This is an optimization exercise on Yosys and OpenROAD, whose aim is small area, not a production implementation.
Function was checked by simulation only, so behaviour that the tests miss may differ from the original.
The series may have gaps, and a smaller design here may also do less where the tests do not look.

==> config.mk <==
export PLATFORM = sky130hd
export DESIGN_NAME = Convolution3x3
export DESIGN_NICKNAME = Convolution3x3
export VERILOG_FILES = /design/flow/design.v
export SDC_FILE = /design/flow/constraint.sdc
export NUM_CORES = 4
export LEC_CHECK = 0
export CAP_MARGIN = 20
export CORE_MARGIN = 2
export CORE_UTILIZATION = 40
export SLEW_MARGIN = 20
==> run.sh <==
#!/bin/bash
# synth_recipe.tcl (not shown) runs the flow's synth.tcl, then flattens the netlist and writes it again
# the make line also repeats each setting of config.mk as NAME=value (left out here)
make -C /OpenROAD-flow-scripts/flow DESIGN_CONFIG=/design/flow/config.mk WORK_HOME=/design/flow/orfs CLKGATE_MAP_FILE= SYNTH_SCRIPT=/design/flow/synth_recipe.tcl finish
==> constraint.sdc <==
create_clock -name core_clock -period 10.0 [get_ports {clk}]
set_input_delay 2.0000 -clock core_clock [delete_from_list [all_inputs] [get_ports {clk}]]
set_output_delay 2.0000 -clock core_clock [all_outputs]
set_load 0.01 [all_outputs]
==> design.v <==
module Convolution3x3 (
    input clk,               
    input rst_n,             
    input [71:0] input_patch,  
    input [71:0] kernel,       
    input [7:0] bias,        
    output reg [9:0] output_pixel   
);
    always @(posedge clk or negedge rst_n) begin
        if (!rst_n) begin
            output_pixel <= 10'b0;
        end else begin
            output_pixel[7:0] = 
                input_patch[0*8 +: 8] * kernel[0*8 +: 8] + 
                input_patch[1*8 +: 8] * kernel[1*8 +: 8] + 
                input_patch[2*8 +: 8] * kernel[2*8 +: 8] +
                input_patch[3*8 +: 8] * kernel[3*8 +: 8] + 
                input_patch[4*8 +: 8] * kernel[4*8 +: 8] + 
                input_patch[5*8 +: 8] * kernel[5*8 +: 8] +
                input_patch[6*8 +: 8] * kernel[6*8 +: 8] + 
                input_patch[7*8 +: 8] * kernel[7*8 +: 8] + 
                input_patch[8*8 +: 8] * kernel[8*8 +: 8];
            output_pixel[7:0] = output_pixel[7:0] + bias[7:0];
        end
    end
endmodule
==> run notes, run 1 <==
GRT met3 Usage 1.34%; I/O Buffers 161; grt ovf 0; Crit Path Max Fanout 7; Mapped Area 0.00948 sq mm; initial antenna violation count 0; # DRC 0; fin. max-slew vios 0; Worst Setup End Kind flip-flop; antenna-violating nets left 0; slowest library cell on the worst path fa_1; busiest grt layer met2; clk sinks 8; CP required 10090 ps; drt first-iter violations 206; syn_area_per_cell 9.06 sq um; DRT Pass-1 Iters 4; crit path kind in2reg; RSZ-0062 raised after global routing false; Setup TNS 0 ps; delay-heaviest family, CP adder cells; min-delay worst type in2async; vias in the first global route 7520; gpl congestion 0.862; Hold WS 2040 ps; Unique masters post-synth 13; final non-filler cell total 1531; Tmin final 9500 ps; max reg flops 8; biggest regs output_pixel (8); CP startpoint kind input port; CTS resizes 0; DP Cell Count 1528; Detailed Place HPWL 22000 um; H-tree Lvls 1; nets@finish 1690; TritonCTS Buffers 3; Synth Register Bits 8; Setup violations, final 0; Vias per Instance 4.46; crit path from kernel[1]; Root Buffer clkbuf_16; first-pass GRT wire length 38300 um; full die area 0.0249 sq mm; Final Cycle Share 95.0%; synthesized instance count 1046; met2 Usage GRT 34.4%; Area growth syn-to-layout 22.1%; outcome timing/DRC/antenna clean; Clock transition at path regs 40 ps; final hold viol count 0; Max clock buf depth 2; Synth warnings 1; Placement Setup Slack 262 ps; min setup slack post-route 502 ps; antenna cells 0; starting density of the core 40.6%; CP max stage delay 530 ps; fmax 105 MHz; Max-cap violations 0; register area share after synthesis 2.11%; GR Util met1 27.5%; pin count of the biggest net entering global routing 9; IO Count 164; Hold Buf Count CTS 0; most frequent CP cell fa_1; WP buf/inv 9; routed len/inst 15.3 um; Top reg by flops output_pixel; CTS tree done; layout cells sized above 1 0.495%; Post-CTS Setup Inserts 0; Data arrival, critical path 9590 ps
run 1: cells in the final DEF (no fill, tap or decap), drive strengths merged:
cell / instances
clkdlybuf4s50: 161
fa: 178
and2: 169
clkbuf: 3
a21oi: 2
xnor3: 6
dfrtp: 8
xnor2: 112
a21o: 2
buf: 3
nand2: 155
conb: 2
ha: 144
inv: 245
xor2: 22
run 1: layer usage:
metal	vias up	share of wire, %
met4	0	2.1
li1	3382	-
met3	14	3.8
met2	142	47
met5	-	0
met1	3293	47
run 1: worst max path at each step:
stage / end / slack, ps / cells after the start
detailed placement: output_pixel[7] / 260 / 27
floorplan: output_pixel[7] / 1050 / 26
global route: output_pixel[7] / 160 / 27
global placement: output_pixel[7] / 320 / 27
CTS: output_pixel[7] / 460 / 27
finish: output_pixel[7] / 500 / 27
run 1: through the flow:
stage / area (sq um) / utilization [%]
floorplan: 9480 / -
global placement: 11500 / 49.3
detailed placement: 11500 / 49.3
CTS: 11600 / 49.6
global route: 11600 / 49.6
finish: 11600 / 49.6
run 1: synthesized netlist by cell type:
master / n / area, sq um
fa_1: 178 / 3560
xnor3_1: 6 / 135
xor2_1: 22 / 193
and2_1: 169 / 1060
buf_4: 2 / 15.0
a21oi_1: 2 / 10.0
inv_1: 245 / 920
ha_1: 144 / 1800
a21o_1: 2 / 15.0
nand2_1: 155 / 582
dfrtp_1: 8 / 200
conb_1: 1 / 3.75
xnor2_1: 112 / 981
run 1: logic make-up after synthesis:
family / count (synthesis) / synth area share, %
compound gates: 4 / 0.264
xor+xnor: 140 / 13.8
fa+ha+maj: 322 / 56.6
buf+inv: 247 / 9.86
flops: 8 / 2.11
other cells: 1 / 0.0396
simple gates: 324 / 17.3
run 1: area by class of cell:
cell class | count | area (sq um)
multi-input cells | 792 | 8350
repair buffers | 164 | 1630
flip-flops and latches | 8 | 200
inverters | 245 | 920
fillers | 2231 | 11800
clock buffers | 3 | 75.1
well taps | 319 | 399
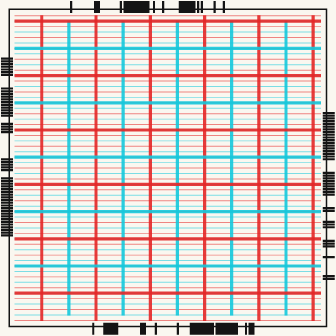
Run 1: supply network
Drawn at 2 px/um. Pins as bars on the die edge.
legend:
  red:
    net: VSS
  cyan:
    net: VDD
met4 straps: 11
signal pins: 164
met1 rails: 57
DIE WIDTH: 158 um
chip height: 158 um
Core Region: 0.0233 sq mm

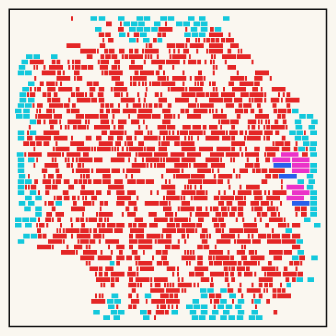
Run 1: cells colored by class
Drawn at 2 px/um.
legend:
  magenta:
    class: registers
    cells: 8
    share_of_their_area: 1.8%
  red:
    class: remaining logic cells
    cells: 1037
    share_of_their_area: 83%
  blue:
    class: clock-net drivers
    cells: 3
    share_of_their_area: 0.67%
  cyan:
    class: remaining buffers and delay cells
    cells: 164
    share_of_their_area: 15%
Finished Cell Area: 0.0116 sq mm
register fraction of the total cell area: 1.73%
Final Util: 49.6%
Rows: 56

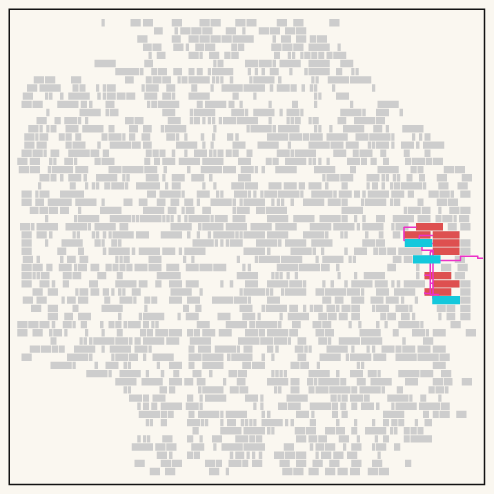
Run 1: clock wires, drivers and flops
Drawn at 3 px/um.
legend:
  cyan:
    item: clock-net drivers
    count: 3
  red:
    item: flip-flops
    count: 8
  magenta:
    item: clock wires
    length: 103 um
routed clock nets: 4

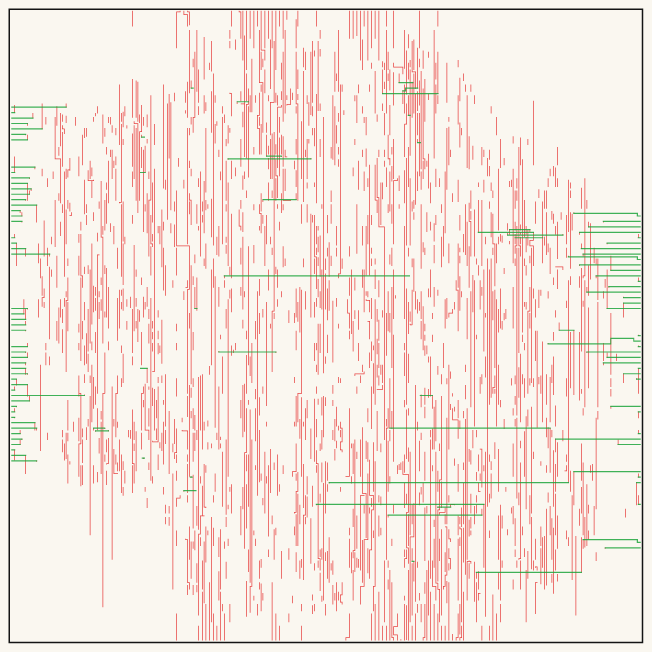
Run 1: routed metal, one color a layer
Drawn at 4 px/um. Two of the layers only.
legend:
  red:
    layer: M2
    wire_length: 11100 um
  green:
    layer: M3
    wire_length: 887 um
via count: 6831
Routed WL: 23500 um
gr usage total: 19.9%

## Run 2: files that changed since run 1, shown whole
==> design.v <==
module fa (input a, input b, input c, output s, output co);
  assign s = a ^ b ^ c;
  assign co = (a & b) | (a & c) | (b & c);
endmodule
module ha (input a, input b, output s, output co);
  assign s = a ^ b;
  assign co = a & b;
endmodule
module Convolution3x3 (
    input clk,
    input rst_n,
    input [71:0] input_patch,
    input [71:0] kernel,
    input [7:0] bias,
    output reg [9:0] output_pixel
);
  wire [71:0] px = input_patch;
  wire [71:0] kx = kernel;
  wire [7:0] bx = bias;
  wire pp0_0_0 = ~(px[0] & kx[0]);
  wire pp0_0_1 = ~(px[0] & kx[1]);
  wire pp0_0_2 = ~(px[0] & kx[2]);
  wire pp0_0_3 = ~(px[0] & kx[3]);
  wire pp0_0_4 = ~(px[0] & kx[4]);
  wire pp0_0_5 = ~(px[0] & kx[5]);
  wire pp0_0_6 = ~(px[0] & kx[6]);
  wire pp0_0_7 = ~(px[0] & kx[7]);
  wire pp0_1_0 = ~(px[1] & kx[0]);
  wire pp0_1_1 = ~(px[1] & kx[1]);
  wire pp0_1_2 = ~(px[1] & kx[2]);
  wire pp0_1_3 = ~(px[1] & kx[3]);
  wire pp0_1_4 = ~(px[1] & kx[4]);
  wire pp0_1_5 = ~(px[1] & kx[5]);
  wire pp0_1_6 = ~(px[1] & kx[6]);
  wire pp0_2_0 = ~(px[2] & kx[0]);
  wire pp0_2_1 = ~(px[2] & kx[1]);
  wire pp0_2_2 = ~(px[2] & kx[2]);
  wire pp0_2_3 = ~(px[2] & kx[3]);
  wire pp0_2_4 = ~(px[2] & kx[4]);
  wire pp0_2_5 = ~(px[2] & kx[5]);
  wire pp0_3_0 = ~(px[3] & kx[0]);
  wire pp0_3_1 = ~(px[3] & kx[1]);
  wire pp0_3_2 = ~(px[3] & kx[2]);
  wire pp0_3_3 = ~(px[3] & kx[3]);
  wire pp0_3_4 = ~(px[3] & kx[4]);
  wire pp0_4_0 = ~(px[4] & kx[0]);
  wire pp0_4_1 = ~(px[4] & kx[1]);
  wire pp0_4_2 = ~(px[4] & kx[2]);
  wire pp0_4_3 = ~(px[4] & kx[3]);
  wire pp0_5_0 = ~(px[5] & kx[0]);
  wire pp0_5_1 = ~(px[5] & kx[1]);
  wire pp0_5_2 = ~(px[5] & kx[2]);
  wire pp0_6_0 = ~(px[6] & kx[0]);
  wire pp0_6_1 = ~(px[6] & kx[1]);
  wire pp0_7_0 = ~(px[7] & kx[0]);
  wire pp1_0_0 = ~(px[8] & kx[8]);
  wire pp1_0_1 = ~(px[8] & kx[9]);
  wire pp1_0_2 = ~(px[8] & kx[10]);
  wire pp1_0_3 = ~(px[8] & kx[11]);
  wire pp1_0_4 = ~(px[8] & kx[12]);
  wire pp1_0_5 = ~(px[8] & kx[13]);
  wire pp1_0_6 = ~(px[8] & kx[14]);
  wire pp1_0_7 = ~(px[8] & kx[15]);
  wire pp1_1_0 = ~(px[9] & kx[8]);
  wire pp1_1_1 = ~(px[9] & kx[9]);
  wire pp1_1_2 = ~(px[9] & kx[10]);
  wire pp1_1_3 = ~(px[9] & kx[11]);
  wire pp1_1_4 = ~(px[9] & kx[12]);
  wire pp1_1_5 = ~(px[9] & kx[13]);
  wire pp1_1_6 = ~(px[9] & kx[14]);
  wire pp1_2_0 = ~(px[10] & kx[8]);
  wire pp1_2_1 = ~(px[10] & kx[9]);
  wire pp1_2_2 = ~(px[10] & kx[10]);
  wire pp1_2_3 = ~(px[10] & kx[11]);
  wire pp1_2_4 = ~(px[10] & kx[12]);
  wire pp1_2_5 = ~(px[10] & kx[13]);
  wire pp1_3_0 = ~(px[11] & kx[8]);
  wire pp1_3_1 = ~(px[11] & kx[9]);
  wire pp1_3_2 = ~(px[11] & kx[10]);
  wire pp1_3_3 = ~(px[11] & kx[11]);
  wire pp1_3_4 = ~(px[11] & kx[12]);
  wire pp1_4_0 = ~(px[12] & kx[8]);
  wire pp1_4_1 = ~(px[12] & kx[9]);
  wire pp1_4_2 = ~(px[12] & kx[10]);
  wire pp1_4_3 = ~(px[12] & kx[11]);
  wire pp1_5_0 = ~(px[13] & kx[8]);
  wire pp1_5_1 = ~(px[13] & kx[9]);
  wire pp1_5_2 = ~(px[13] & kx[10]);
  wire pp1_6_0 = ~(px[14] & kx[8]);
  wire pp1_6_1 = ~(px[14] & kx[9]);
  wire pp1_7_0 = ~(px[15] & kx[8]);
  wire pp2_0_0 = ~(px[16] & kx[16]);
  wire pp2_0_1 = ~(px[16] & kx[17]);
  wire pp2_0_2 = ~(px[16] & kx[18]);
  wire pp2_0_3 = ~(px[16] & kx[19]);
  wire pp2_0_4 = ~(px[16] & kx[20]);
  wire pp2_0_5 = ~(px[16] & kx[21]);
  wire pp2_0_6 = ~(px[16] & kx[22]);
  wire pp2_0_7 = ~(px[16] & kx[23]);
  wire pp2_1_0 = ~(px[17] & kx[16]);
  wire pp2_1_1 = ~(px[17] & kx[17]);
  wire pp2_1_2 = ~(px[17] & kx[18]);
  wire pp2_1_3 = ~(px[17] & kx[19]);
  wire pp2_1_4 = ~(px[17] & kx[20]);
  wire pp2_1_5 = ~(px[17] & kx[21]);
  wire pp2_1_6 = ~(px[17] & kx[22]);
  wire pp2_2_0 = ~(px[18] & kx[16]);
  wire pp2_2_1 = ~(px[18] & kx[17]);
  wire pp2_2_2 = ~(px[18] & kx[18]);
  wire pp2_2_3 = ~(px[18] & kx[19]);
  wire pp2_2_4 = ~(px[18] & kx[20]);
  wire pp2_2_5 = ~(px[18] & kx[21]);
  wire pp2_3_0 = ~(px[19] & kx[16]);
  wire pp2_3_1 = ~(px[19] & kx[17]);
  wire pp2_3_2 = ~(px[19] & kx[18]);
  wire pp2_3_3 = ~(px[19] & kx[19]);
  wire pp2_3_4 = ~(px[19] & kx[20]);
  wire pp2_4_0 = ~(px[20] & kx[16]);
  wire pp2_4_1 = ~(px[20] & kx[17]);
  wire pp2_4_2 = ~(px[20] & kx[18]);
  wire pp2_4_3 = ~(px[20] & kx[19]);
  wire pp2_5_0 = ~(px[21] & kx[16]);
  wire pp2_5_1 = ~(px[21] & kx[17]);
  wire pp2_5_2 = ~(px[21] & kx[18]);
  wire pp2_6_0 = ~(px[22] & kx[16]);
  wire pp2_6_1 = ~(px[22] & kx[17]);
  wire pp2_7_0 = ~(px[23] & kx[16]);
  wire pp3_0_0 = ~(px[24] & kx[24]);
  wire pp3_0_1 = ~(px[24] & kx[25]);
  wire pp3_0_2 = ~(px[24] & kx[26]);
  wire pp3_0_3 = ~(px[24] & kx[27]);
  wire pp3_0_4 = ~(px[24] & kx[28]);
  wire pp3_0_5 = ~(px[24] & kx[29]);
  wire pp3_0_6 = ~(px[24] & kx[30]);
  wire pp3_0_7 = ~(px[24] & kx[31]);
  wire pp3_1_0 = ~(px[25] & kx[24]);
  wire pp3_1_1 = ~(px[25] & kx[25]);
  wire pp3_1_2 = ~(px[25] & kx[26]);
  wire pp3_1_3 = ~(px[25] & kx[27]);
  wire pp3_1_4 = ~(px[25] & kx[28]);
  wire pp3_1_5 = ~(px[25] & kx[29]);
  wire pp3_1_6 = ~(px[25] & kx[30]);
  wire pp3_2_0 = ~(px[26] & kx[24]);
  wire pp3_2_1 = ~(px[26] & kx[25]);
  wire pp3_2_2 = ~(px[26] & kx[26]);
  wire pp3_2_3 = ~(px[26] & kx[27]);
  wire pp3_2_4 = ~(px[26] & kx[28]);
  wire pp3_2_5 = ~(px[26] & kx[29]);
  wire pp3_3_0 = ~(px[27] & kx[24]);
  wire pp3_3_1 = ~(px[27] & kx[25]);
  wire pp3_3_2 = ~(px[27] & kx[26]);
  wire pp3_3_3 = ~(px[27] & kx[27]);
  wire pp3_3_4 = ~(px[27] & kx[28]);
  wire pp3_4_0 = ~(px[28] & kx[24]);
  wire pp3_4_1 = ~(px[28] & kx[25]);
  wire pp3_4_2 = ~(px[28] & kx[26]);
  wire pp3_4_3 = ~(px[28] & kx[27]);
  wire pp3_5_0 = ~(px[29] & kx[24]);
  wire pp3_5_1 = ~(px[29] & kx[25]);
  wire pp3_5_2 = ~(px[29] & kx[26]);
  wire pp3_6_0 = ~(px[30] & kx[24]);
  wire pp3_6_1 = ~(px[30] & kx[25]);
  wire pp3_7_0 = ~(px[31] & kx[24]);
  wire pp4_0_0 = ~(px[32] & kx[32]);
  wire pp4_0_1 = ~(px[32] & kx[33]);
  wire pp4_0_2 = ~(px[32] & kx[34]);
  wire pp4_0_3 = ~(px[32] & kx[35]);
  wire pp4_0_4 = ~(px[32] & kx[36]);
  wire pp4_0_5 = ~(px[32] & kx[37]);
  wire pp4_0_6 = ~(px[32] & kx[38]);
  wire pp4_0_7 = ~(px[32] & kx[39]);
  wire pp4_1_0 = ~(px[33] & kx[32]);
  wire pp4_1_1 = ~(px[33] & kx[33]);
  wire pp4_1_2 = ~(px[33] & kx[34]);
  wire pp4_1_3 = ~(px[33] & kx[35]);
  wire pp4_1_4 = ~(px[33] & kx[36]);
  wire pp4_1_5 = ~(px[33] & kx[37]);
  wire pp4_1_6 = ~(px[33] & kx[38]);
  wire pp4_2_0 = ~(px[34] & kx[32]);
  wire pp4_2_1 = ~(px[34] & kx[33]);
  wire pp4_2_2 = ~(px[34] & kx[34]);
  wire pp4_2_3 = ~(px[34] & kx[35]);
  wire pp4_2_4 = ~(px[34] & kx[36]);
  wire pp4_2_5 = ~(px[34] & kx[37]);
  wire pp4_3_0 = ~(px[35] & kx[32]);
  wire pp4_3_1 = ~(px[35] & kx[33]);
  wire pp4_3_2 = ~(px[35] & kx[34]);
  wire pp4_3_3 = ~(px[35] & kx[35]);
  wire pp4_3_4 = ~(px[35] & kx[36]);
  wire pp4_4_0 = ~(px[36] & kx[32]);
  wire pp4_4_1 = ~(px[36] & kx[33]);
  wire pp4_4_2 = ~(px[36] & kx[34]);
  wire pp4_4_3 = ~(px[36] & kx[35]);
  wire pp4_5_0 = ~(px[37] & kx[32]);
  wire pp4_5_1 = ~(px[37] & kx[33]);
  wire pp4_5_2 = ~(px[37] & kx[34]);
  wire pp4_6_0 = ~(px[38] & kx[32]);
  wire pp4_6_1 = ~(px[38] & kx[33]);
  wire pp4_7_0 = ~(px[39] & kx[32]);
  wire pp5_0_0 = ~(px[40] & kx[40]);
  wire pp5_0_1 = ~(px[40] & kx[41]);
  wire pp5_0_2 = ~(px[40] & kx[42]);
  wire pp5_0_3 = ~(px[40] & kx[43]);
  wire pp5_0_4 = ~(px[40] & kx[44]);
  wire pp5_0_5 = ~(px[40] & kx[45]);
  wire pp5_0_6 = ~(px[40] & kx[46]);
  wire pp5_0_7 = ~(px[40] & kx[47]);
  wire pp5_1_0 = ~(px[41] & kx[40]);
  wire pp5_1_1 = ~(px[41] & kx[41]);
  wire pp5_1_2 = ~(px[41] & kx[42]);
  wire pp5_1_3 = ~(px[41] & kx[43]);
  wire pp5_1_4 = ~(px[41] & kx[44]);
  wire pp5_1_5 = ~(px[41] & kx[45]);
  wire pp5_1_6 = ~(px[41] & kx[46]);
  wire pp5_2_0 = ~(px[42] & kx[40]);
  wire pp5_2_1 = ~(px[42] & kx[41]);
  wire pp5_2_2 = ~(px[42] & kx[42]);
  wire pp5_2_3 = ~(px[42] & kx[43]);
  wire pp5_2_4 = ~(px[42] & kx[44]);
  wire pp5_2_5 = ~(px[42] & kx[45]);
  wire pp5_3_0 = ~(px[43] & kx[40]);
  wire pp5_3_1 = ~(px[43] & kx[41]);
  wire pp5_3_2 = ~(px[43] & kx[42]);
  wire pp5_3_3 = ~(px[43] & kx[43]);
  wire pp5_3_4 = ~(px[43] & kx[44]);
  wire pp5_4_0 = ~(px[44] & kx[40]);
  wire pp5_4_1 = ~(px[44] & kx[41]);
  wire pp5_4_2 = ~(px[44] & kx[42]);
  wire pp5_4_3 = ~(px[44] & kx[43]);
  wire pp5_5_0 = ~(px[45] & kx[40]);
  wire pp5_5_1 = ~(px[45] & kx[41]);
  wire pp5_5_2 = ~(px[45] & kx[42]);
  wire pp5_6_0 = ~(px[46] & kx[40]);
  wire pp5_6_1 = ~(px[46] & kx[41]);
  wire pp5_7_0 = ~(px[47] & kx[40]);
  wire pp6_0_0 = ~(px[48] & kx[48]);
  wire pp6_0_1 = ~(px[48] & kx[49]);
  wire pp6_0_2 = ~(px[48] & kx[50]);
  wire pp6_0_3 = ~(px[48] & kx[51]);
  wire pp6_0_4 = ~(px[48] & kx[52]);
  wire pp6_0_5 = ~(px[48] & kx[53]);
  wire pp6_0_6 = ~(px[48] & kx[54]);
  wire pp6_0_7 = ~(px[48] & kx[55]);
  wire pp6_1_0 = ~(px[49] & kx[48]);
  wire pp6_1_1 = ~(px[49] & kx[49]);
  wire pp6_1_2 = ~(px[49] & kx[50]);
  wire pp6_1_3 = ~(px[49] & kx[51]);
  wire pp6_1_4 = ~(px[49] & kx[52]);
  wire pp6_1_5 = ~(px[49] & kx[53]);
  wire pp6_1_6 = ~(px[49] & kx[54]);
  wire pp6_2_0 = ~(px[50] & kx[48]);
  wire pp6_2_1 = ~(px[50] & kx[49]);
  wire pp6_2_2 = ~(px[50] & kx[50]);
  wire pp6_2_3 = ~(px[50] & kx[51]);
  wire pp6_2_4 = ~(px[50] & kx[52]);
  wire pp6_2_5 = ~(px[50] & kx[53]);
  wire pp6_3_0 = ~(px[51] & kx[48]);
  wire pp6_3_1 = ~(px[51] & kx[49]);
  wire pp6_3_2 = ~(px[51] & kx[50]);
  wire pp6_3_3 = ~(px[51] & kx[51]);
  wire pp6_3_4 = ~(px[51] & kx[52]);
  wire pp6_4_0 = ~(px[52] & kx[48]);
  wire pp6_4_1 = ~(px[52] & kx[49]);
  wire pp6_4_2 = ~(px[52] & kx[50]);
  wire pp6_4_3 = ~(px[52] & kx[51]);
  wire pp6_5_0 = ~(px[53] & kx[48]);
  wire pp6_5_1 = ~(px[53] & kx[49]);
  wire pp6_5_2 = ~(px[53] & kx[50]);
  wire pp6_6_0 = ~(px[54] & kx[48]);
  wire pp6_6_1 = ~(px[54] & kx[49]);
  wire pp6_7_0 = ~(px[55] & kx[48]);
  wire pp7_0_0 = ~(px[56] & kx[56]);
  wire pp7_0_1 = ~(px[56] & kx[57]);
  wire pp7_0_2 = ~(px[56] & kx[58]);
  wire pp7_0_3 = ~(px[56] & kx[59]);
  wire pp7_0_4 = ~(px[56] & kx[60]);
  wire pp7_0_5 = ~(px[56] & kx[61]);
  wire pp7_0_6 = ~(px[56] & kx[62]);
  wire pp7_0_7 = ~(px[56] & kx[63]);
  wire pp7_1_0 = ~(px[57] & kx[56]);
  wire pp7_1_1 = ~(px[57] & kx[57]);
  wire pp7_1_2 = ~(px[57] & kx[58]);
  wire pp7_1_3 = ~(px[57] & kx[59]);
  wire pp7_1_4 = ~(px[57] & kx[60]);
  wire pp7_1_5 = ~(px[57] & kx[61]);
  wire pp7_1_6 = ~(px[57] & kx[62]);
  wire pp7_2_0 = ~(px[58] & kx[56]);
  wire pp7_2_1 = ~(px[58] & kx[57]);
  wire pp7_2_2 = ~(px[58] & kx[58]);
  wire pp7_2_3 = ~(px[58] & kx[59]);
  wire pp7_2_4 = ~(px[58] & kx[60]);
  wire pp7_2_5 = ~(px[58] & kx[61]);
  wire pp7_3_0 = ~(px[59] & kx[56]);
  wire pp7_3_1 = ~(px[59] & kx[57]);
  wire pp7_3_2 = ~(px[59] & kx[58]);
  wire pp7_3_3 = ~(px[59] & kx[59]);
  wire pp7_3_4 = ~(px[59] & kx[60]);
  wire pp7_4_0 = ~(px[60] & kx[56]);
  wire pp7_4_1 = ~(px[60] & kx[57]);
  wire pp7_4_2 = ~(px[60] & kx[58]);
  wire pp7_4_3 = ~(px[60] & kx[59]);
  wire pp7_5_0 = ~(px[61] & kx[56]);
  wire pp7_5_1 = ~(px[61] & kx[57]);
  wire pp7_5_2 = ~(px[61] & kx[58]);
  wire pp7_6_0 = ~(px[62] & kx[56]);
  wire pp7_6_1 = ~(px[62] & kx[57]);
  wire pp7_7_0 = ~(px[63] & kx[56]);
  wire pp8_0_0 = ~(px[64] & kx[64]);
  wire pp8_0_1 = ~(px[64] & kx[65]);
  wire pp8_0_2 = ~(px[64] & kx[66]);
  wire pp8_0_3 = ~(px[64] & kx[67]);
  wire pp8_0_4 = ~(px[64] & kx[68]);
  wire pp8_0_5 = ~(px[64] & kx[69]);
  wire pp8_0_6 = ~(px[64] & kx[70]);
  wire pp8_0_7 = ~(px[64] & kx[71]);
  wire pp8_1_0 = ~(px[65] & kx[64]);
  wire pp8_1_1 = ~(px[65] & kx[65]);
  wire pp8_1_2 = ~(px[65] & kx[66]);
  wire pp8_1_3 = ~(px[65] & kx[67]);
  wire pp8_1_4 = ~(px[65] & kx[68]);
  wire pp8_1_5 = ~(px[65] & kx[69]);
  wire pp8_1_6 = ~(px[65] & kx[70]);
  wire pp8_2_0 = ~(px[66] & kx[64]);
  wire pp8_2_1 = ~(px[66] & kx[65]);
  wire pp8_2_2 = ~(px[66] & kx[66]);
  wire pp8_2_3 = ~(px[66] & kx[67]);
  wire pp8_2_4 = ~(px[66] & kx[68]);
  wire pp8_2_5 = ~(px[66] & kx[69]);
  wire pp8_3_0 = ~(px[67] & kx[64]);
  wire pp8_3_1 = ~(px[67] & kx[65]);
  wire pp8_3_2 = ~(px[67] & kx[66]);
  wire pp8_3_3 = ~(px[67] & kx[67]);
  wire pp8_3_4 = ~(px[67] & kx[68]);
  wire pp8_4_0 = ~(px[68] & kx[64]);
  wire pp8_4_1 = ~(px[68] & kx[65]);
  wire pp8_4_2 = ~(px[68] & kx[66]);
  wire pp8_4_3 = ~(px[68] & kx[67]);
  wire pp8_5_0 = ~(px[69] & kx[64]);
  wire pp8_5_1 = ~(px[69] & kx[65]);
  wire pp8_5_2 = ~(px[69] & kx[66]);
  wire pp8_6_0 = ~(px[70] & kx[64]);
  wire pp8_6_1 = ~(px[70] & kx[65]);
  wire pp8_7_0 = ~(px[71] & kx[64]);
  wire bn0 = ~bx[0];
  wire bn1 = ~bx[1];
  wire bn2 = ~bx[2];
  wire bn3 = ~bx[3];
  wire bn4 = ~bx[4];
  wire bn5 = ~bx[5];
  wire bn6 = ~bx[6];
  wire bn7 = ~bx[7];
  wire s1 = ~(bn0 ^ pp0_0_0);
  wire c2 = bn0 | pp0_0_0;
  wire s3, c4;
  fa us3 (pp1_0_0, pp2_0_0, pp3_0_0, s3, c4);
  wire s5, c6;
  fa us5 (pp4_0_0, pp5_0_0, pp6_0_0, s5, c6);
  wire s7, c8;
  fa us7 (pp7_0_0, pp8_0_0, s1, s7, c8);
  wire s9, c10;
  fa us9 (s3, s5, s7, s9, c10);
  wire s11 = ~(bn1 ^ pp0_0_1);
  wire c12 = bn1 | pp0_0_1;
  wire s13, c14;
  fa us13 (pp0_1_0, pp1_0_1, pp1_1_0, s13, c14);
  wire s15, c16;
  fa us15 (pp2_0_1, pp2_1_0, pp3_0_1, s15, c16);
  wire s17, c18;
  fa us17 (pp3_1_0, pp4_0_1, pp4_1_0, s17, c18);
  wire s19, c20;
  fa us19 (pp5_0_1, pp5_1_0, pp6_0_1, s19, c20);
  wire s21, c22;
  fa us21 (pp6_1_0, pp7_0_1, pp7_1_0, s21, c22);
  wire s23, c24;
  fa us23 (pp8_0_1, pp8_1_0, c2, s23, c24);
  wire s25, c26;
  fa us25 (s11, c4, c6, s25, c26);
  wire s27, c28;
  fa us27 (s13, s15, s17, s27, c28);
  wire s29, c30;
  fa us29 (s19, s21, c8, s29, c30);
  wire s31, c32;
  fa us31 (s23, s25, s27, s31, c32);
  wire s33, c34;
  fa us33 (c10, s29, s31, s33, c34);
  wire s35 = ~(bn2 ^ pp0_0_2);
  wire c36 = bn2 | pp0_0_2;
  wire s37, c38;
  fa us37 (pp0_1_1, pp0_2_0, pp1_0_2, s37, c38);
  wire s39, c40;
  fa us39 (pp1_1_1, pp1_2_0, pp2_0_2, s39, c40);
  wire s41, c42;
  fa us41 (pp2_1_1, pp2_2_0, pp3_0_2, s41, c42);
  wire s43, c44;
  fa us43 (pp3_1_1, pp3_2_0, pp4_0_2, s43, c44);
  wire s45, c46;
  fa us45 (pp4_1_1, pp4_2_0, pp5_0_2, s45, c46);
  wire s47, c48;
  fa us47 (pp5_1_1, pp5_2_0, pp6_0_2, s47, c48);
  wire s49, c50;
  fa us49 (pp6_1_1, pp6_2_0, pp7_0_2, s49, c50);
  wire s51, c52;
  fa us51 (pp7_1_1, pp7_2_0, pp8_0_2, s51, c52);
  wire s53, c54;
  fa us53 (pp8_1_1, pp8_2_0, c12, s53, c54);
  wire s55, c56;
  fa us55 (s35, c14, c16, s55, c56);
  wire s57, c58;
  fa us57 (c18, c20, c22, s57, c58);
  wire s59, c60;
  fa us59 (s37, s39, s41, s59, c60);
  wire s61, c62;
  fa us61 (s43, s45, s47, s61, c62);
  wire s63, c64;
  fa us63 (s49, s51, c24, s63, c64);
  wire s65, c66;
  fa us65 (s53, c26, s55, s65, c66);
  wire s67, c68;
  fa us67 (s57, c28, s59, s67, c68);
  wire s69, c70;
  fa us69 (s61, c30, s63, s69, c70);
  wire s71, c72;
  fa us71 (c32, s65, s67, s71, c72);
  wire s73, c74;
  fa us73 (s69, c34, s71, s73, c74);
  wire s75, c76;
  fa us75 (bn3, pp0_0_3, pp0_1_2, s75, c76);
  wire s77, c78;
  fa us77 (pp0_2_1, pp0_3_0, pp1_0_3, s77, c78);
  wire s79, c80;
  fa us79 (pp1_1_2, pp1_2_1, pp1_3_0, s79, c80);
  wire s81, c82;
  fa us81 (pp2_0_3, pp2_1_2, pp2_2_1, s81, c82);
  wire s83, c84;
  fa us83 (pp2_3_0, pp3_0_3, pp3_1_2, s83, c84);
  wire s85, c86;
  fa us85 (pp3_2_1, pp3_3_0, pp4_0_3, s85, c86);
  wire s87, c88;
  fa us87 (pp4_1_2, pp4_2_1, pp4_3_0, s87, c88);
  wire s89, c90;
  fa us89 (pp5_0_3, pp5_1_2, pp5_2_1, s89, c90);
  wire s91, c92;
  fa us91 (pp5_3_0, pp6_0_3, pp6_1_2, s91, c92);
  wire s93, c94;
  fa us93 (pp6_2_1, pp6_3_0, pp7_0_3, s93, c94);
  wire s95, c96;
  fa us95 (pp7_1_2, pp7_2_1, pp7_3_0, s95, c96);
  wire s97, c98;
  fa us97 (pp8_0_3, pp8_1_2, pp8_2_1, s97, c98);
  wire s99, c100;
  fa us99 (pp8_3_0, c36, c38, s99, c100);
  wire s101, c102;
  fa us101 (c40, c42, c44, s101, c102);
  wire s103, c104;
  fa us103 (c46, c48, c50, s103, c104);
  wire s105, c106;
  fa us105 (c52, s75, s77, s105, c106);
  wire s107, c108;
  fa us107 (s79, s81, s83, s107, c108);
  wire s109, c110;
  fa us109 (s85, s87, s89, s109, c110);
  wire s111, c112;
  fa us111 (s91, s93, s95, s111, c112);
  wire s113, c114;
  fa us113 (s97, c54, c56, s113, c114);
  wire s115, c116;
  fa us115 (c58, s101, s103, s115, c116);
  wire s117, c118;
  fa us117 (s99, c60, c62, s117, c118);
  wire s119, c120;
  fa us119 (s105, s107, s109, s119, c120);
  wire s121, c122;
  fa us121 (s111, c64, c66, s121, c122);
  wire s123, c124;
  fa us123 (s113, c68, s115, s123, c124);
  wire s125, c126;
  fa us125 (s117, s119, c70, s125, c126);
  wire s127, c128;
  fa us127 (s121, s123, c72, s127, c128);
  wire s129, c130;
  fa us129 (s125, c74, s127, s129, c130);
  wire s131 = ~(bn4 ^ pp0_0_4);
  wire c132 = bn4 | pp0_0_4;
  wire s133, c134;
  fa us133 (pp0_1_3, pp0_2_2, pp0_3_1, s133, c134);
  wire s135, c136;
  fa us135 (pp0_4_0, pp1_0_4, pp1_1_3, s135, c136);
  wire s137, c138;
  fa us137 (pp1_2_2, pp1_3_1, pp1_4_0, s137, c138);
  wire s139, c140;
  fa us139 (pp2_0_4, pp2_1_3, pp2_2_2, s139, c140);
  wire s141, c142;
  fa us141 (pp2_3_1, pp2_4_0, pp3_0_4, s141, c142);
  wire s143, c144;
  fa us143 (pp3_1_3, pp3_2_2, pp3_3_1, s143, c144);
  wire s145, c146;
  fa us145 (pp3_4_0, pp4_0_4, pp4_1_3, s145, c146);
  wire s147, c148;
  fa us147 (pp4_2_2, pp4_3_1, pp4_4_0, s147, c148);
  wire s149, c150;
  fa us149 (pp5_0_4, pp5_1_3, pp5_2_2, s149, c150);
  wire s151, c152;
  fa us151 (pp5_3_1, pp5_4_0, pp6_0_4, s151, c152);
  wire s153, c154;
  fa us153 (pp6_1_3, pp6_2_2, pp6_3_1, s153, c154);
  wire s155, c156;
  fa us155 (pp6_4_0, pp7_0_4, pp7_1_3, s155, c156);
  wire s157, c158;
  fa us157 (pp7_2_2, pp7_3_1, pp7_4_0, s157, c158);
  wire s159, c160;
  fa us159 (pp8_0_4, pp8_1_3, pp8_2_2, s159, c160);
  wire s161, c162;
  fa us161 (pp8_3_1, pp8_4_0, s131, s161, c162);
  wire s163, c164;
  fa us163 (c76, c78, c80, s163, c164);
  wire s165, c166;
  fa us165 (c82, c84, c86, s165, c166);
  wire s167, c168;
  fa us167 (c88, c90, c92, s167, c168);
  wire s169, c170;
  fa us169 (c94, c96, c98, s169, c170);
  wire s171, c172;
  fa us171 (s133, s135, s137, s171, c172);
  wire s173, c174;
  fa us173 (s139, s141, s143, s173, c174);
  wire s175, c176;
  fa us175 (s145, s147, s149, s175, c176);
  wire s177, c178;
  fa us177 (s151, s153, s155, s177, c178);
  wire s179, c180;
  fa us179 (s157, s159, s161, s179, c180);
  wire s181, c182;
  fa us181 (c100, c102, c104, s181, c182);
  wire s183, c184;
  fa us183 (s163, s165, s167, s183, c184);
  wire s185, c186;
  fa us185 (s169, c106, c108, s185, c186);
  wire s187, c188;
  fa us187 (c110, c112, s171, s187, c188);
  wire s189, c190;
  fa us189 (s173, s175, s177, s189, c190);
  wire s191, c192;
  fa us191 (s179, c114, c116, s191, c192);
  wire s193, c194;
  fa us193 (c118, s181, c120, s193, c194);
  wire s195, c196;
  fa us195 (s183, s185, s187, s195, c196);
  wire s197, c198;
  fa us197 (s189, c122, c124, s197, c198);
  wire s199, c200;
  fa us199 (s191, s193, s195, s199, c200);
  wire s201, c202;
  fa us201 (c126, c128, s197, s201, c202);
  wire s203, c204;
  fa us203 (s199, c130, s201, s203, c204);
  wire s205 = ~(bn5 ^ pp0_0_5);
  wire c206 = bn5 | pp0_0_5;
  wire s207, c208;
  fa us207 (pp0_1_4, pp0_2_3, pp0_3_2, s207, c208);
  wire s209, c210;
  fa us209 (pp0_4_1, pp0_5_0, pp1_0_5, s209, c210);
  wire s211, c212;
  fa us211 (pp1_1_4, pp1_2_3, pp1_3_2, s211, c212);
  wire s213, c214;
  fa us213 (pp1_4_1, pp1_5_0, pp2_0_5, s213, c214);
  wire s215, c216;
  fa us215 (pp2_1_4, pp2_2_3, pp2_3_2, s215, c216);
  wire s217, c218;
  fa us217 (pp2_4_1, pp2_5_0, pp3_0_5, s217, c218);
  wire s219, c220;
  fa us219 (pp3_1_4, pp3_2_3, pp3_3_2, s219, c220);
  wire s221, c222;
  fa us221 (pp3_4_1, pp3_5_0, pp4_0_5, s221, c222);
  wire s223, c224;
  fa us223 (pp4_1_4, pp4_2_3, pp4_3_2, s223, c224);
  wire s225, c226;
  fa us225 (pp4_4_1, pp4_5_0, pp5_0_5, s225, c226);
  wire s227, c228;
  fa us227 (pp5_1_4, pp5_2_3, pp5_3_2, s227, c228);
  wire s229, c230;
  fa us229 (pp5_4_1, pp5_5_0, pp6_0_5, s229, c230);
  wire s231, c232;
  fa us231 (pp6_1_4, pp6_2_3, pp6_3_2, s231, c232);
  wire s233, c234;
  fa us233 (pp6_4_1, pp6_5_0, pp7_0_5, s233, c234);
  wire s235, c236;
  fa us235 (pp7_1_4, pp7_2_3, pp7_3_2, s235, c236);
  wire s237, c238;
  fa us237 (pp7_4_1, pp7_5_0, pp8_0_5, s237, c238);
  wire s239, c240;
  fa us239 (pp8_1_4, pp8_2_3, pp8_3_2, s239, c240);
  wire s241, c242;
  fa us241 (pp8_4_1, pp8_5_0, c132, s241, c242);
  wire s243, c244;
  fa us243 (s205, c134, c136, s243, c244);
  wire s245, c246;
  fa us245 (c138, c140, c142, s245, c246);
  wire s247, c248;
  fa us247 (c144, c146, c148, s247, c248);
  wire s249, c250;
  fa us249 (c150, c152, c154, s249, c250);
  wire s251, c252;
  fa us251 (c156, c158, c160, s251, c252);
  wire s253, c254;
  fa us253 (s207, s209, s211, s253, c254);
  wire s255, c256;
  fa us255 (s213, s215, s217, s255, c256);
  wire s257, c258;
  fa us257 (s219, s221, s223, s257, c258);
  wire s259, c260;
  fa us259 (s225, s227, s229, s259, c260);
  wire s261, c262;
  fa us261 (s231, s233, s235, s261, c262);
  wire s263, c264;
  fa us263 (s237, s239, c162, s263, c264);
  wire s265, c266;
  fa us265 (s241, c164, c166, s265, c266);
  wire s267, c268;
  fa us267 (c168, c170, s243, s267, c268);
  wire s269, c270;
  fa us269 (s245, s247, s249, s269, c270);
  wire s271, c272;
  fa us271 (s251, c172, c174, s271, c272);
  wire s273, c274;
  fa us273 (c176, c178, s253, s273, c274);
  wire s275, c276;
  fa us275 (s255, s257, s259, s275, c276);
  wire s277, c278;
  fa us277 (s261, c180, s263, s277, c278);
  wire s279, c280;
  fa us279 (c182, c184, c186, s279, c280);
  wire s281, c282;
  fa us281 (s265, c188, c190, s281, c282);
  wire s283, c284;
  fa us283 (s267, s269, s271, s283, c284);
  wire s285, c286;
  fa us285 (s273, s275, s277, s285, c286);
  wire s287, c288;
  fa us287 (c192, c194, s279, s287, c288);
  wire s289, c290;
  fa us289 (s281, c196, s283, s289, c290);
  wire s291, c292;
  fa us291 (s285, c198, s287, s291, c292);
  wire s293, c294;
  fa us293 (c200, s289, c202, s293, c294);
  wire s295, c296;
  fa us295 (s291, c204, s293, s295, c296);
  wire s297 = ~(bn6 ^ pp0_0_6);
  wire c298 = bn6 | pp0_0_6;
  wire s299, c300;
  fa us299 (pp0_1_5, pp0_2_4, pp0_3_3, s299, c300);
  wire s301, c302;
  fa us301 (pp0_4_2, pp0_5_1, pp0_6_0, s301, c302);
  wire s303, c304;
  fa us303 (pp1_0_6, pp1_1_5, pp1_2_4, s303, c304);
  wire s305, c306;
  fa us305 (pp1_3_3, pp1_4_2, pp1_5_1, s305, c306);
  wire s307, c308;
  fa us307 (pp1_6_0, pp2_0_6, pp2_1_5, s307, c308);
  wire s309, c310;
  fa us309 (pp2_2_4, pp2_3_3, pp2_4_2, s309, c310);
  wire s311, c312;
  fa us311 (pp2_5_1, pp2_6_0, pp3_0_6, s311, c312);
  wire s313, c314;
  fa us313 (pp3_1_5, pp3_2_4, pp3_3_3, s313, c314);
  wire s315, c316;
  fa us315 (pp3_4_2, pp3_5_1, pp3_6_0, s315, c316);
  wire s317, c318;
  fa us317 (pp4_0_6, pp4_1_5, pp4_2_4, s317, c318);
  wire s319, c320;
  fa us319 (pp4_3_3, pp4_4_2, pp4_5_1, s319, c320);
  wire s321, c322;
  fa us321 (pp4_6_0, pp5_0_6, pp5_1_5, s321, c322);
  wire s323, c324;
  fa us323 (pp5_2_4, pp5_3_3, pp5_4_2, s323, c324);
  wire s325, c326;
  fa us325 (pp5_5_1, pp5_6_0, pp6_0_6, s325, c326);
  wire s327, c328;
  fa us327 (pp6_1_5, pp6_2_4, pp6_3_3, s327, c328);
  wire s329, c330;
  fa us329 (pp6_4_2, pp6_5_1, pp6_6_0, s329, c330);
  wire s331, c332;
  fa us331 (pp7_0_6, pp7_1_5, pp7_2_4, s331, c332);
  wire s333, c334;
  fa us333 (pp7_3_3, pp7_4_2, pp7_5_1, s333, c334);
  wire s335, c336;
  fa us335 (pp7_6_0, pp8_0_6, pp8_1_5, s335, c336);
  wire s337, c338;
  fa us337 (pp8_2_4, pp8_3_3, pp8_4_2, s337, c338);
  wire s339, c340;
  fa us339 (pp8_5_1, pp8_6_0, c206, s339, c340);
  wire s341, c342;
  fa us341 (s297, c208, c210, s341, c342);
  wire s343, c344;
  fa us343 (c212, c214, c216, s343, c344);
  wire s345, c346;
  fa us345 (c218, c220, c222, s345, c346);
  wire s347, c348;
  fa us347 (c224, c226, c228, s347, c348);
  wire s349, c350;
  fa us349 (c230, c232, c234, s349, c350);
  wire s351, c352;
  fa us351 (c236, c238, c240, s351, c352);
  wire s353, c354;
  fa us353 (s299, s301, s303, s353, c354);
  wire s355, c356;
  fa us355 (s305, s307, s309, s355, c356);
  wire s357, c358;
  fa us357 (s311, s313, s315, s357, c358);
  wire s359, c360;
  fa us359 (s317, s319, s321, s359, c360);
  wire s361, c362;
  fa us361 (s323, s325, s327, s361, c362);
  wire s363, c364;
  fa us363 (s329, s331, s333, s363, c364);
  wire s365, c366;
  fa us365 (s335, s337, c242, s365, c366);
  wire s367, c368;
  fa us367 (s339, c244, c246, s367, c368);
  wire s369, c370;
  fa us369 (c248, c250, c252, s369, c370);
  wire s371, c372;
  fa us371 (s341, s343, s345, s371, c372);
  wire s373, c374;
  fa us373 (s347, s349, s351, s373, c374);
  wire s375, c376;
  fa us375 (c254, c256, c258, s375, c376);
  wire s377, c378;
  fa us377 (c260, c262, s353, s377, c378);
  wire s379, c380;
  fa us379 (s355, s357, s359, s379, c380);
  wire s381, c382;
  fa us381 (s361, s363, c264, s381, c382);
  wire s383, c384;
  fa us383 (s365, c266, c268, s383, c384);
  wire s385, c386;
  fa us385 (c270, c272, s367, s385, c386);
  wire s387, c388;
  fa us387 (s369, c274, c276, s387, c388);
  wire s389, c390;
  fa us389 (s371, s373, s375, s389, c390);
  wire s391, c392;
  fa us391 (s377, s379, c278, s391, c392);
  wire s393, c394;
  fa us393 (s381, c280, c282, s393, c394);
  wire s395, c396;
  fa us395 (s383, s385, c284, s395, c396);
  wire s397, c398;
  fa us397 (s387, s389, c286, s397, c398);
  wire s399, c400;
  fa us399 (s391, c288, c290, s399, c400);
  wire s401, c402;
  fa us401 (s393, s395, s397, s401, c402);
  wire s403, c404;
  fa us403 (c292, s399, s401, s403, c404);
  wire s405, c406;
  fa us405 (c294, s403, c296, s405, c406);
  wire x407 = bn7 ^ pp0_0_7;
  wire x408 = pp0_1_6 ^ pp0_2_5;
  wire x409 = pp0_3_4 ^ pp0_4_3;
  wire x410 = pp0_5_2 ^ pp0_6_1;
  wire x411 = pp0_7_0 ^ pp1_0_7;
  wire x412 = pp1_1_6 ^ pp1_2_5;
  wire x413 = pp1_3_4 ^ pp1_4_3;
  wire x414 = pp1_5_2 ^ pp1_6_1;
  wire x415 = pp1_7_0 ^ pp2_0_7;
  wire x416 = pp2_1_6 ^ pp2_2_5;
  wire x417 = pp2_3_4 ^ pp2_4_3;
  wire x418 = pp2_5_2 ^ pp2_6_1;
  wire x419 = pp2_7_0 ^ pp3_0_7;
  wire x420 = pp3_1_6 ^ pp3_2_5;
  wire x421 = pp3_3_4 ^ pp3_4_3;
  wire x422 = pp3_5_2 ^ pp3_6_1;
  wire x423 = pp3_7_0 ^ pp4_0_7;
  wire x424 = pp4_1_6 ^ pp4_2_5;
  wire x425 = pp4_3_4 ^ pp4_4_3;
  wire x426 = pp4_5_2 ^ pp4_6_1;
  wire x427 = pp4_7_0 ^ pp5_0_7;
  wire x428 = pp5_1_6 ^ pp5_2_5;
  wire x429 = pp5_3_4 ^ pp5_4_3;
  wire x430 = pp5_5_2 ^ pp5_6_1;
  wire x431 = pp5_7_0 ^ pp6_0_7;
  wire x432 = pp6_1_6 ^ pp6_2_5;
  wire x433 = pp6_3_4 ^ pp6_4_3;
  wire x434 = pp6_5_2 ^ pp6_6_1;
  wire x435 = pp6_7_0 ^ pp7_0_7;
  wire x436 = pp7_1_6 ^ pp7_2_5;
  wire x437 = pp7_3_4 ^ pp7_4_3;
  wire x438 = pp7_5_2 ^ pp7_6_1;
  wire x439 = pp7_7_0 ^ pp8_0_7;
  wire x440 = pp8_1_6 ^ pp8_2_5;
  wire x441 = pp8_3_4 ^ pp8_4_3;
  wire x442 = pp8_5_2 ^ pp8_6_1;
  wire x443 = pp8_7_0 ^ c298;
  wire x444 = x407 ^ x408;
  wire x445 = x409 ^ x410;
  wire x446 = x411 ^ x412;
  wire x447 = x413 ^ x414;
  wire x448 = x415 ^ x416;
  wire x449 = x417 ^ x418;
  wire x450 = x419 ^ x420;
  wire x451 = x421 ^ x422;
  wire x452 = x423 ^ x424;
  wire x453 = x425 ^ x426;
  wire x454 = x427 ^ x428;
  wire x455 = x429 ^ x430;
  wire x456 = x431 ^ x432;
  wire x457 = x433 ^ x434;
  wire x458 = x435 ^ x436;
  wire x459 = x437 ^ x438;
  wire x460 = x439 ^ x440;
  wire x461 = x441 ^ x442;
  wire x462 = c300 ^ c302;
  wire x463 = c304 ^ c306;
  wire x464 = c308 ^ c310;
  wire x465 = c312 ^ c314;
  wire x466 = c316 ^ c318;
  wire x467 = c320 ^ c322;
  wire x468 = c324 ^ c326;
  wire x469 = c328 ^ c330;
  wire x470 = c332 ^ c334;
  wire x471 = c336 ^ c338;
  wire x472 = x443 ^ x444;
  wire x473 = x445 ^ x446;
  wire x474 = x447 ^ x448;
  wire x475 = x449 ^ x450;
  wire x476 = x451 ^ x452;
  wire x477 = x453 ^ x454;
  wire x478 = x455 ^ x456;
  wire x479 = x457 ^ x458;
  wire x480 = x459 ^ x460;
  wire x481 = x461 ^ c340;
  wire x482 = x462 ^ x463;
  wire x483 = x464 ^ x465;
  wire x484 = x466 ^ x467;
  wire x485 = x468 ^ x469;
  wire x486 = x470 ^ x471;
  wire x487 = x472 ^ x473;
  wire x488 = x474 ^ x475;
  wire x489 = x476 ^ x477;
  wire x490 = x478 ^ x479;
  wire x491 = x480 ^ c342;
  wire x492 = c344 ^ c346;
  wire x493 = c348 ^ c350;
  wire x494 = c352 ^ x481;
  wire x495 = x482 ^ x483;
  wire x496 = x484 ^ x485;
  wire x497 = x486 ^ c354;
  wire x498 = c356 ^ c358;
  wire x499 = c360 ^ c362;
  wire x500 = c364 ^ x487;
  wire x501 = x488 ^ x489;
  wire x502 = x490 ^ c366;
  wire x503 = x491 ^ x492;
  wire x504 = x493 ^ x494;
  wire x505 = x495 ^ x496;
  wire x506 = x497 ^ x498;
  wire x507 = x499 ^ x500;
  wire x508 = x501 ^ c368;
  wire x509 = c370 ^ x502;
  wire x510 = x503 ^ c372;
  wire x511 = c374 ^ c376;
  wire x512 = x504 ^ x505;
  wire x513 = x506 ^ c378;
  wire x514 = c380 ^ x507;
  wire x515 = c382 ^ x508;
  wire x516 = x509 ^ x510;
  wire x517 = x511 ^ x512;
  wire x518 = x513 ^ x514;
  wire x519 = x515 ^ c384;
  wire x520 = c386 ^ x516;
  wire x521 = c388 ^ c390;
  wire x522 = x517 ^ x518;
  wire x523 = c392 ^ x519;
  wire x524 = x520 ^ x521;
  wire x525 = x522 ^ x523;
  wire x526 = c394 ^ c396;
  wire x527 = x524 ^ x525;
  wire x528 = c398 ^ x526;
  wire x529 = x527 ^ x528;
  wire x530 = c400 ^ x529;
  wire x531 = c402 ^ x530;
  wire x532 = x531 ^ c404;
  wire x533 = x532 ^ c406;
  wire [7:0] res;
  assign res[0] = ~s9;
  assign res[1] = ~s33;
  assign res[2] = ~s73;
  assign res[3] = ~s129;
  assign res[4] = ~s203;
  assign res[5] = ~s295;
  assign res[6] = ~s405;
  assign res[7] = x533;
  always @(posedge clk or negedge rst_n) begin
    if (!rst_n) output_pixel <= 10'b0;
    else output_pixel <= {2'b00, res};
  end
endmodule
==> config.mk <==
export PLATFORM = sky130hd
export DESIGN_NAME = Convolution3x3
export DESIGN_NICKNAME = Convolution3x3
export VERILOG_FILES = /design/flow/design.v
export SDC_FILE = /design/flow/constraint.sdc
export NUM_CORES = 4
export LEC_CHECK = 0
export CAP_MARGIN = 20
export CORE_MARGIN = 2
export CORE_UTILIZATION = 40
export SLEW_MARGIN = 20
export SYNTH_HIERARCHICAL = 1
export SYNTH_MINIMUM_KEEP_SIZE = 0
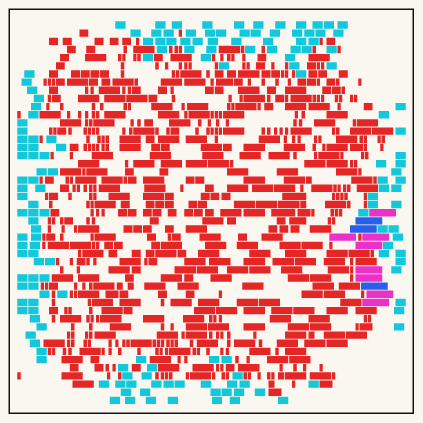
Run 2: cells colored by class
Drawn at 3 px/um.
legend:
  blue:
    class: clock-net drivers
    cells: 3
    share_of_their_area: 0.90%
  red:
    class: remaining logic cells
    cells: 673
    share_of_their_area: 77%
  magenta:
    class: registers
    cells: 8
    share_of_their_area: 2.4%
  cyan:
    class: remaining buffers and delay cells
    cells: 161
    share_of_their_area: 19%
Rows: 47
register fraction of the total cell area: 2.32%
Final Util: 52.0%

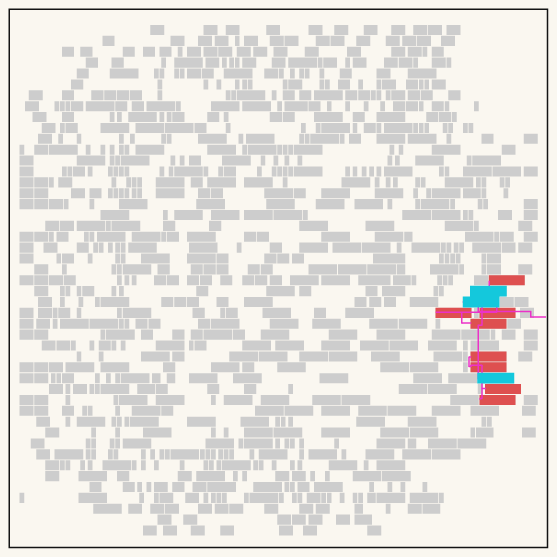
Run 2: clock wires, drivers and flops
Drawn at 4 px/um.
legend:
  magenta:
    item: clock wires
    length: 101 um
  red:
    item: flip-flops
    count: 8
  cyan:
    item: clock-net drivers
    count: 3
routed clock nets: 4

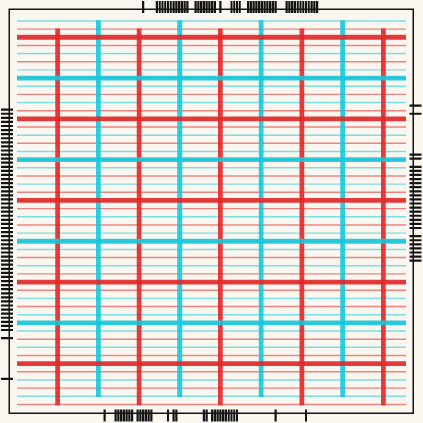
Run 2: supply network
Drawn at 3 px/um. Pins as bars on the die edge.
legend:
  red:
    net: VSS
  cyan:
    net: VDD
rows: 47
signal pins: 164
met5 straps: 9
chip height: 134 um
Core Region: 0.0166 sq mm
DIE WIDTH: 134 um

==> run notes, run 2 <==
final hold viol count 0 (unchanged); register area share after synthesis 2.95% (was 2.11%); clk sinks 8 (unchanged); Unique masters post-synth 15 (was 13); H-tree Lvls 1 (unchanged); Adder-Cell Fraction of Synth Area 59.3% (was 56.6%); Post-CTS Setup Inserts 0 (unchanged); area leader, netlist fa_1 (unchanged); nets@finish 1204 (was 1690); pin count of the biggest net entering global routing 9 (unchanged); fraction of synthesized area in multiplexers 0% (unchanged); Routed WL 24700 um (was 23500 um); vias in the first global route 6172 (was 7520); Worst Setup End Kind flip-flop (unchanged); first-pass GRT wire length 37100 um (was 38300 um); CTS resizes 0 (unchanged); Final Cycle Share 82.4% (was 95.0%); synthesized instance count 698 (was 1046); Data arrival, critical path 8330 ps (was 9590 ps); most instantiated cells after synthesis nand2_1 (317), fa_1 (197), xnor2_1 (98), xor2_1 (23), inv_1 (19) (was inv_1 (245), fa_1 (178), and2_1 (169), nand2_1 (155), ha_1 (144)); Detailed Place HPWL 22700 um (was 22000 um); compound-cell area share of the yosys netlist 0% (was 0.264%); Setup TNS 0 ps (unchanged); via count 5398 (was 6831); leading post-synthesis cells by cell area fa_1 (58%), nand2_1 (18%), xnor2_1 (13%), xor2_1 (3.0%), dfrtp_1 (3.0%) (was fa_1 (38%), ha_1 (19%), and2_1 (11%), xnor2_1 (10%), inv_1 (9.7%)); starting density of the core 40.9% (was 40.6%); # DRC 0 (unchanged); I/O Buffers 161 (unchanged); Clock transition at path regs 40 ps (about the same); Area growth syn-to-layout 27.3% (was 22.1%); biggest regs output_pixel (8) (unchanged); Max clock buf depth 2 (unchanged); Top reg by flops output_pixel (unchanged); Setup violations, final 0 (unchanged); RSZ-0062 raised after global routing false (unchanged); max reg flops 8 (unchanged); Tmin final 8240 ps (was 9500 ps); Synth Register Bits 8 (unchanged); Post-synth EDFFs 0 (unchanged); layout cells sized above 1 0.710% (was 0.495%); crit path kind in2reg (unchanged); post-synthesis xor/xnor area fraction 16.8% (was 13.8%); asr flop ratio synth 100% (unchanged); CTS tree done (unchanged); DRT Pass-1 Iters 5 (was 4); share of the synthesized area in the top cell type 58.2% (was 37.6%); most instantiated library cell after synthesis nand2_1 (was inv_1); antenna-violating nets left 0 (unchanged); commonest cells after routing, fill and taps aside nand2_1 (317), fa_1 (197), clkdlybuf4s50_1 (161) (was inv_1 (245), fa_1 (178), and2_1 (169)); syn_area_per_cell 9.72 sq um (was 9.06 sq um); Hold Buf Count CTS 0 (unchanged); top_reg_cell synth dfrtp_1 (unchanged); final non-filler cell total 1065 (was 1531); outcome timing/DRC/antenna clean (unchanged); grt ovf 0 (unchanged); CP startpoint kind input port (unchanged); CP required 10090 ps (about the same); IO Count 164 (unchanged); Vias per Instance 5.07 (was 4.46); DP Cell Count 1062 (was 1528); largest family of logic cells by synthesized area adder cells (unchanged); TritonCTS Buffers 3 (unchanged); routed len/inst 23.2 um (was 15.3 um); antenna cells 0 (unchanged); gpl congestion 0.971 (was 0.862); Hold WS 2050 ps (was 2040 ps); commonest non-fill, non-tap cell in the layout nand2_1 (was inv_1); Root Buffer clkbuf_16 (unchanged); # fillers 1514 (was 2231); Crit Path Max Fanout 8 (was 7); Synth warnings 7 (was 1); fmax 121 MHz (was 105 MHz); Max-cap violations 0 (unchanged); simple-gate share of the synthesized area 18.2% (was 17.3%); full die area 0.0180 sq mm (was 0.0249 sq mm)
-- run 2: worst max-delay path, stage by stage --
cell and delay [ps]:
clkdlybuf4s50_1 840, nand2_1 160, fa_1 480, fa_1 440, fa_1 510, fa_1 590, fa_1 440, fa_1 400
fa_1 420, fa_1 430, fa_1 390, xnor2_1 150, xnor2_1 180, xnor2_1 180, xnor2_2 150, xnor3_1 330
xnor3_1 220
-- run 2: cell type report --
cell class	instances	area (sq um)	area share, %
clock buffer	3	75.1	0.870
inverter	19	71.3	0.826
multi-input combinational	654	6400	74.1
sequential	8	200	2.32
tap	220	275	3.19
timing repair buffer	161	1610	18.7
-- run 2: modules after synthesis, one instance, submodules excluded --
module | cells | area [sq um]
Convolution3x3 | 501 | 2840
fa | 1 | 20.0
-- run 2: logic make-up (layout without fill, tap and decap cells) --
logic type               count (synthesis)  count (layout)
other                                    1               2
flip-flops                               8               8
XOR/XNOR                               125             125
adder cells (fa/ha/maj)                203             203
AND/OR/NAND/NOR                        324             324
buffers and inverters                   37             183
-- run 2: worst max path at each step --
stage / from / endpoint / slack [ps] / cells after the start
floorplan: kernel[24] / output_pixel[7] / 2560 / 17
global placement: kernel[0] / output_pixel[7] / 1630 / 17
detailed placement: kernel[0] / output_pixel[7] / 1490 / 17
CTS: kernel[0] / output_pixel[7] / 1720 / 17
global route: kernel[0] / output_pixel[7] / 1480 / 17
finish: kernel[0] / output_pixel[7] / 1760 / 17
-- run 2: routing by layer --
layer / part of all wire (%) / track usage, % / wire length [um] / vias to the layer above
met5: 0 / 0 / 0 / -
met4: 3.0 / 6.90 / 738 / 0
met3: 7.2 / 6.05 / 1770 / 24
met2: 49 / 48.6 / 12200 / 238
met1: 40 / 37.4 / 10000 / 2773
li1: - / - / - / 2363
-- run 2: metrics by stage --
stage	setup WS (ps)	area [sq um]	util [%]
floorplan	2560	6790	-
global placement	1630	8560	51.6
detailed placement	1490	8560	51.6
CTS	1720	8630	52.0
global route	1480	8630	52.0
finish	1760	8630	52.0
Run 2, routed metal, one color a layer:
Drawn at 4 px/um. Two of the layers only.
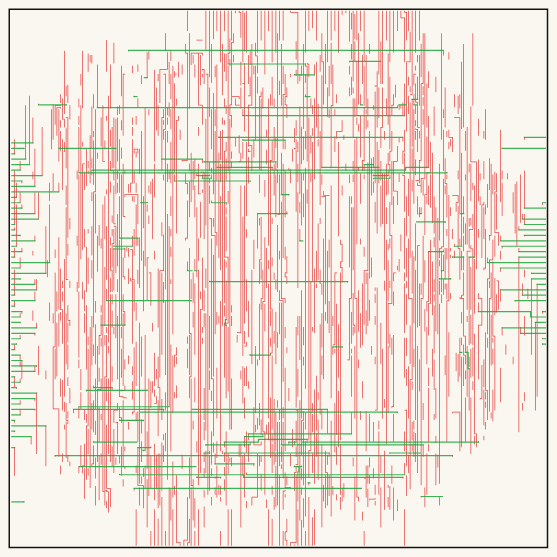

--- run 3 (diff from run 2) ---
==> flow/run.sh (new file) <==
#!/bin/bash
# Standard ORFS layout (standard.sh, standard synthesis unchanged), with every
# input and output port buffered by the smallest buffer, sky130_fd_sc_hd__buf_1.
set -euo pipefail
bash standard.sh "BUFFER_PORTS_ARGS=-buffer_cell sky130_fd_sc_hd__buf_1" finish > standard_sh.log 2>&1
==> standard.sh (new file) <==
#!/bin/bash
# synth_recipe.tcl (not shown) runs the flow's synth.tcl, then flattens the netlist and writes it again
# the make line also repeats each setting of config.mk as NAME=value (left out here)
make -C /OpenROAD-flow-scripts/flow DESIGN_CONFIG=/design/flow/config.mk WORK_HOME=/design/flow/orfs CLKGATE_MAP_FILE= SYNTH_SCRIPT=/design/flow/synth_recipe.tcl "${@:-finish}"
--- a/config.mk
+++ b/config.mk
@@ -8,6 +8,7 @@
 export CAP_MARGIN = 20
 export CORE_MARGIN = 2
 export CORE_UTILIZATION = 40
+export CTS_BUF_LIST = sky130_fd_sc_hd__clkbuf_2
 export SLEW_MARGIN = 20
 export SYNTH_HIERARCHICAL = 1
 export SYNTH_MINIMUM_KEEP_SIZE = 0
removed: run.sh
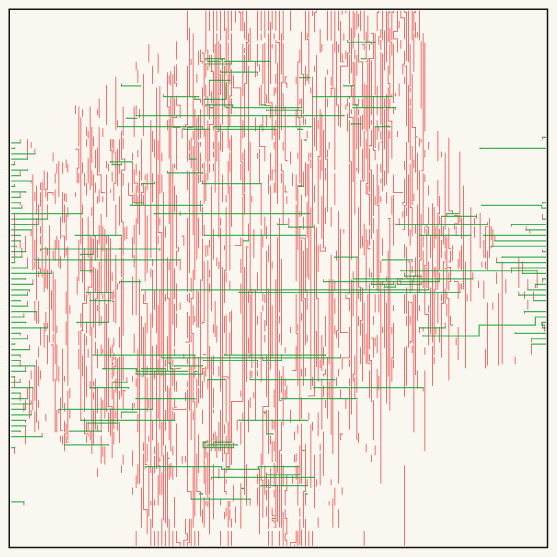
Run 3: routed metal, one color a layer
Drawn at 4 px/um. Two of the layers only.
legend:
  red:
    layer: M2
    wire_length: 10600 um
  green:
    layer: M3
    wire_length: 1720 um
via count: 5411
routed len/inst: 21.3 um
Routed WL: 22700 um
gr usage total: 26.0%

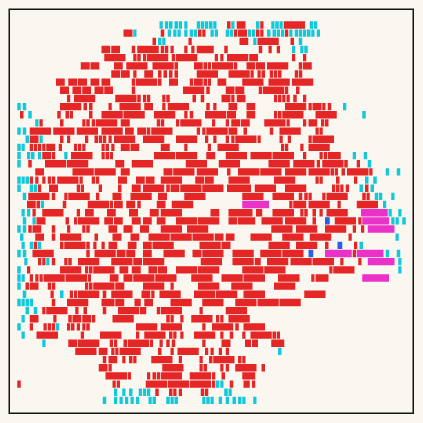
Run 3: cells colored by class
Drawn at 3 px/um.
legend:
  cyan:
    class: remaining buffers and delay cells
    cells: 161
    share_of_their_area: 8.3%
  red:
    class: remaining logic cells
    cells: 673
    share_of_their_area: 89%
  blue:
    class: clock-net drivers
    cells: 3
    share_of_their_area: 0.21%
  magenta:
    class: registers
    cells: 8
    share_of_their_area: 2.7%
register fraction of the total cell area: 2.65%
Final Util: 45.6%
Finished Cell Area: 0.00756 sq mm

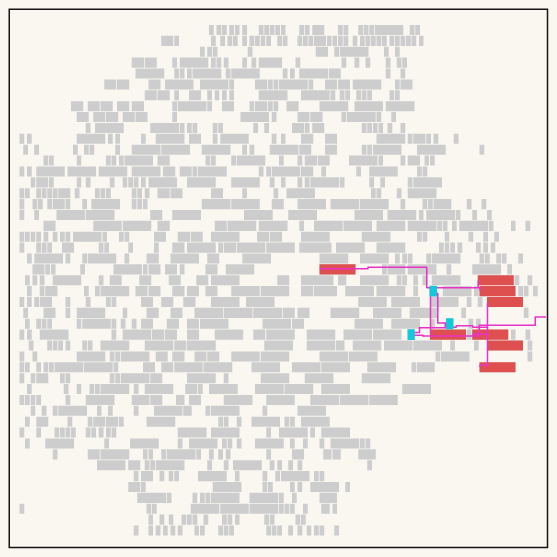
Run 3: clock wires, drivers and flops
Drawn at 4 px/um.
legend:
  cyan:
    item: clock-net drivers
    count: 3
  red:
    item: flip-flops
    count: 8
  magenta:
    item: clock wires
    length: 151 um
flops lie: middle right

==> run notes, run 3 <==
Tmin final 7700 ps (was 8240 ps); commonest cells after routing, fill and taps aside nand2_1 (317), fa_1 (197), buf_1 (161) (was nand2_1 (317), fa_1 (197), clkdlybuf4s50_1 (161)); Rows 47 (unchanged); share of the synthesized area in the top cell type 58.2% (unchanged); CTS resizes 0 (unchanged); fin. max-slew vios 0 (unchanged); CTS tree done (unchanged); most instantiated cells after synthesis nand2_1 (317), fa_1 (197), xnor2_1 (98), xor2_1 (23), inv_1 (19) (unchanged); antenna-violating nets left 0 (unchanged); vias in the first global route 5874 (was 6172); CP startpoint kind input port (unchanged); final hold viol count 0 (unchanged); biggest regs output_pixel (8) (unchanged); crit path from kernel[8] (was kernel[0]); gpl congestion 0.949 (was 0.971); starting density of the core 40.9% (unchanged); Max-cap violations 0 (unchanged); clk sinks 8 (unchanged); drt first-iter violations 390 (was 447); Final Cycle Share 77.0% (was 82.4%); grt ovf 0 (unchanged); outcome timing/DRC/antenna clean (unchanged); I/O Buffers 161 (unchanged); pin count of the biggest net entering global routing 9 (unchanged); most instantiated library cell after synthesis nand2_1 (unchanged); antenna cells 0 (unchanged); full die area 0.0180 sq mm (unchanged); DP Cell Count 1062 (unchanged); Placement Cell Area 0.00755 sq mm (was 0.00856 sq mm); final non-filler cell total 1065 (unchanged); DIE WIDTH 134 um (unchanged); TritonCTS Buffers 3 (unchanged); Setup TNS 0 ps (unchanged); Area growth syn-to-layout 11.5% (was 27.3%); IO Count 164 (unchanged); Worst Setup End Kind flip-flop (unchanged); Unique masters post-synth 15 (unchanged); register area share after synthesis 2.95% (unchanged); Synth Register Bits 8 (unchanged); Vias per Instance 5.08 (was 5.07); chip height 134 um (unchanged); min-delay worst type in2async (unchanged); Top reg by flops output_pixel (unchanged); initial antenna violation count 0 (unchanged); Setup violations, final 0 (unchanged); Data arrival, critical path 7840 ps (was 8330 ps); Synth warnings 7 (unchanged); Detailed Place HPWL 20700 um (was 22700 um); layout cells sized above 1 0.710% (unchanged); max reg flops 8 (unchanged); fmax 130 MHz (was 121 MHz)
run 3: per-module statistics from Yosys (local to each module, per instance):
| module | cells | area, sq um |
|---|---|---|
| Convolution3x3 | 501 | 2840 |
| fa | 1 | 20.0 |
run 3: path summary, 6_finish.rpt:
kind	to	slack, ps	cells past startpoint
hold / removal	output_pixel[0]	1670	1
setup / recovery	output_pixel[7]	2300	17
max in group asynchronous	output_pixel[5]	7970	1
min in group core_clock	output_pixel[0]	2500	5
run 3: layout make-up:
class                           instances  area, sq um  share of cell area (%)
Timing Repair Buffer                  161          604                    7.99
Sequential cell                         8          200                    2.65
Inverter                               19         71.3                   0.943
Multi-Input combinational cell        654         6400                    84.6
Tap cell                              220          275                    3.64
Clock buffer                            3         15.0                   0.199
run 3: logic make-up after synthesis:
group | Yosys count | share of synthesized area (%)
XOR/XNOR | 125 | 16.8
flip-flops | 8 | 2.95
adder cells (fa/ha/maj) | 203 | 59.3
buffers and inverters | 37 | 2.77
other | 1 | 0.0553
AND/OR/NAND/NOR | 324 | 18.2
run 3: critical path, cell delays in order:
cell,delay (ps)
buf_1,350
nand2_1,140
fa_1,440
fa_1,650
fa_1,470
fa_1,530
fa_1,440
fa_1,400
fa_1,420
fa_1,420
fa_1,390
xnor2_1,140
xnor2_1,190
xnor2_1,180
xnor2_2,150
xnor3_1,330
xnor3_1,190
run 3: routing by layer:
layer / wire, um / vias to the layer above / global-route usage, %
met5: 0 / - / 0
met4: 971 / 0 / 8.83
met3: 1720 / 36 / 3.63
met2: 10600 / 280 / 41.5
met1: 9410 / 2738 / 36.7
li1: - / 2357 / -
run 3: through the flow:
step,util (%),worst slack (ps)
after CTS,45.6,2280
after floorplan,-,2560
final,45.6,2300
after detailed placement,45.5,2010
after global placement,45.5,2040
after global routing,45.6,2100
## Run 4: large edit since run 3, in outline
design.v: 898 -> 1371 lines; modules unchanged: 2
  nd2: new, 3 lines
  nd3: new, 3 lines
  nr2: new, 3 lines
  xo2: new, 3 lines
  xn2: new, 3 lines
  inv: new, 3 lines
  Convolution3x3: edited, 890 -> 1345 lines
==> module xo2 as of run 4 <==
module xo2 (input a, input b, output y);
  assign y = a ^ b;
endmodule
==> module nd2 as of run 4 <==
module nd2 (input a, input b, output y);
  assign y = ~(a & b);
endmodule
==> module inv as of run 4 <==
module inv (input a, output y);
  assign y = ~a;
endmodule
==> module nr2 as of run 4 <==
module nr2 (input a, input b, output y);
  assign y = ~(a | b);
endmodule
==> module xn2 as of run 4 <==
module xn2 (input a, input b, output y);
  assign y = ~(a ^ b);
endmodule
==> module nd3 as of run 4 <==
module nd3 (input a, input b, input c, output y);
  assign y = ~(a & b & c);
endmodule
--- a/config.mk
+++ b/config.mk
@@ -9,5 +9,5 @@
 export CORE_MARGIN = 2
 export CORE_UTILIZATION = 40
-export CTS_BUF_LIST = sky130_fd_sc_hd__clkbuf_2
+export CTS_BUF_LIST = sky130_fd_sc_hd__clkbuf_4
 export SLEW_MARGIN = 20
 export SYNTH_HIERARCHICAL = 1
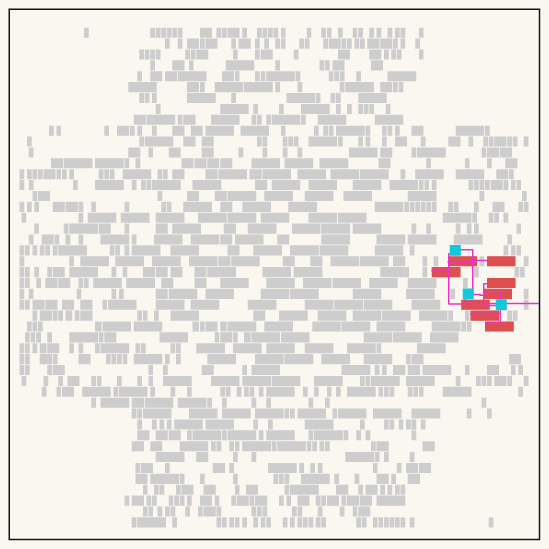
Run 4: clock wires, drivers and flops
Drawn at 4 px/um.
legend:
  cyan:
    item: clock-net drivers
    count: 3
  magenta:
    item: clock wires
    length: 106 um
  red:
    item: flip-flops
    count: 8
routed clock nets: 4
flops lie: middle right

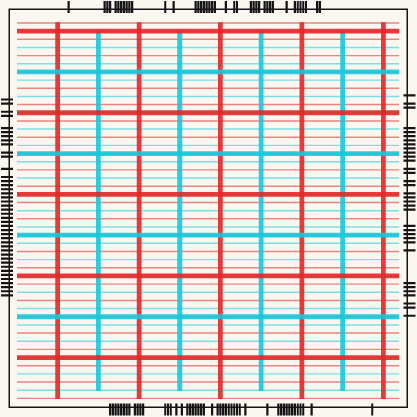
Run 4: supply network
Drawn at 3 px/um. Pins as bars on the die edge.
legend:
  cyan:
    net: VDD
  red:
    net: VSS
met4 straps: 9
met5 straps: 9
rows: 46
met1 rails: 47
signal pins: 164
Core Region: 0.0159 sq mm

==> run notes, run 4 <==
grt ovf 0 (unchanged); Crit Path Max Fanout 14 (was 8); nets@finish 1197 (was 1204); Worst Setup End Kind flip-flop (unchanged); area leader, netlist fa_1 (unchanged); commonest cells after routing, fill and taps aside nand2_1 (324), fa_1 (197), buf_1 (161) (was nand2_1 (317), fa_1 (197), buf_1 (161)); IO Count 164 (unchanged); fmax 147 MHz (was 130 MHz); pin count of the biggest net entering global routing 15 (was 9); clk sinks 8 (unchanged); Vias per Instance 4.82 (was 5.08); I/O Buffers 161 (unchanged); Detailed Place HPWL 16800 um (was 20700 um); top_reg_cell synth dfxtp_1 (was dfrtp_1); min-delay worst type in2reg (was in2async); vias in the first global route 5618 (was 5874); leading post-synthesis cells by cell area fa_1 (60%), nand2_1 (19%), xor2_1 (18%), dfxtp_1 (2.4%), nand3_1 (0.46%) (was fa_1 (58%), nand2_1 (18%), xnor2_1 (13%), xor2_1 (3.0%), dfrtp_1 (3.0%)); chip height 132 um (was 134 um); CTS resizes 0 (unchanged); commonest non-fill, non-tap cell in the layout nand2_1 (unchanged); Root Buffer clkbuf_4 (was clkbuf_2); layout cells sized above 1 0.355% (was 0.710%); register area share after synthesis 2.44% (was 2.95%); CP required 10130 ps (about the same); Post-synth EDFFs 0 (unchanged); syn_area_per_cell 9.65 sq um (was 9.72 sq um); # DRC 0 (unchanged); fin. max-slew vios 0 (unchanged); share of the synthesized area in the top cell type 60.0% (was 58.2%); antenna-violating nets left 0 (unchanged); Top reg by flops output_pixel (unchanged); crit path kind in2reg (unchanged); Synth Register Bits 8 (unchanged); Setup TNS 0 ps (unchanged); Max clock buf depth 2 (unchanged); Hold Path End output_pixel[5]; Rows 46 (was 47); Final Cycle Share 68.1% (was 77.0%); hold path depth 3; Hold Buf Count CTS 0 (unchanged); outcome timing/DRC/antenna clean (unchanged); asr flop ratio synth 0% (was 100%); initial antenna violation count 0 (unchanged); Post-CTS Setup Inserts 0 (unchanged); RSZ-0062 raised after global routing false (unchanged); starting density of the core 41.2% (was 40.9%)
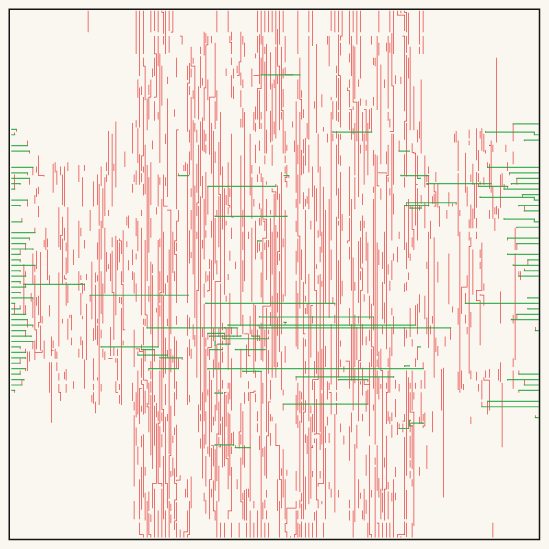
Run 4: routed metal, one color a layer
Drawn at 4 px/um. Two of the layers only.
legend:
  red:
    layer: M2
    wire_length: 8820 um
  green:
    layer: M3
    wire_length: 901 um
via count: 5108
Routed WL: 17900 um
routed len/inst: 16.9 um

==> run 4: cell count changes after synthesis, sizes merged, moves of 8 or more <==
cell	before	now
xor2	23	133
xnor2	100	0
inv	19	2
buf	18	2
dfrtp	8	0
dfxtp	0	8
nor2	0	8
==> run 4: worst max-delay path, cell delays in order <==
cell and delay [ps]:
buf_1 470, nand3_1 240, fa_1 470, fa_1 520
fa_1 460, fa_1 510, fa_1 430, fa_1 400
fa_1 420, fa_1 420, fa_1 390, xor2_1 140
nor2_1 50
==> run 4: cells by family after synthesis <==
family | after synthesis | share of synthesized area [%]
simple gates | 338 | 19.4
xor+xnor | 133 | 17.7
other cells | 1 | 0.0571
flops | 8 | 2.44
fa+ha+maj | 197 | 60.0
buf+inv | 4 | 0.343
==> run 4: routing by layer <==
| metal | track usage [%] | vias up | routed length, um |
|---|---|---|---|
| met2 | 36.9 | 171 | 8820 |
| met4 | 1.91 | 0 | 162 |
| met5 | 0 | - | 0 |
| li1 | - | 2374 | - |
| met3 | 1.69 | 8 | 900 |
| met1 | 30.9 | 2555 | 7990 |
==> run 4: layout make-up <==
cell class              instances  area (sq um)
well taps                     216           270
repair buffers                161           604
flip-flops and latches          8           160
fillers                      1619          8490
clock buffers                   3          22.5
inverters                       2          7.51
multi-input cells             670          6390
==> run 4: through the flow <==
stage	instance area [sq um]	std cells	setup WS (ps)
floorplan	6580	682	3700
global placement	7430	1057	3030
detailed placement	7430	1057	2990
CTS	7460	1060	3250
global route	7460	1060	2990
finish	7460	1060	3190
==> run 4: worst max-delay path by stage <==
stage                          startpoint  cells after the start               to
after floorplan           input_patch[42]                     12  output_pixel[7]
after global placement     input_patch[0]                     13  output_pixel[7]
after detailed placement   input_patch[0]                     13  output_pixel[7]
after CTS                  input_patch[0]                     13  output_pixel[7]
after global routing       input_patch[0]                     13  output_pixel[7]
final                      input_patch[0]                     13  output_pixel[7]
Run 4, cells colored by class:
Drawn at 3 px/um.
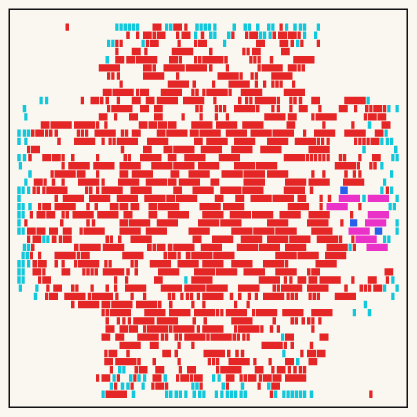

--- run 5 (diff from run 4) ---
--- a/config.mk
+++ b/config.mk
@@ -8,7 +8,7 @@
 export CAP_MARGIN = 20
 export CORE_MARGIN = 2
 export CORE_UTILIZATION = 40
-export CTS_BUF_LIST = sky130_fd_sc_hd__clkbuf_4
+export CTS_BUF_LIST = sky130_fd_sc_hd__clkbuf_8
 export SLEW_MARGIN = 20
 export SYNTH_HIERARCHICAL = 1
 export SYNTH_MINIMUM_KEEP_SIZE = 0
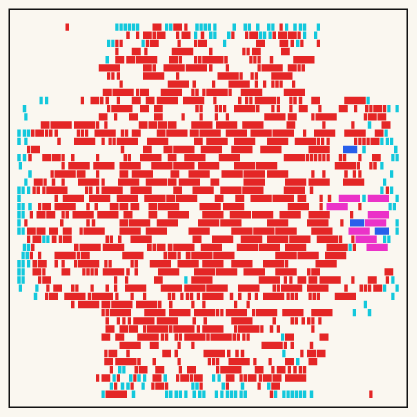
Run 5: cells colored by class
Drawn at 3 px/um.
legend:
  red:
    class: remaining logic cells
    cells: 672
    share_of_their_area: 89%
  cyan:
    class: remaining buffers and delay cells
    cells: 161
    share_of_their_area: 8.4%
  blue:
    class: clock-net drivers
    cells: 3
    share_of_their_area: 0.57%
  magenta:
    class: registers
    cells: 8
    share_of_their_area: 2.2%
Final Util: 46.9%
Finished Cell Area: 0.00748 sq mm
register fraction of the total cell area: 2.14%
Rows: 46

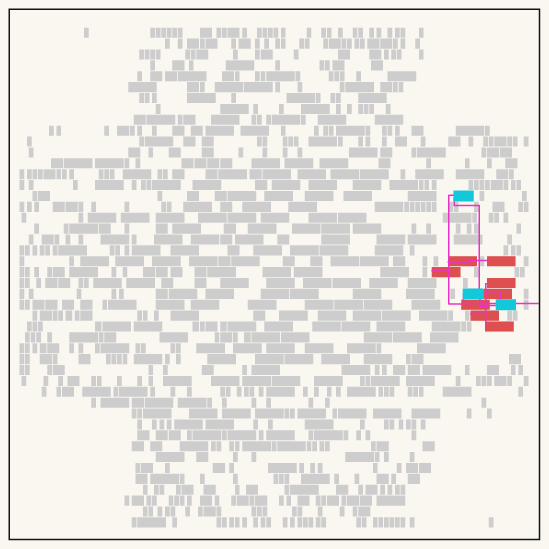
Run 5: clock wires, drivers and flops
Drawn at 4 px/um.
legend:
  magenta:
    item: clock wires
    length: 134 um
  red:
    item: flip-flops
    count: 8
  cyan:
    item: clock-net drivers
    count: 3
routed clock nets: 4
flops lie: middle right

==> run notes, run 5 <==
DRT Pass-1 Iters 5 (unchanged); most instantiated cells after synthesis nand2_1 (324), fa_1 (197), xor2_1 (133), dfxtp_1 (8), nor2_1 (8) (unchanged); TritonCTS Buffers 3 (unchanged); Data arrival, critical path 6930 ps (was 6940 ps); clock buf count 3 (unchanged); Root Buffer clkbuf_8 (was clkbuf_4); Setup TNS 0 ps (unchanged); Synth Register Bits 8 (unchanged); # DRC 0 (unchanged); Non-clk bufs 161 (unchanged); Non-clock buffers, area share 8.08% (was 8.10%); Clock transition at path regs 40 ps (was 50 ps); ClkCell Share 0.552% (was 0.302%); # Taps 216 (unchanged); Setup violations, final 0 (unchanged); IO Count 164 (unchanged); Synth warnings 7 (unchanged); fraction of area in multi-input gates 85.5% (was 85.7%); Mapped Area 0.00657 sq mm (unchanged); drt first-iter violations 369 (was 346); initial antenna violation count 0 (unchanged); nets@finish 1197 (unchanged); number of sequential cells 8 (unchanged); Post-synth EDFFs 0 (unchanged); Non-CTS inverters 2 (unchanged); synthesized instance count 681 (unchanged); most instantiated library cell after synthesis nand2_1 (unchanged); Area growth syn-to-layout 13.8% (was 13.5%); register area share after synthesis 2.44% (unchanged); Max-cap violations 0 (unchanged); outcome timing/DRC/antenna clean (unchanged); CP startpoint kind input port (unchanged); Vias per Instance 4.82 (about the same); max reg flops 8 (unchanged); pin count of the biggest net entering global routing 15 (unchanged); Top reg by flops output_pixel (unchanged); FF/Latch Area 160 sq um (unchanged); biggest regs output_pixel (8) (unchanged); Max-area cell class multi-input combinational cells (unchanged); Hold Buf Count CTS 0 (unchanged); Detailed Place HPWL 16800 um (unchanged); vias in the first global route 5620 (was 5618); DIE WIDTH 132 um (unchanged); Crit Path Max Fanout 14 (unchanged); H-tree Lvls 1 (unchanged); asr flop ratio synth 0% (unchanged)
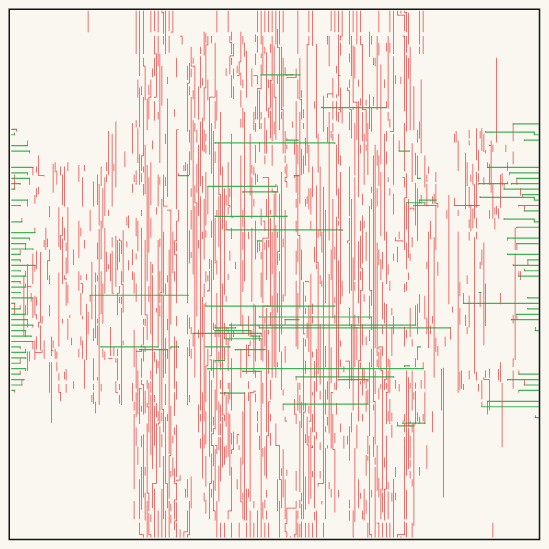
Run 5: routed metal, one color a layer
Drawn at 4 px/um. Two of the layers only.
legend:
  green:
    layer: M3
    wire_length: 920 um
  red:
    layer: M2
    wire_length: 8810 um
via count: 5107
Routed WL: 17900 um
routed len/inst: 16.9 um

run 5: cell counts after synthesis:
Identical to the previous run, type by type.
run 5: metal layers:
metal	global-route usage, %	share of wire, %
met1	31.0	45
met2	37.0	49
met3	1.69	5.1
met4	2.27	1.0
met5	0	0
run 5: modules after synthesis, one instance, submodules excluded:
module	copies in the design	flip-flops and latches	cells	area [sq um]
Convolution3x3	1	8	11	179
fa	197	0	1	20.0
inv	2	0	1	3.75
nd2	324	0	1	3.75
nd3	6	0	1	5.00
nr2	8	0	1	3.75
xo2	133	0	1	8.76
run 5: worst max-delay path, cell delays in order:
cell and delay [ps]:
buf_1 480, nand3_1 230, fa_1 470, fa_1 520, fa_1 460, fa_1 510, fa_1 430, fa_1 400
fa_1 420, fa_1 420, fa_1 390, xor2_1 140, nor2_1 50
run 5: kinds of logic (layout without fill, tap and decap cells):
| kind of cell | Yosys count | count (layout) | share of synthesized area [%] |
|---|---|---|---|
| buffers and inverters | 4 | 166 | 0.343 |
| AND/OR/NAND/NOR | 338 | 338 | 19.4 |
| flip-flops | 8 | 8 | 2.44 |
| other | 1 | 2 | 0.0571 |
| XOR/XNOR | 133 | 133 | 17.7 |
| adder cells (fa/ha/maj) | 197 | 197 | 60.0 |
run 5: metrics by stage:
stage | utilization, % | area (sq um) | setup WS, ps | instances
floorplan | - | 6580 | 3700 | 682
global placement | 46.6 | 7430 | 3030 | 1057
detailed placement | 46.6 | 7430 | 2990 | 1057
CTS | 46.9 | 7480 | 3230 | 1060
global route | 46.9 | 7480 | 2960 | 1060
finish | 46.9 | 7480 | 3180 | 1060
run 5: final timing paths:
check / start / to / slack, ps
hold / removal: rst_n / output_pixel[5] / 2110
setup / recovery: input_patch[0] / output_pixel[7] / 3180
--- run 6 (diff from run 5) ---
--- a/config.mk
+++ b/config.mk
@@ -8,7 +8,7 @@
 export CAP_MARGIN = 20
 export CORE_MARGIN = 2
 export CORE_UTILIZATION = 40
-export CTS_BUF_LIST = sky130_fd_sc_hd__clkbuf_8
+export CTS_BUF_LIST = sky130_fd_sc_hd__clkbuf_2
 export SLEW_MARGIN = 20
 export SYNTH_HIERARCHICAL = 1
 export SYNTH_MINIMUM_KEEP_SIZE = 0
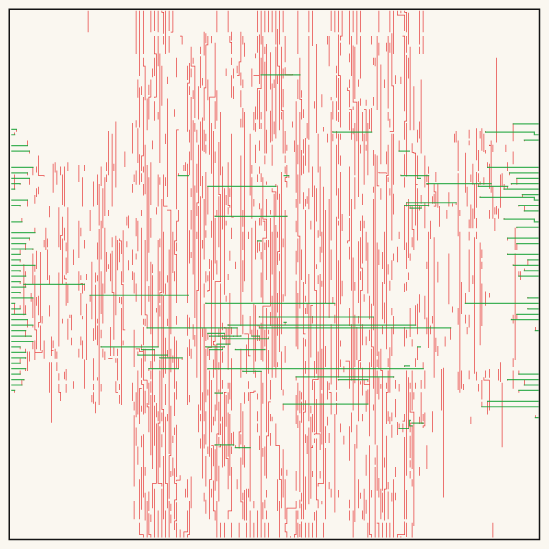
Run 6: routed metal, one color a layer
Drawn at 4 px/um. Two of the layers only.
legend:
  red:
    layer: M2
    wire_length: 8820 um
  green:
    layer: M3
    wire_length: 905 um
routed len/inst: 16.9 um
via count: 5108
Routed WL: 17900 um

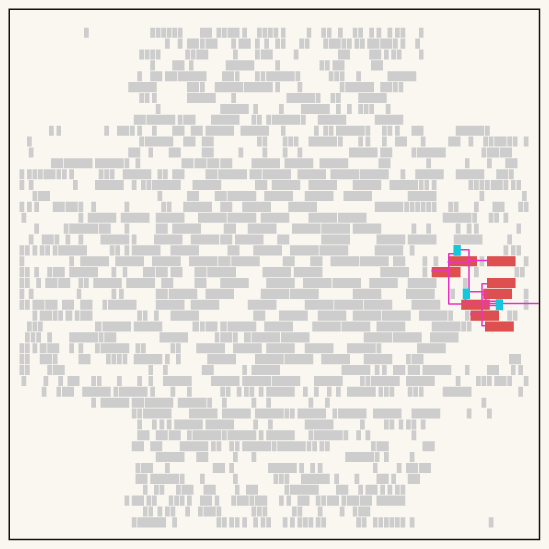
Run 6: clock wires, drivers and flops
Drawn at 4 px/um.
legend:
  magenta:
    item: clock wires
    length: 98.8 um
  cyan:
    item: clock-net drivers
    count: 3
  red:
    item: flip-flops
    count: 8
flops lie: middle right
routed clock nets: 4

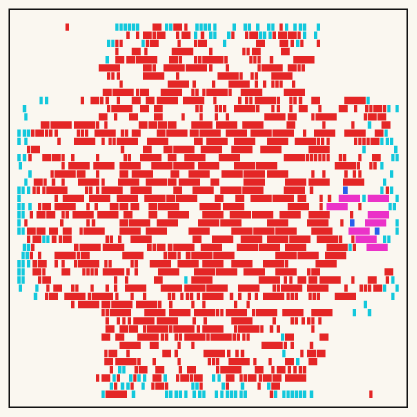
Run 6: cells colored by class
Drawn at 3 px/um.
legend:
  red:
    class: remaining logic cells
    cells: 672
    share_of_their_area: 89%
  magenta:
    class: registers
    cells: 8
    share_of_their_area: 2.2%
  blue:
    class: clock-net drivers
    cells: 3
    share_of_their_area: 0.21%
  cyan:
    class: remaining buffers and delay cells
    cells: 161
    share_of_their_area: 8.4%
Finished Cell Area: 0.00745 sq mm
register fraction of the total cell area: 2.15%
Final Util: 46.7%

==> run notes, run 6 <==
outcome timing/DRC/antenna clean (unchanged); # DRC 0 (unchanged); gr usage total 21.4% (was 21.5%); # fillers 1621 (was 1614); Root Buffer clkbuf_2 (was clkbuf_8); DRT Pass-1 Iters 5 (unchanged); Post-synth EDFFs 0 (unchanged); Hold WS 2110 ps (about the same); gpl congestion 0.939 (unchanged); commonest cells after routing, fill and taps aside nand2_1 (324), fa_1 (197), buf_1 (161) (unchanged); RSZ-0062 raised after global routing false (unchanged); antenna-violating nets left 0 (unchanged); synthesized instance count 681 (unchanged); starting density of the core 41.2% (unchanged); Data arrival, critical path 6940 ps (was 6930 ps); CP startpoint kind input port (unchanged); top_reg_cell synth dfxtp_1 (unchanged); slowest library cell on the worst path fa_1 (unchanged); max reg flops 8 (unchanged); pin count of the biggest net entering global routing 15 (unchanged); Tmin final 6820 ps (about the same); grt ovf 0 (unchanged); Setup TNS 0 ps (unchanged); I/O Buffers 161 (unchanged); delay-heaviest family, CP adder cells (unchanged); CP Cell Sequence buf_1 > nand3_1 > fa_1 > fa_1 > fa_1 > fa_1 > fa_1 > fa_1 > fa_1 > fa_1 > fa_1 > xor2_1 > nor2_1 (unchanged); Synth Register Bits 8 (unchanged); area leader, netlist fa_1 (unchanged); asr flop ratio synth 0% (unchanged); Max clock buf depth 2 (unchanged); chip height 132 um (unchanged); WP buf/inv 1 (unchanged); min-delay worst type in2reg (unchanged); hold path depth 3 (unchanged); full die area 0.0175 sq mm (unchanged); first-pass GRT wire length 29300 um (was 29400 um); fmax 147 MHz (about the same); register area share after synthesis 2.44% (unchanged); leading post-synthesis cells by cell area fa_1 (60%), nand2_1 (19%), xor2_1 (18%), dfxtp_1 (2.4%), nand3_1 (0.46%) (unchanged); nets@finish 1197 (unchanged); CP required 10110 ps (about the same); biggest regs output_pixel (8) (unchanged); DR top layer met4 (unchanged); Mapped Area 0.00657 sq mm (unchanged); CP max stage delay 520 ps (about the same); clk sinks 8 (unchanged); fin. max-slew vios 0 (unchanged); final hold viol count 0 (unchanged); Core Region 0.0159 sq mm (unchanged); most instantiated library cell after synthesis nand2_1 (unchanged); drt first-iter violations 346 (was 369); Max-cap violations 0 (unchanged); Setup violations, final 0 (unchanged); layout cells sized above 1 0.355% (unchanged); most instantiated cells after synthesis nand2_1 (324), fa_1 (197), xor2_1 (133), dfxtp_1 (8), nor2_1 (8) (unchanged); Synth warnings 7 (unchanged); Clock transition at path regs 70 ps (was 40 ps); Final Cycle Share 68.2% (about the same); vias in the first global route 5618 (was 5620); Unique masters post-synth 9 (unchanged); Rows 46 (unchanged); Area growth syn-to-layout 13.4% (was 13.8%); TritonCTS Buffers 3 (unchanged); Worst Setup End Kind flip-flop (unchanged); Routed met1 length 7980 um (was 7950 um); Vias per Instance 4.82 (about the same); Hold Buf Count CTS 0 (unchanged); Met3 Wirelength 904 um (was 920 um); DP Cell Count 1057 (unchanged); IO Count 164 (unchanged); initial antenna violation count 0 (unchanged); most frequent CP cell fa_1 (unchanged); DIE WIDTH 132 um (unchanged); syn_area_per_cell 9.65 sq um (unchanged); CTS tree done (unchanged); CP Depth 13 (unchanged); Crit Path Max Fanout 14 (unchanged); commonest non-fill, non-tap cell in the layout nand2_1 (unchanged); CTS resizes 0 (unchanged); Top reg by flops output_pixel (unchanged); final non-filler cell total 1060 (unchanged); share of the synthesized area in the top cell type 60.0% (unchanged); Detailed Place HPWL 16800 um (unchanged); H-tree Lvls 1 (unchanged); crit path kind in2reg (unchanged)
## run 6: path summary, 6_finish.rpt
| kind | start | end | slack [ps] |
|---|---|---|---|
| setup / recovery | input_patch[0] | output_pixel[7] | 3180 |
| hold / removal | rst_n | output_pixel[5] | 2110 |
## run 6: cells by family (layout without fill, tap and decap cells)
group                      count (synthesis)  count (layout)  synth area share (%)
xor gates and xnor gates                 133             133                  17.7
and+or+nand+nor                          338             338                  19.4
buffers and inverters                      4             166                 0.343
adders and majority gates                197             197                  60.0
DFF                                        8               8                  2.44
other                                      1               2                0.0571
## run 6: modules after synthesis, one instance, submodules excluded, excerpt
module	times used	cell area [sq um]	cells inside	flops+latches
nd3	6	5.00	1	0
inv	2	3.75	1	0
fa	197	20.0	1	0
Convolution3x3	1	179	11	8
nr2	8	3.75	1	0
xo2	133	8.76	1	0
## run 6: cell type report
| cell class | instances | area (sq um) | share of cell area (%) |
|---|---|---|---|
| multi-input cells | 670 | 6390 | 85.8 |
| repair buffers | 161 | 604 | 8.11 |
| well taps | 216 | 270 | 3.63 |
| flip-flops and latches | 8 | 160 | 2.15 |
| clock buffers | 3 | 15.0 | 0.202 |
| inverters | 2 | 7.51 | 0.101 |
## run 6: per-layer routing
layer  track usage (%)  vias to the layer above
li1                  -                     2374
met1              30.9                     2555
met2              36.9                      171
met3              1.69                        8
met4              1.91                        0
met5                 0                        -
## run 6: worst min-delay path, stage by stage
cell,delay (ps)
buf_1,70
inv_1,110
nor2_1,110
## run 6: metrics by stage
| step | setup WS, ps | instance area [sq um] |
|---|---|---|
| floorplan | 3700 | 6580 |
| global placement | 3030 | 7430 |
| detailed placement | 2990 | 7430 |
| CTS | 3240 | 7450 |
| global route | 2980 | 7450 |
| finish | 3180 | 7450 |
--- run 7 (diff from run 6) ---
==> run.sh (new file) <==
#!/bin/bash
# synth_recipe.tcl (not shown) runs the flow's synth.tcl, then flattens the netlist and writes it again
# the make line also repeats each setting of config.mk as NAME=value (left out here)
make -C /OpenROAD-flow-scripts/flow DESIGN_CONFIG=/design/flow/config.mk WORK_HOME=/design/flow/orfs CLKGATE_MAP_FILE= SYNTH_SCRIPT=/design/flow/synth_recipe.tcl finish
removed: flow/run.sh
removed: standard.sh
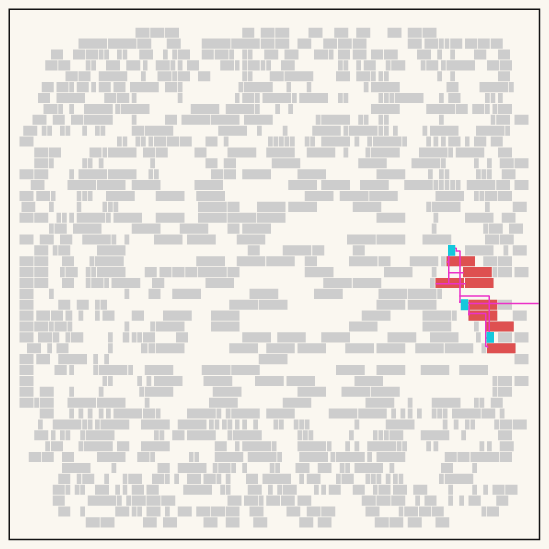
Run 7: clock wires, drivers and flops
Drawn at 4 px/um.
legend:
  red:
    item: flip-flops
    count: 8
  magenta:
    item: clock wires
    length: 91.9 um
  cyan:
    item: clock-net drivers
    count: 3
routed clock nets: 4

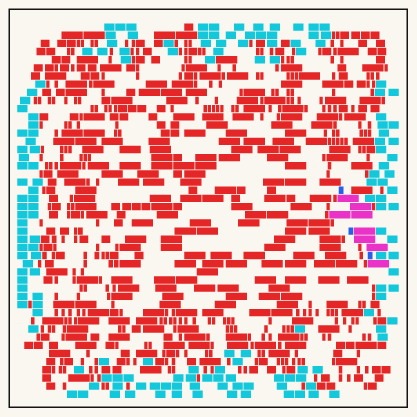
Run 7: cells colored by class
Drawn at 3 px/um.
legend:
  cyan:
    class: remaining buffers and delay cells
    cells: 161
    share_of_their_area: 20%
  magenta:
    class: registers
    cells: 8
    share_of_their_area: 2.0%
  blue:
    class: clock-net drivers
    cells: 3
    share_of_their_area: 0.18%
  red:
    class: remaining logic cells
    cells: 672
    share_of_their_area: 78%
Finished Cell Area: 0.00846 sq mm
register fraction of the total cell area: 1.89%
Final Util: 53.0%

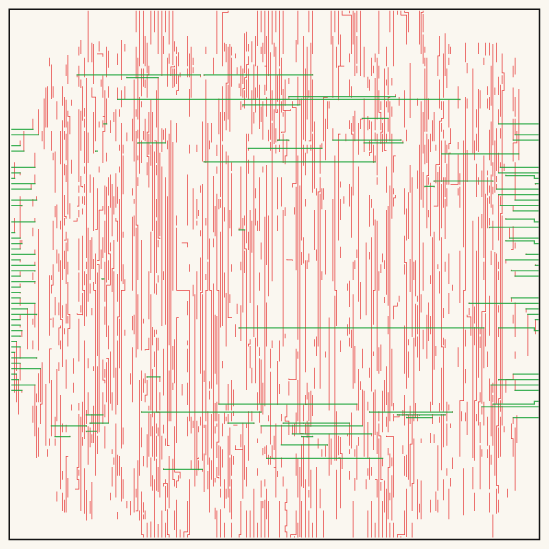
Run 7: routed metal, one color a layer
Drawn at 4 px/um. Two of the layers only.
legend:
  green:
    layer: M3
    wire_length: 1050 um
  red:
    layer: M2
    wire_length: 10500 um
routed len/inst: 19.6 um
Routed WL: 20800 um

==> run notes, run 7 <==
outcome timing/DRC/antenna clean (unchanged); Root Buffer clkbuf_2 (unchanged); layout cells sized above 1 0.355% (unchanged); starting density of the core 41.2% (unchanged); fin. max-slew vios 0 (unchanged); CP required 10120 ps (was 10110 ps); min-delay worst type in2reg (unchanged); initial antenna violation count 0 (unchanged); Max-cap violations 0 (unchanged); first-pass GRT wire length 33500 um (was 29300 um); commonest non-fill, non-tap cell in the layout nand2_1 (unchanged); DRT Pass-1 Iters 5 (unchanged); Multi-input gate area 0.00639 sq mm (unchanged); antenna-violating nets left 0 (unchanged); Post-CTS Setup Inserts 0 (unchanged); register area share after synthesis 2.44% (unchanged); commonest cells after routing, fill and taps aside nand2_1 (324), fa_1 (197), clkdlybuf4s50_1 (161) (was nand2_1 (324), fa_1 (197), buf_1 (161)); simple-gate share of the synthesized area 19.4% (unchanged); Detailed Place HPWL 19300 um (was 16800 um); Hold Buf Count CTS 0 (unchanged); area leader, netlist fa_1 (unchanged); vias in the first global route 5882 (was 5618); Worst Setup End Kind flip-flop (unchanged); grt ovf 0 (unchanged); Synth warnings 7 (unchanged); Crit Path Max Fanout 14 (unchanged); hold path start rst_n (unchanged); biggest regs output_pixel (8) (unchanged); Adder-Cell Fraction of Synth Area 60.0% (unchanged); Clock transition at path regs 70 ps (about the same); Top reg by flops output_pixel (unchanged); antenna cells 0 (unchanged); TritonCTS Buffers 3 (unchanged); Max clock buf depth 2 (unchanged); delay-heaviest family, CP adder cells (unchanged); most frequent CP cell fa_1 (unchanged); Vias per Instance 4.85 (was 4.82); most instantiated cells after synthesis nand2_1 (324), fa_1 (197), xor2_1 (133), dfxtp_1 (8), nor2_1 (8) (unchanged); Final Cycle Share 70.9% (was 68.2%); Setup TNS 0 ps (unchanged); DIE WIDTH 132 um (unchanged); Area growth syn-to-layout 28.7% (was 13.4%); Post-synth EDFFs 0 (unchanged); clk sinks 8 (unchanged); synthesized instance count 681 (unchanged); Core Region 0.0159 sq mm (unchanged); largest family of logic cells by synthesized area adder cells (unchanged); CP Cell Sequence clkdlybuf4s50_1 > nand3_1 > fa_1 > fa_1 > fa_1 > fa_1 > fa_1 > fa_1 > fa_1 > fa_1 > fa_1 > xor2_1 > nor2_1 (was buf_1 > nand3_1 > fa_1 > fa_1 > fa_1 > fa_1 > fa_1 > fa_1 > fa_1 > fa_1 > fa_1 > xor2_1 > nor2_1); min setup slack post-route 2910 ps (was 3180 ps); busiest grt layer met2 (unchanged); CP Depth 13 (unchanged); # fillers 1490 (was 1621); CTS resizes 0 (unchanged); post-synthesis xor/xnor area fraction 17.7% (unchanged); GR Util met1 35.8% (was 30.9%); syn_area_per_cell 9.65 sq um (unchanged); full die area 0.0175 sq mm (unchanged); gpl congestion 0.895 (was 0.939); met2 Usage GRT 44.3% (was 36.9%); Data arrival, critical path 7200 ps (was 6940 ps); fraction of synthesized area in multiplexers 0% (unchanged); FF/Latch Area 160 sq um (unchanged); Synth Register Bits 8 (unchanged); hold path depth 3 (unchanged); crit path kind in2reg (unchanged); Setup violations, final 0 (unchanged); CTS tree done (unchanged); RSZ-0062 raised after global routing false (unchanged); Tmin final 7090 ps (was 6820 ps); IO Count 164 (unchanged); chip height 132 um (unchanged); fmax 141 MHz (was 147 MHz); gr usage total 25.3% (was 21.4%); Rows 46 (unchanged); GRT met3 Usage 2.69% (was 1.69%); via count 5144 (was 5108); I/O Buffers 161 (unchanged); drt first-iter violations 248 (was 346); share of the synthesized area in the top cell type 60.0% (unchanged); max reg flops 8 (unchanged); Unique masters post-synth 9 (unchanged)
run 7: metrics by stage:
| stage | instances | hold WS, ps | instance area [sq um] | utilization [%] |
|---|---|---|---|---|
| floorplan | 682 | 2210 | 6580 | - |
| global placement | 1057 | 2720 | 8440 | 53.0 |
| detailed placement | 1057 | 2730 | 8440 | 53.0 |
| CTS | 1060 | 2470 | 8460 | 53.0 |
| global route | 1060 | 2510 | 8460 | 53.0 |
| finish | 1060 | 2480 | 8460 | 53.0 |
run 7: cell families after synthesis:
group                      count (synthesis)
other                                      1
DFF                                        8
adders and majority gates                197
and+or+nand+nor                          338
xor gates and xnor gates                 133
buffers and inverters                      4
run 7: tightest hold or removal path, delay by kind of cell:
| family | cells | cell delay [ps] |
|---|---|---|
| and+or+nand+nor | 1 | 70 |
| buffers and inverters | 2 | 600 |
run 7: area by class of cell:
cell class | instances | share of cell area [%]
inverters | 2 | 0.0888
multi-input cells | 670 | 75.6
clock buffers | 3 | 0.178
flip-flops and latches | 8 | 1.89
repair buffers | 161 | 19.1
well taps | 216 | 3.20
run 7: worst max path at each step:
| stage | slack [ps] | to | from |
|---|---|---|---|
| 5_1_grt | 2710 | output_pixel[7] | input_patch[0] |
| 2_1_floorplan | 3700 | output_pixel[7] | input_patch[42] |
| 4_1_cts | 2920 | output_pixel[7] | input_patch[0] |
| 3_5_place_dp | 2670 | output_pixel[7] | input_patch[0] |
| 6_report | 2910 | output_pixel[7] | input_patch[0] |
| 3_3_place_gp | 2760 | output_pixel[7] | input_patch[0] |
run 7: modules after synthesis, one instance, submodules excluded:
module / copies in the design / cells inside / flip-flops and latches
Convolution3x3: 1 / 11 / 8
nd3: 6 / 1 / 0
inv: 2 / 1 / 0
nr2: 8 / 1 / 0
xo2: 133 / 1 / 0
fa: 197 / 1 / 0
nd2: 324 / 1 / 0
run 7: per-layer routing:
layer	vias to the layer above	part of all wire, %
met5	-	0
met4	0	0.52
met3	4	5.1
met2	163	51
met1	2602	44
li1	2375	-
--- run 8 (diff from run 7) ---
==> flow/run.sh (new file) <==
#!/bin/bash
set -euo pipefail
bash standard.sh "BUFFER_PORTS_ARGS=-buffer_cell sky130_fd_sc_hd__buf_1" "CTS_ARGS=-buf_list sky130_fd_sc_hd__clkbuf_4 -repair_clock_nets" finish > standard_sh.log 2>&1
==> standard.sh (new file) <==
#!/bin/bash
# synth_recipe.tcl (not shown) runs the flow's synth.tcl, then flattens the netlist and writes it again
# the make line also repeats each setting of config.mk as NAME=value (left out here)
make -C /OpenROAD-flow-scripts/flow DESIGN_CONFIG=/design/flow/config.mk WORK_HOME=/design/flow/orfs CLKGATE_MAP_FILE= SYNTH_SCRIPT=/design/flow/synth_recipe.tcl "${@:-finish}"
removed: run.sh
==> run notes, run 8 <==
outcome timing/DRC/antenna clean (unchanged); via count 5108 (was 5144); full die area 0.0175 sq mm (unchanged); DRT Pass-1 Iters 5 (unchanged); Setup TNS 0 ps (unchanged); Unique masters post-synth 9 (unchanged); Hold Buf Count CTS 0 (unchanged); Rows 46 (unchanged); H-tree Lvls 1 (unchanged); crit path kind in2reg (unchanged); Crit Path Max Fanout 14 (unchanged); antenna-violating nets left 0 (unchanged); min-delay worst type in2reg (unchanged); TritonCTS Buffers 3 (unchanged); Post-CTS Setup Inserts 0 (unchanged); Root Buffer clkbuf_4 (was clkbuf_2); Synth warnings 7 (unchanged); share of the synthesized area in the top cell type 60.0% (unchanged); top_reg_cell synth dfxtp_1 (unchanged); gr usage total 21.4% (was 25.3%); chip height 132 um (unchanged); IO Count 164 (unchanged); # fillers 1619 (was 1490); biggest regs output_pixel (8) (unchanged); antenna cells 0 (unchanged); layout cells sized above 1 0.355% (unchanged); leading post-synthesis cells by cell area fa_1 (60%), nand2_1 (19%), xor2_1 (18%), dfxtp_1 (2.4%), nand3_1 (0.46%) (unchanged); clk sinks 8 (unchanged); starting density of the core 41.2% (unchanged); commonest non-fill, non-tap cell in the layout nand2_1 (unchanged); most instantiated cells after synthesis nand2_1 (324), fa_1 (197), xor2_1 (133), dfxtp_1 (8), nor2_1 (8) (unchanged); CP startpoint kind input port (unchanged); FF/Latch Area 160 sq um (unchanged); Tmin final 6810 ps (was 7090 ps); fmax 147 MHz (was 141 MHz); syn_area_per_cell 9.65 sq um (unchanged); most instantiated library cell after synthesis nand2_1 (unchanged); # DRC 0 (unchanged); final non-filler cell total 1060 (unchanged); drt first-iter violations 346 (was 248); asr flop ratio synth 0% (unchanged); Detailed Place HPWL 16800 um (was 19300 um); Top reg by flops output_pixel (unchanged); pin count of the biggest net entering global routing 15 (unchanged); grt ovf 0 (unchanged); register area share after synthesis 2.44% (unchanged); final hold viol count 0 (unchanged); Synth Register Bits 8 (unchanged); synthesized instance count 681 (unchanged); fin. max-slew vios 0 (unchanged); Max-cap violations 0 (unchanged); area leader, netlist fa_1 (unchanged); Core Region 0.0159 sq mm (unchanged); Routed WL 17900 um (was 20800 um); first-pass GRT wire length 29300 um (was 33500 um); routed len/inst 16.9 um (was 19.6 um); CTS resizes 0 (unchanged); I/O Buffers 161 (unchanged); initial antenna violation count 0 (unchanged); Data arrival, critical path 6940 ps (was 7200 ps); Post-synth EDFFs 0 (unchanged); Worst Setup End Kind flip-flop (unchanged); DP Cell Count 1057 (unchanged); Max clock buf depth 2 (unchanged); RSZ-0062 raised after global routing false (unchanged); nets@finish 1197 (unchanged); Setup violations, final 0 (unchanged); commonest cells after routing, fill and taps aside nand2_1 (324), fa_1 (197), buf_1 (161) (was nand2_1 (324), fa_1 (197), clkdlybuf4s50_1 (161)); Area growth syn-to-layout 13.5% (was 28.7%); gpl congestion 0.939 (was 0.895)
run 8: cell counts after synthesis:
No cell type changed its count.
run 8: worst paths after layout:
path | startpoint | endpoint | cells after the start
worst max-delay path | input_patch[0] | output_pixel[7] | 13
worst min-delay path | rst_n | output_pixel[5] | 3
run 8: cells by family (layout without fill, tap and decap cells):
family | count (synthesis) | in the layout | share of synthesized area (%)
other | 1 | 2 | 0.0571
adders and majority gates | 197 | 197 | 60.0
and+or+nand+nor | 338 | 338 | 19.4
buffers and inverters | 4 | 166 | 0.343
DFF | 8 | 8 | 2.44
xor gates and xnor gates | 133 | 133 | 17.7
run 8: layout make-up:
class	count	area share, %
Multi-Input combinational cell	670	85.7
Timing Repair Buffer	161	8.10
Tap cell	216	3.62
Sequential cell	8	2.15
Clock buffer	3	0.302
Inverter	2	0.101
run 8: Yosys stat by module, one instance, submodules excluded:
module          cells  times used  area, sq um
Convolution3x3     11           1          179
fa                  1         197         20.0
inv                 1           2         3.75
nd2                 1         324         3.75
nd3                 1           6         5.00
nr2                 1           8         3.75
xo2                 1         133         8.76
run 8: through the flow:
step	setup WS, ps	util (%)	hold slack [ps]	area, sq um
finish	3190	46.8	2090	7460
global route	2990	46.8	2140	7460
CTS	3250	46.8	2090	7460
detailed placement	2990	46.6	2350	7430
global placement	3030	46.6	2330	7430
floorplan	3700	-	2210	6580
run 8: metal layers:
| layer | up-vias | routed length (um) | global-route usage [%] |
|---|---|---|---|
| li1 | 2374 | - | - |
| met1 | 2555 | 7990 | 30.9 |
| met2 | 171 | 8820 | 36.9 |
| met3 | 8 | 900 | 1.69 |
| met4 | 0 | 162 | 1.91 |
| met5 | - | 0 | 0 |
run 8: worst max-delay path, cell delays in order:
cell     delay (ps)
buf_1           470
nand3_1         240
fa_1            470
fa_1            520
fa_1            460
fa_1            510
fa_1            430
fa_1            400
fa_1            420
fa_1            420
fa_1            390
xor2_1          140
nor2_1           50
--- run 9 (diff from run 8) ---
==> flow/run.sh (replaced) <==
#!/bin/bash
set -euo pipefail
bash standard.sh "BUFFER_PORTS_ARGS=-buffer_cell sky130_fd_sc_hd__buf_1" "CTS_ARGS=-sink_clustering_enable -sink_clustering_size 50 -sink_clustering_max_diameter 500 -buf_list sky130_fd_sc_hd__clkbuf_4 -repair_clock_nets" finish > standard_sh.log 2>&1
==> run notes, run 9 <==
leading post-synthesis cells by cell area fa_1 (60%), nand2_1 (19%), xor2_1 (18%), dfxtp_1 (2.4%), nand3_1 (0.46%) (unchanged); Placement Setup Slack 2990 ps (unchanged); commonest cells after routing, fill and taps aside nand2_1 (324), fa_1 (197), buf_1 (161) (unchanged); post-synthesis xor/xnor area fraction 17.7% (unchanged); Detailed Place HPWL 16800 um (unchanged); Area growth syn-to-layout 13.5% (unchanged); Placement Cell Area 0.00743 sq mm (unchanged); Worst Setup End Kind flip-flop (unchanged); first-pass GRT wire length 29300 um (unchanged); Max clock buf depth 2 (unchanged); most frequent CP cell fa_1 (unchanged); RSZ-0062 raised after global routing false (unchanged); synthesized instance count 681 (unchanged); share of the synthesized area in the top cell type 60.0% (unchanged); H-tree Lvls 1 (unchanged); Routed met1 length 7990 um (unchanged); largest family of logic cells by synthesized area adder cells (unchanged); chip height 132 um (unchanged); Max-cap violations 0 (unchanged); via count 5108 (unchanged); Routed WL 17900 um (unchanged); Unique masters post-synth 9 (unchanged); outcome timing/DRC/antenna clean (unchanged); max reg flops 8 (unchanged); Synth Register Bits 8 (unchanged); IO Count 164 (unchanged); Clock transition at path regs 50 ps (about the same); CTS resizes 0 (unchanged); CP max stage delay 520 ps (about the same); CP required 10130 ps (about the same); commonest non-fill, non-tap cell in the layout nand2_1 (unchanged); Setup TNS 0 ps (unchanged); crit path kind in2reg (unchanged); simple-gate share of the synthesized area 19.4% (unchanged); Post-synth EDFFs 0 (unchanged); met2 WL post-DR 8820 um (unchanged); syn_area_per_cell 9.65 sq um (unchanged); DR top layer met4 (unchanged); vias in the first global route 5618 (unchanged); Crit Path Max Fanout 14 (unchanged); CP startpoint kind input port (unchanged); routed len/inst 16.9 um (unchanged); DRT Pass-1 Iters 5 (unchanged); Top reg by flops output_pixel (unchanged); Tmin final 6810 ps (unchanged); slowest library cell on the worst path fa_1 (unchanged); Rows 46 (unchanged); Data arrival, critical path 6940 ps (about the same); Root Buffer clkbuf_4 (unchanged); register area share after synthesis 2.44% (unchanged); fmax 147 MHz (unchanged); most instantiated cells after synthesis nand2_1 (324), fa_1 (197), xor2_1 (133), dfxtp_1 (8), nor2_1 (8) (unchanged); nets@finish 1197 (unchanged); Vias per Instance 4.82 (unchanged)
==> run 9: final timing paths <==
path / slack [ps] / startpoint / cells after the start / endpoint
max: 3190 / input_patch[0] / 13 / output_pixel[7]
min: 2090 / rst_n / 3 / output_pixel[5]
==> run 9: routing by layer <==
| metal | GRT usage [%] | vias up |
|---|---|---|
| met4 | 1.91 | 0 |
| met5 | 0 | - |
| met2 | 36.9 | 171 |
| met3 | 1.69 | 8 |
| li1 | - | 2374 |
| met1 | 30.9 | 2555 |
==> run 9: layout make-up <==
cell class              count  share of cell area [%]
clock buffers               3                   0.302
inverters                   2                   0.101
multi-input cells         670                    85.7
flip-flops and latches      8                    2.15
well taps                 216                    3.62
repair buffers            161                    8.10
==> run 9: logic make-up after synthesis <==
family                   after synthesis
other                                  1
buffers and inverters                  4
adder cells (fa/ha/maj)              197
XOR/XNOR                             133
AND/OR/NAND/NOR                      338
flip-flops                             8
==> run 9: worst min-delay path, cell delays in order <==
cell,delay (ps)
buf_1,70
inv_1,110
nor2_1,120
==> run 9: stage by stage <==
step,util [%],cells
after detailed placement,46.6,1057
after CTS,46.8,1060
after global placement,46.6,1057
after floorplan,-,682
after global routing,46.8,1060
final,46.8,1060
==> run 9: Yosys stat by module, one instance, submodules excluded, a selection <==
module | flip-flops and latches | area (sq um) | cells
nd3 | 0 | 5.00 | 1
Convolution3x3 | 8 | 179 | 11
inv | 0 | 3.75 | 1
nd2 | 0 | 3.75 | 1
xo2 | 0 | 8.76 | 1
nr2 | 0 | 3.75 | 1

## port drivers added, routing unchanged
How much do the figures lean on ideal ports? The routed layouts below were timed once more, with nothing changed but the port constraints. Step 1, drivers: a clkbuf_16 drives clk and a buf_2 each remaining input, both assumed. Step 2 also shifts input and output timing later by t, the mid clock arrival at the registers, as if the neighbouring blocks saw the same clock. Three values: ideal ports, drivers, drivers and shift; two values: the first two.
run | shift t [ns] | setup WS [ns] | worst setup path at the end | latest minus earliest clock arrival (ns) | slew at the worst register clock pin (ns)
run 1 | 0.251 | 0.502 / 0.503 / 0.253 | input to register | 0.001 / 0.001 | 0.04 / 0.04
run 2 | 0.251 | 1.763 / 1.766 / 1.515 | input to register | 0.000 / 0.000 | 0.04 / 0.04
run 3 | 0.256 | 2.295 / 2.291 / 2.035 | input to register | 0.022 / 0.022 | 0.10 / 0.10
run 4 | 0.262 | 3.193 / 3.187 / 2.926 | input to register | 0.001 / 0.001 | 0.05 / 0.05
run 5 | 0.247 | 3.182 / 3.179 / 2.931 | input to register | 0.005 / 0.005 | 0.04 / 0.04
run 6 | 0.238 | 3.178 / 3.172 / 2.934 | input to register | 0.004 / 0.004 | 0.07 / 0.07
run 7 | 0.241 | 2.913 / 2.905 / 2.664 | input to register | 0.003 / 0.002 | 0.07 / 0.07
run 8 | 0.262 | 3.193 / 3.187 / 2.926 | input to register | 0.001 / 0.001 | 0.05 / 0.05
run 9 | 0.262 | 3.193 / 3.187 / 2.926 | input to register | 0.001 / 0.001 | 0.05 / 0.05
After both steps every run listed still meets setup and hold.
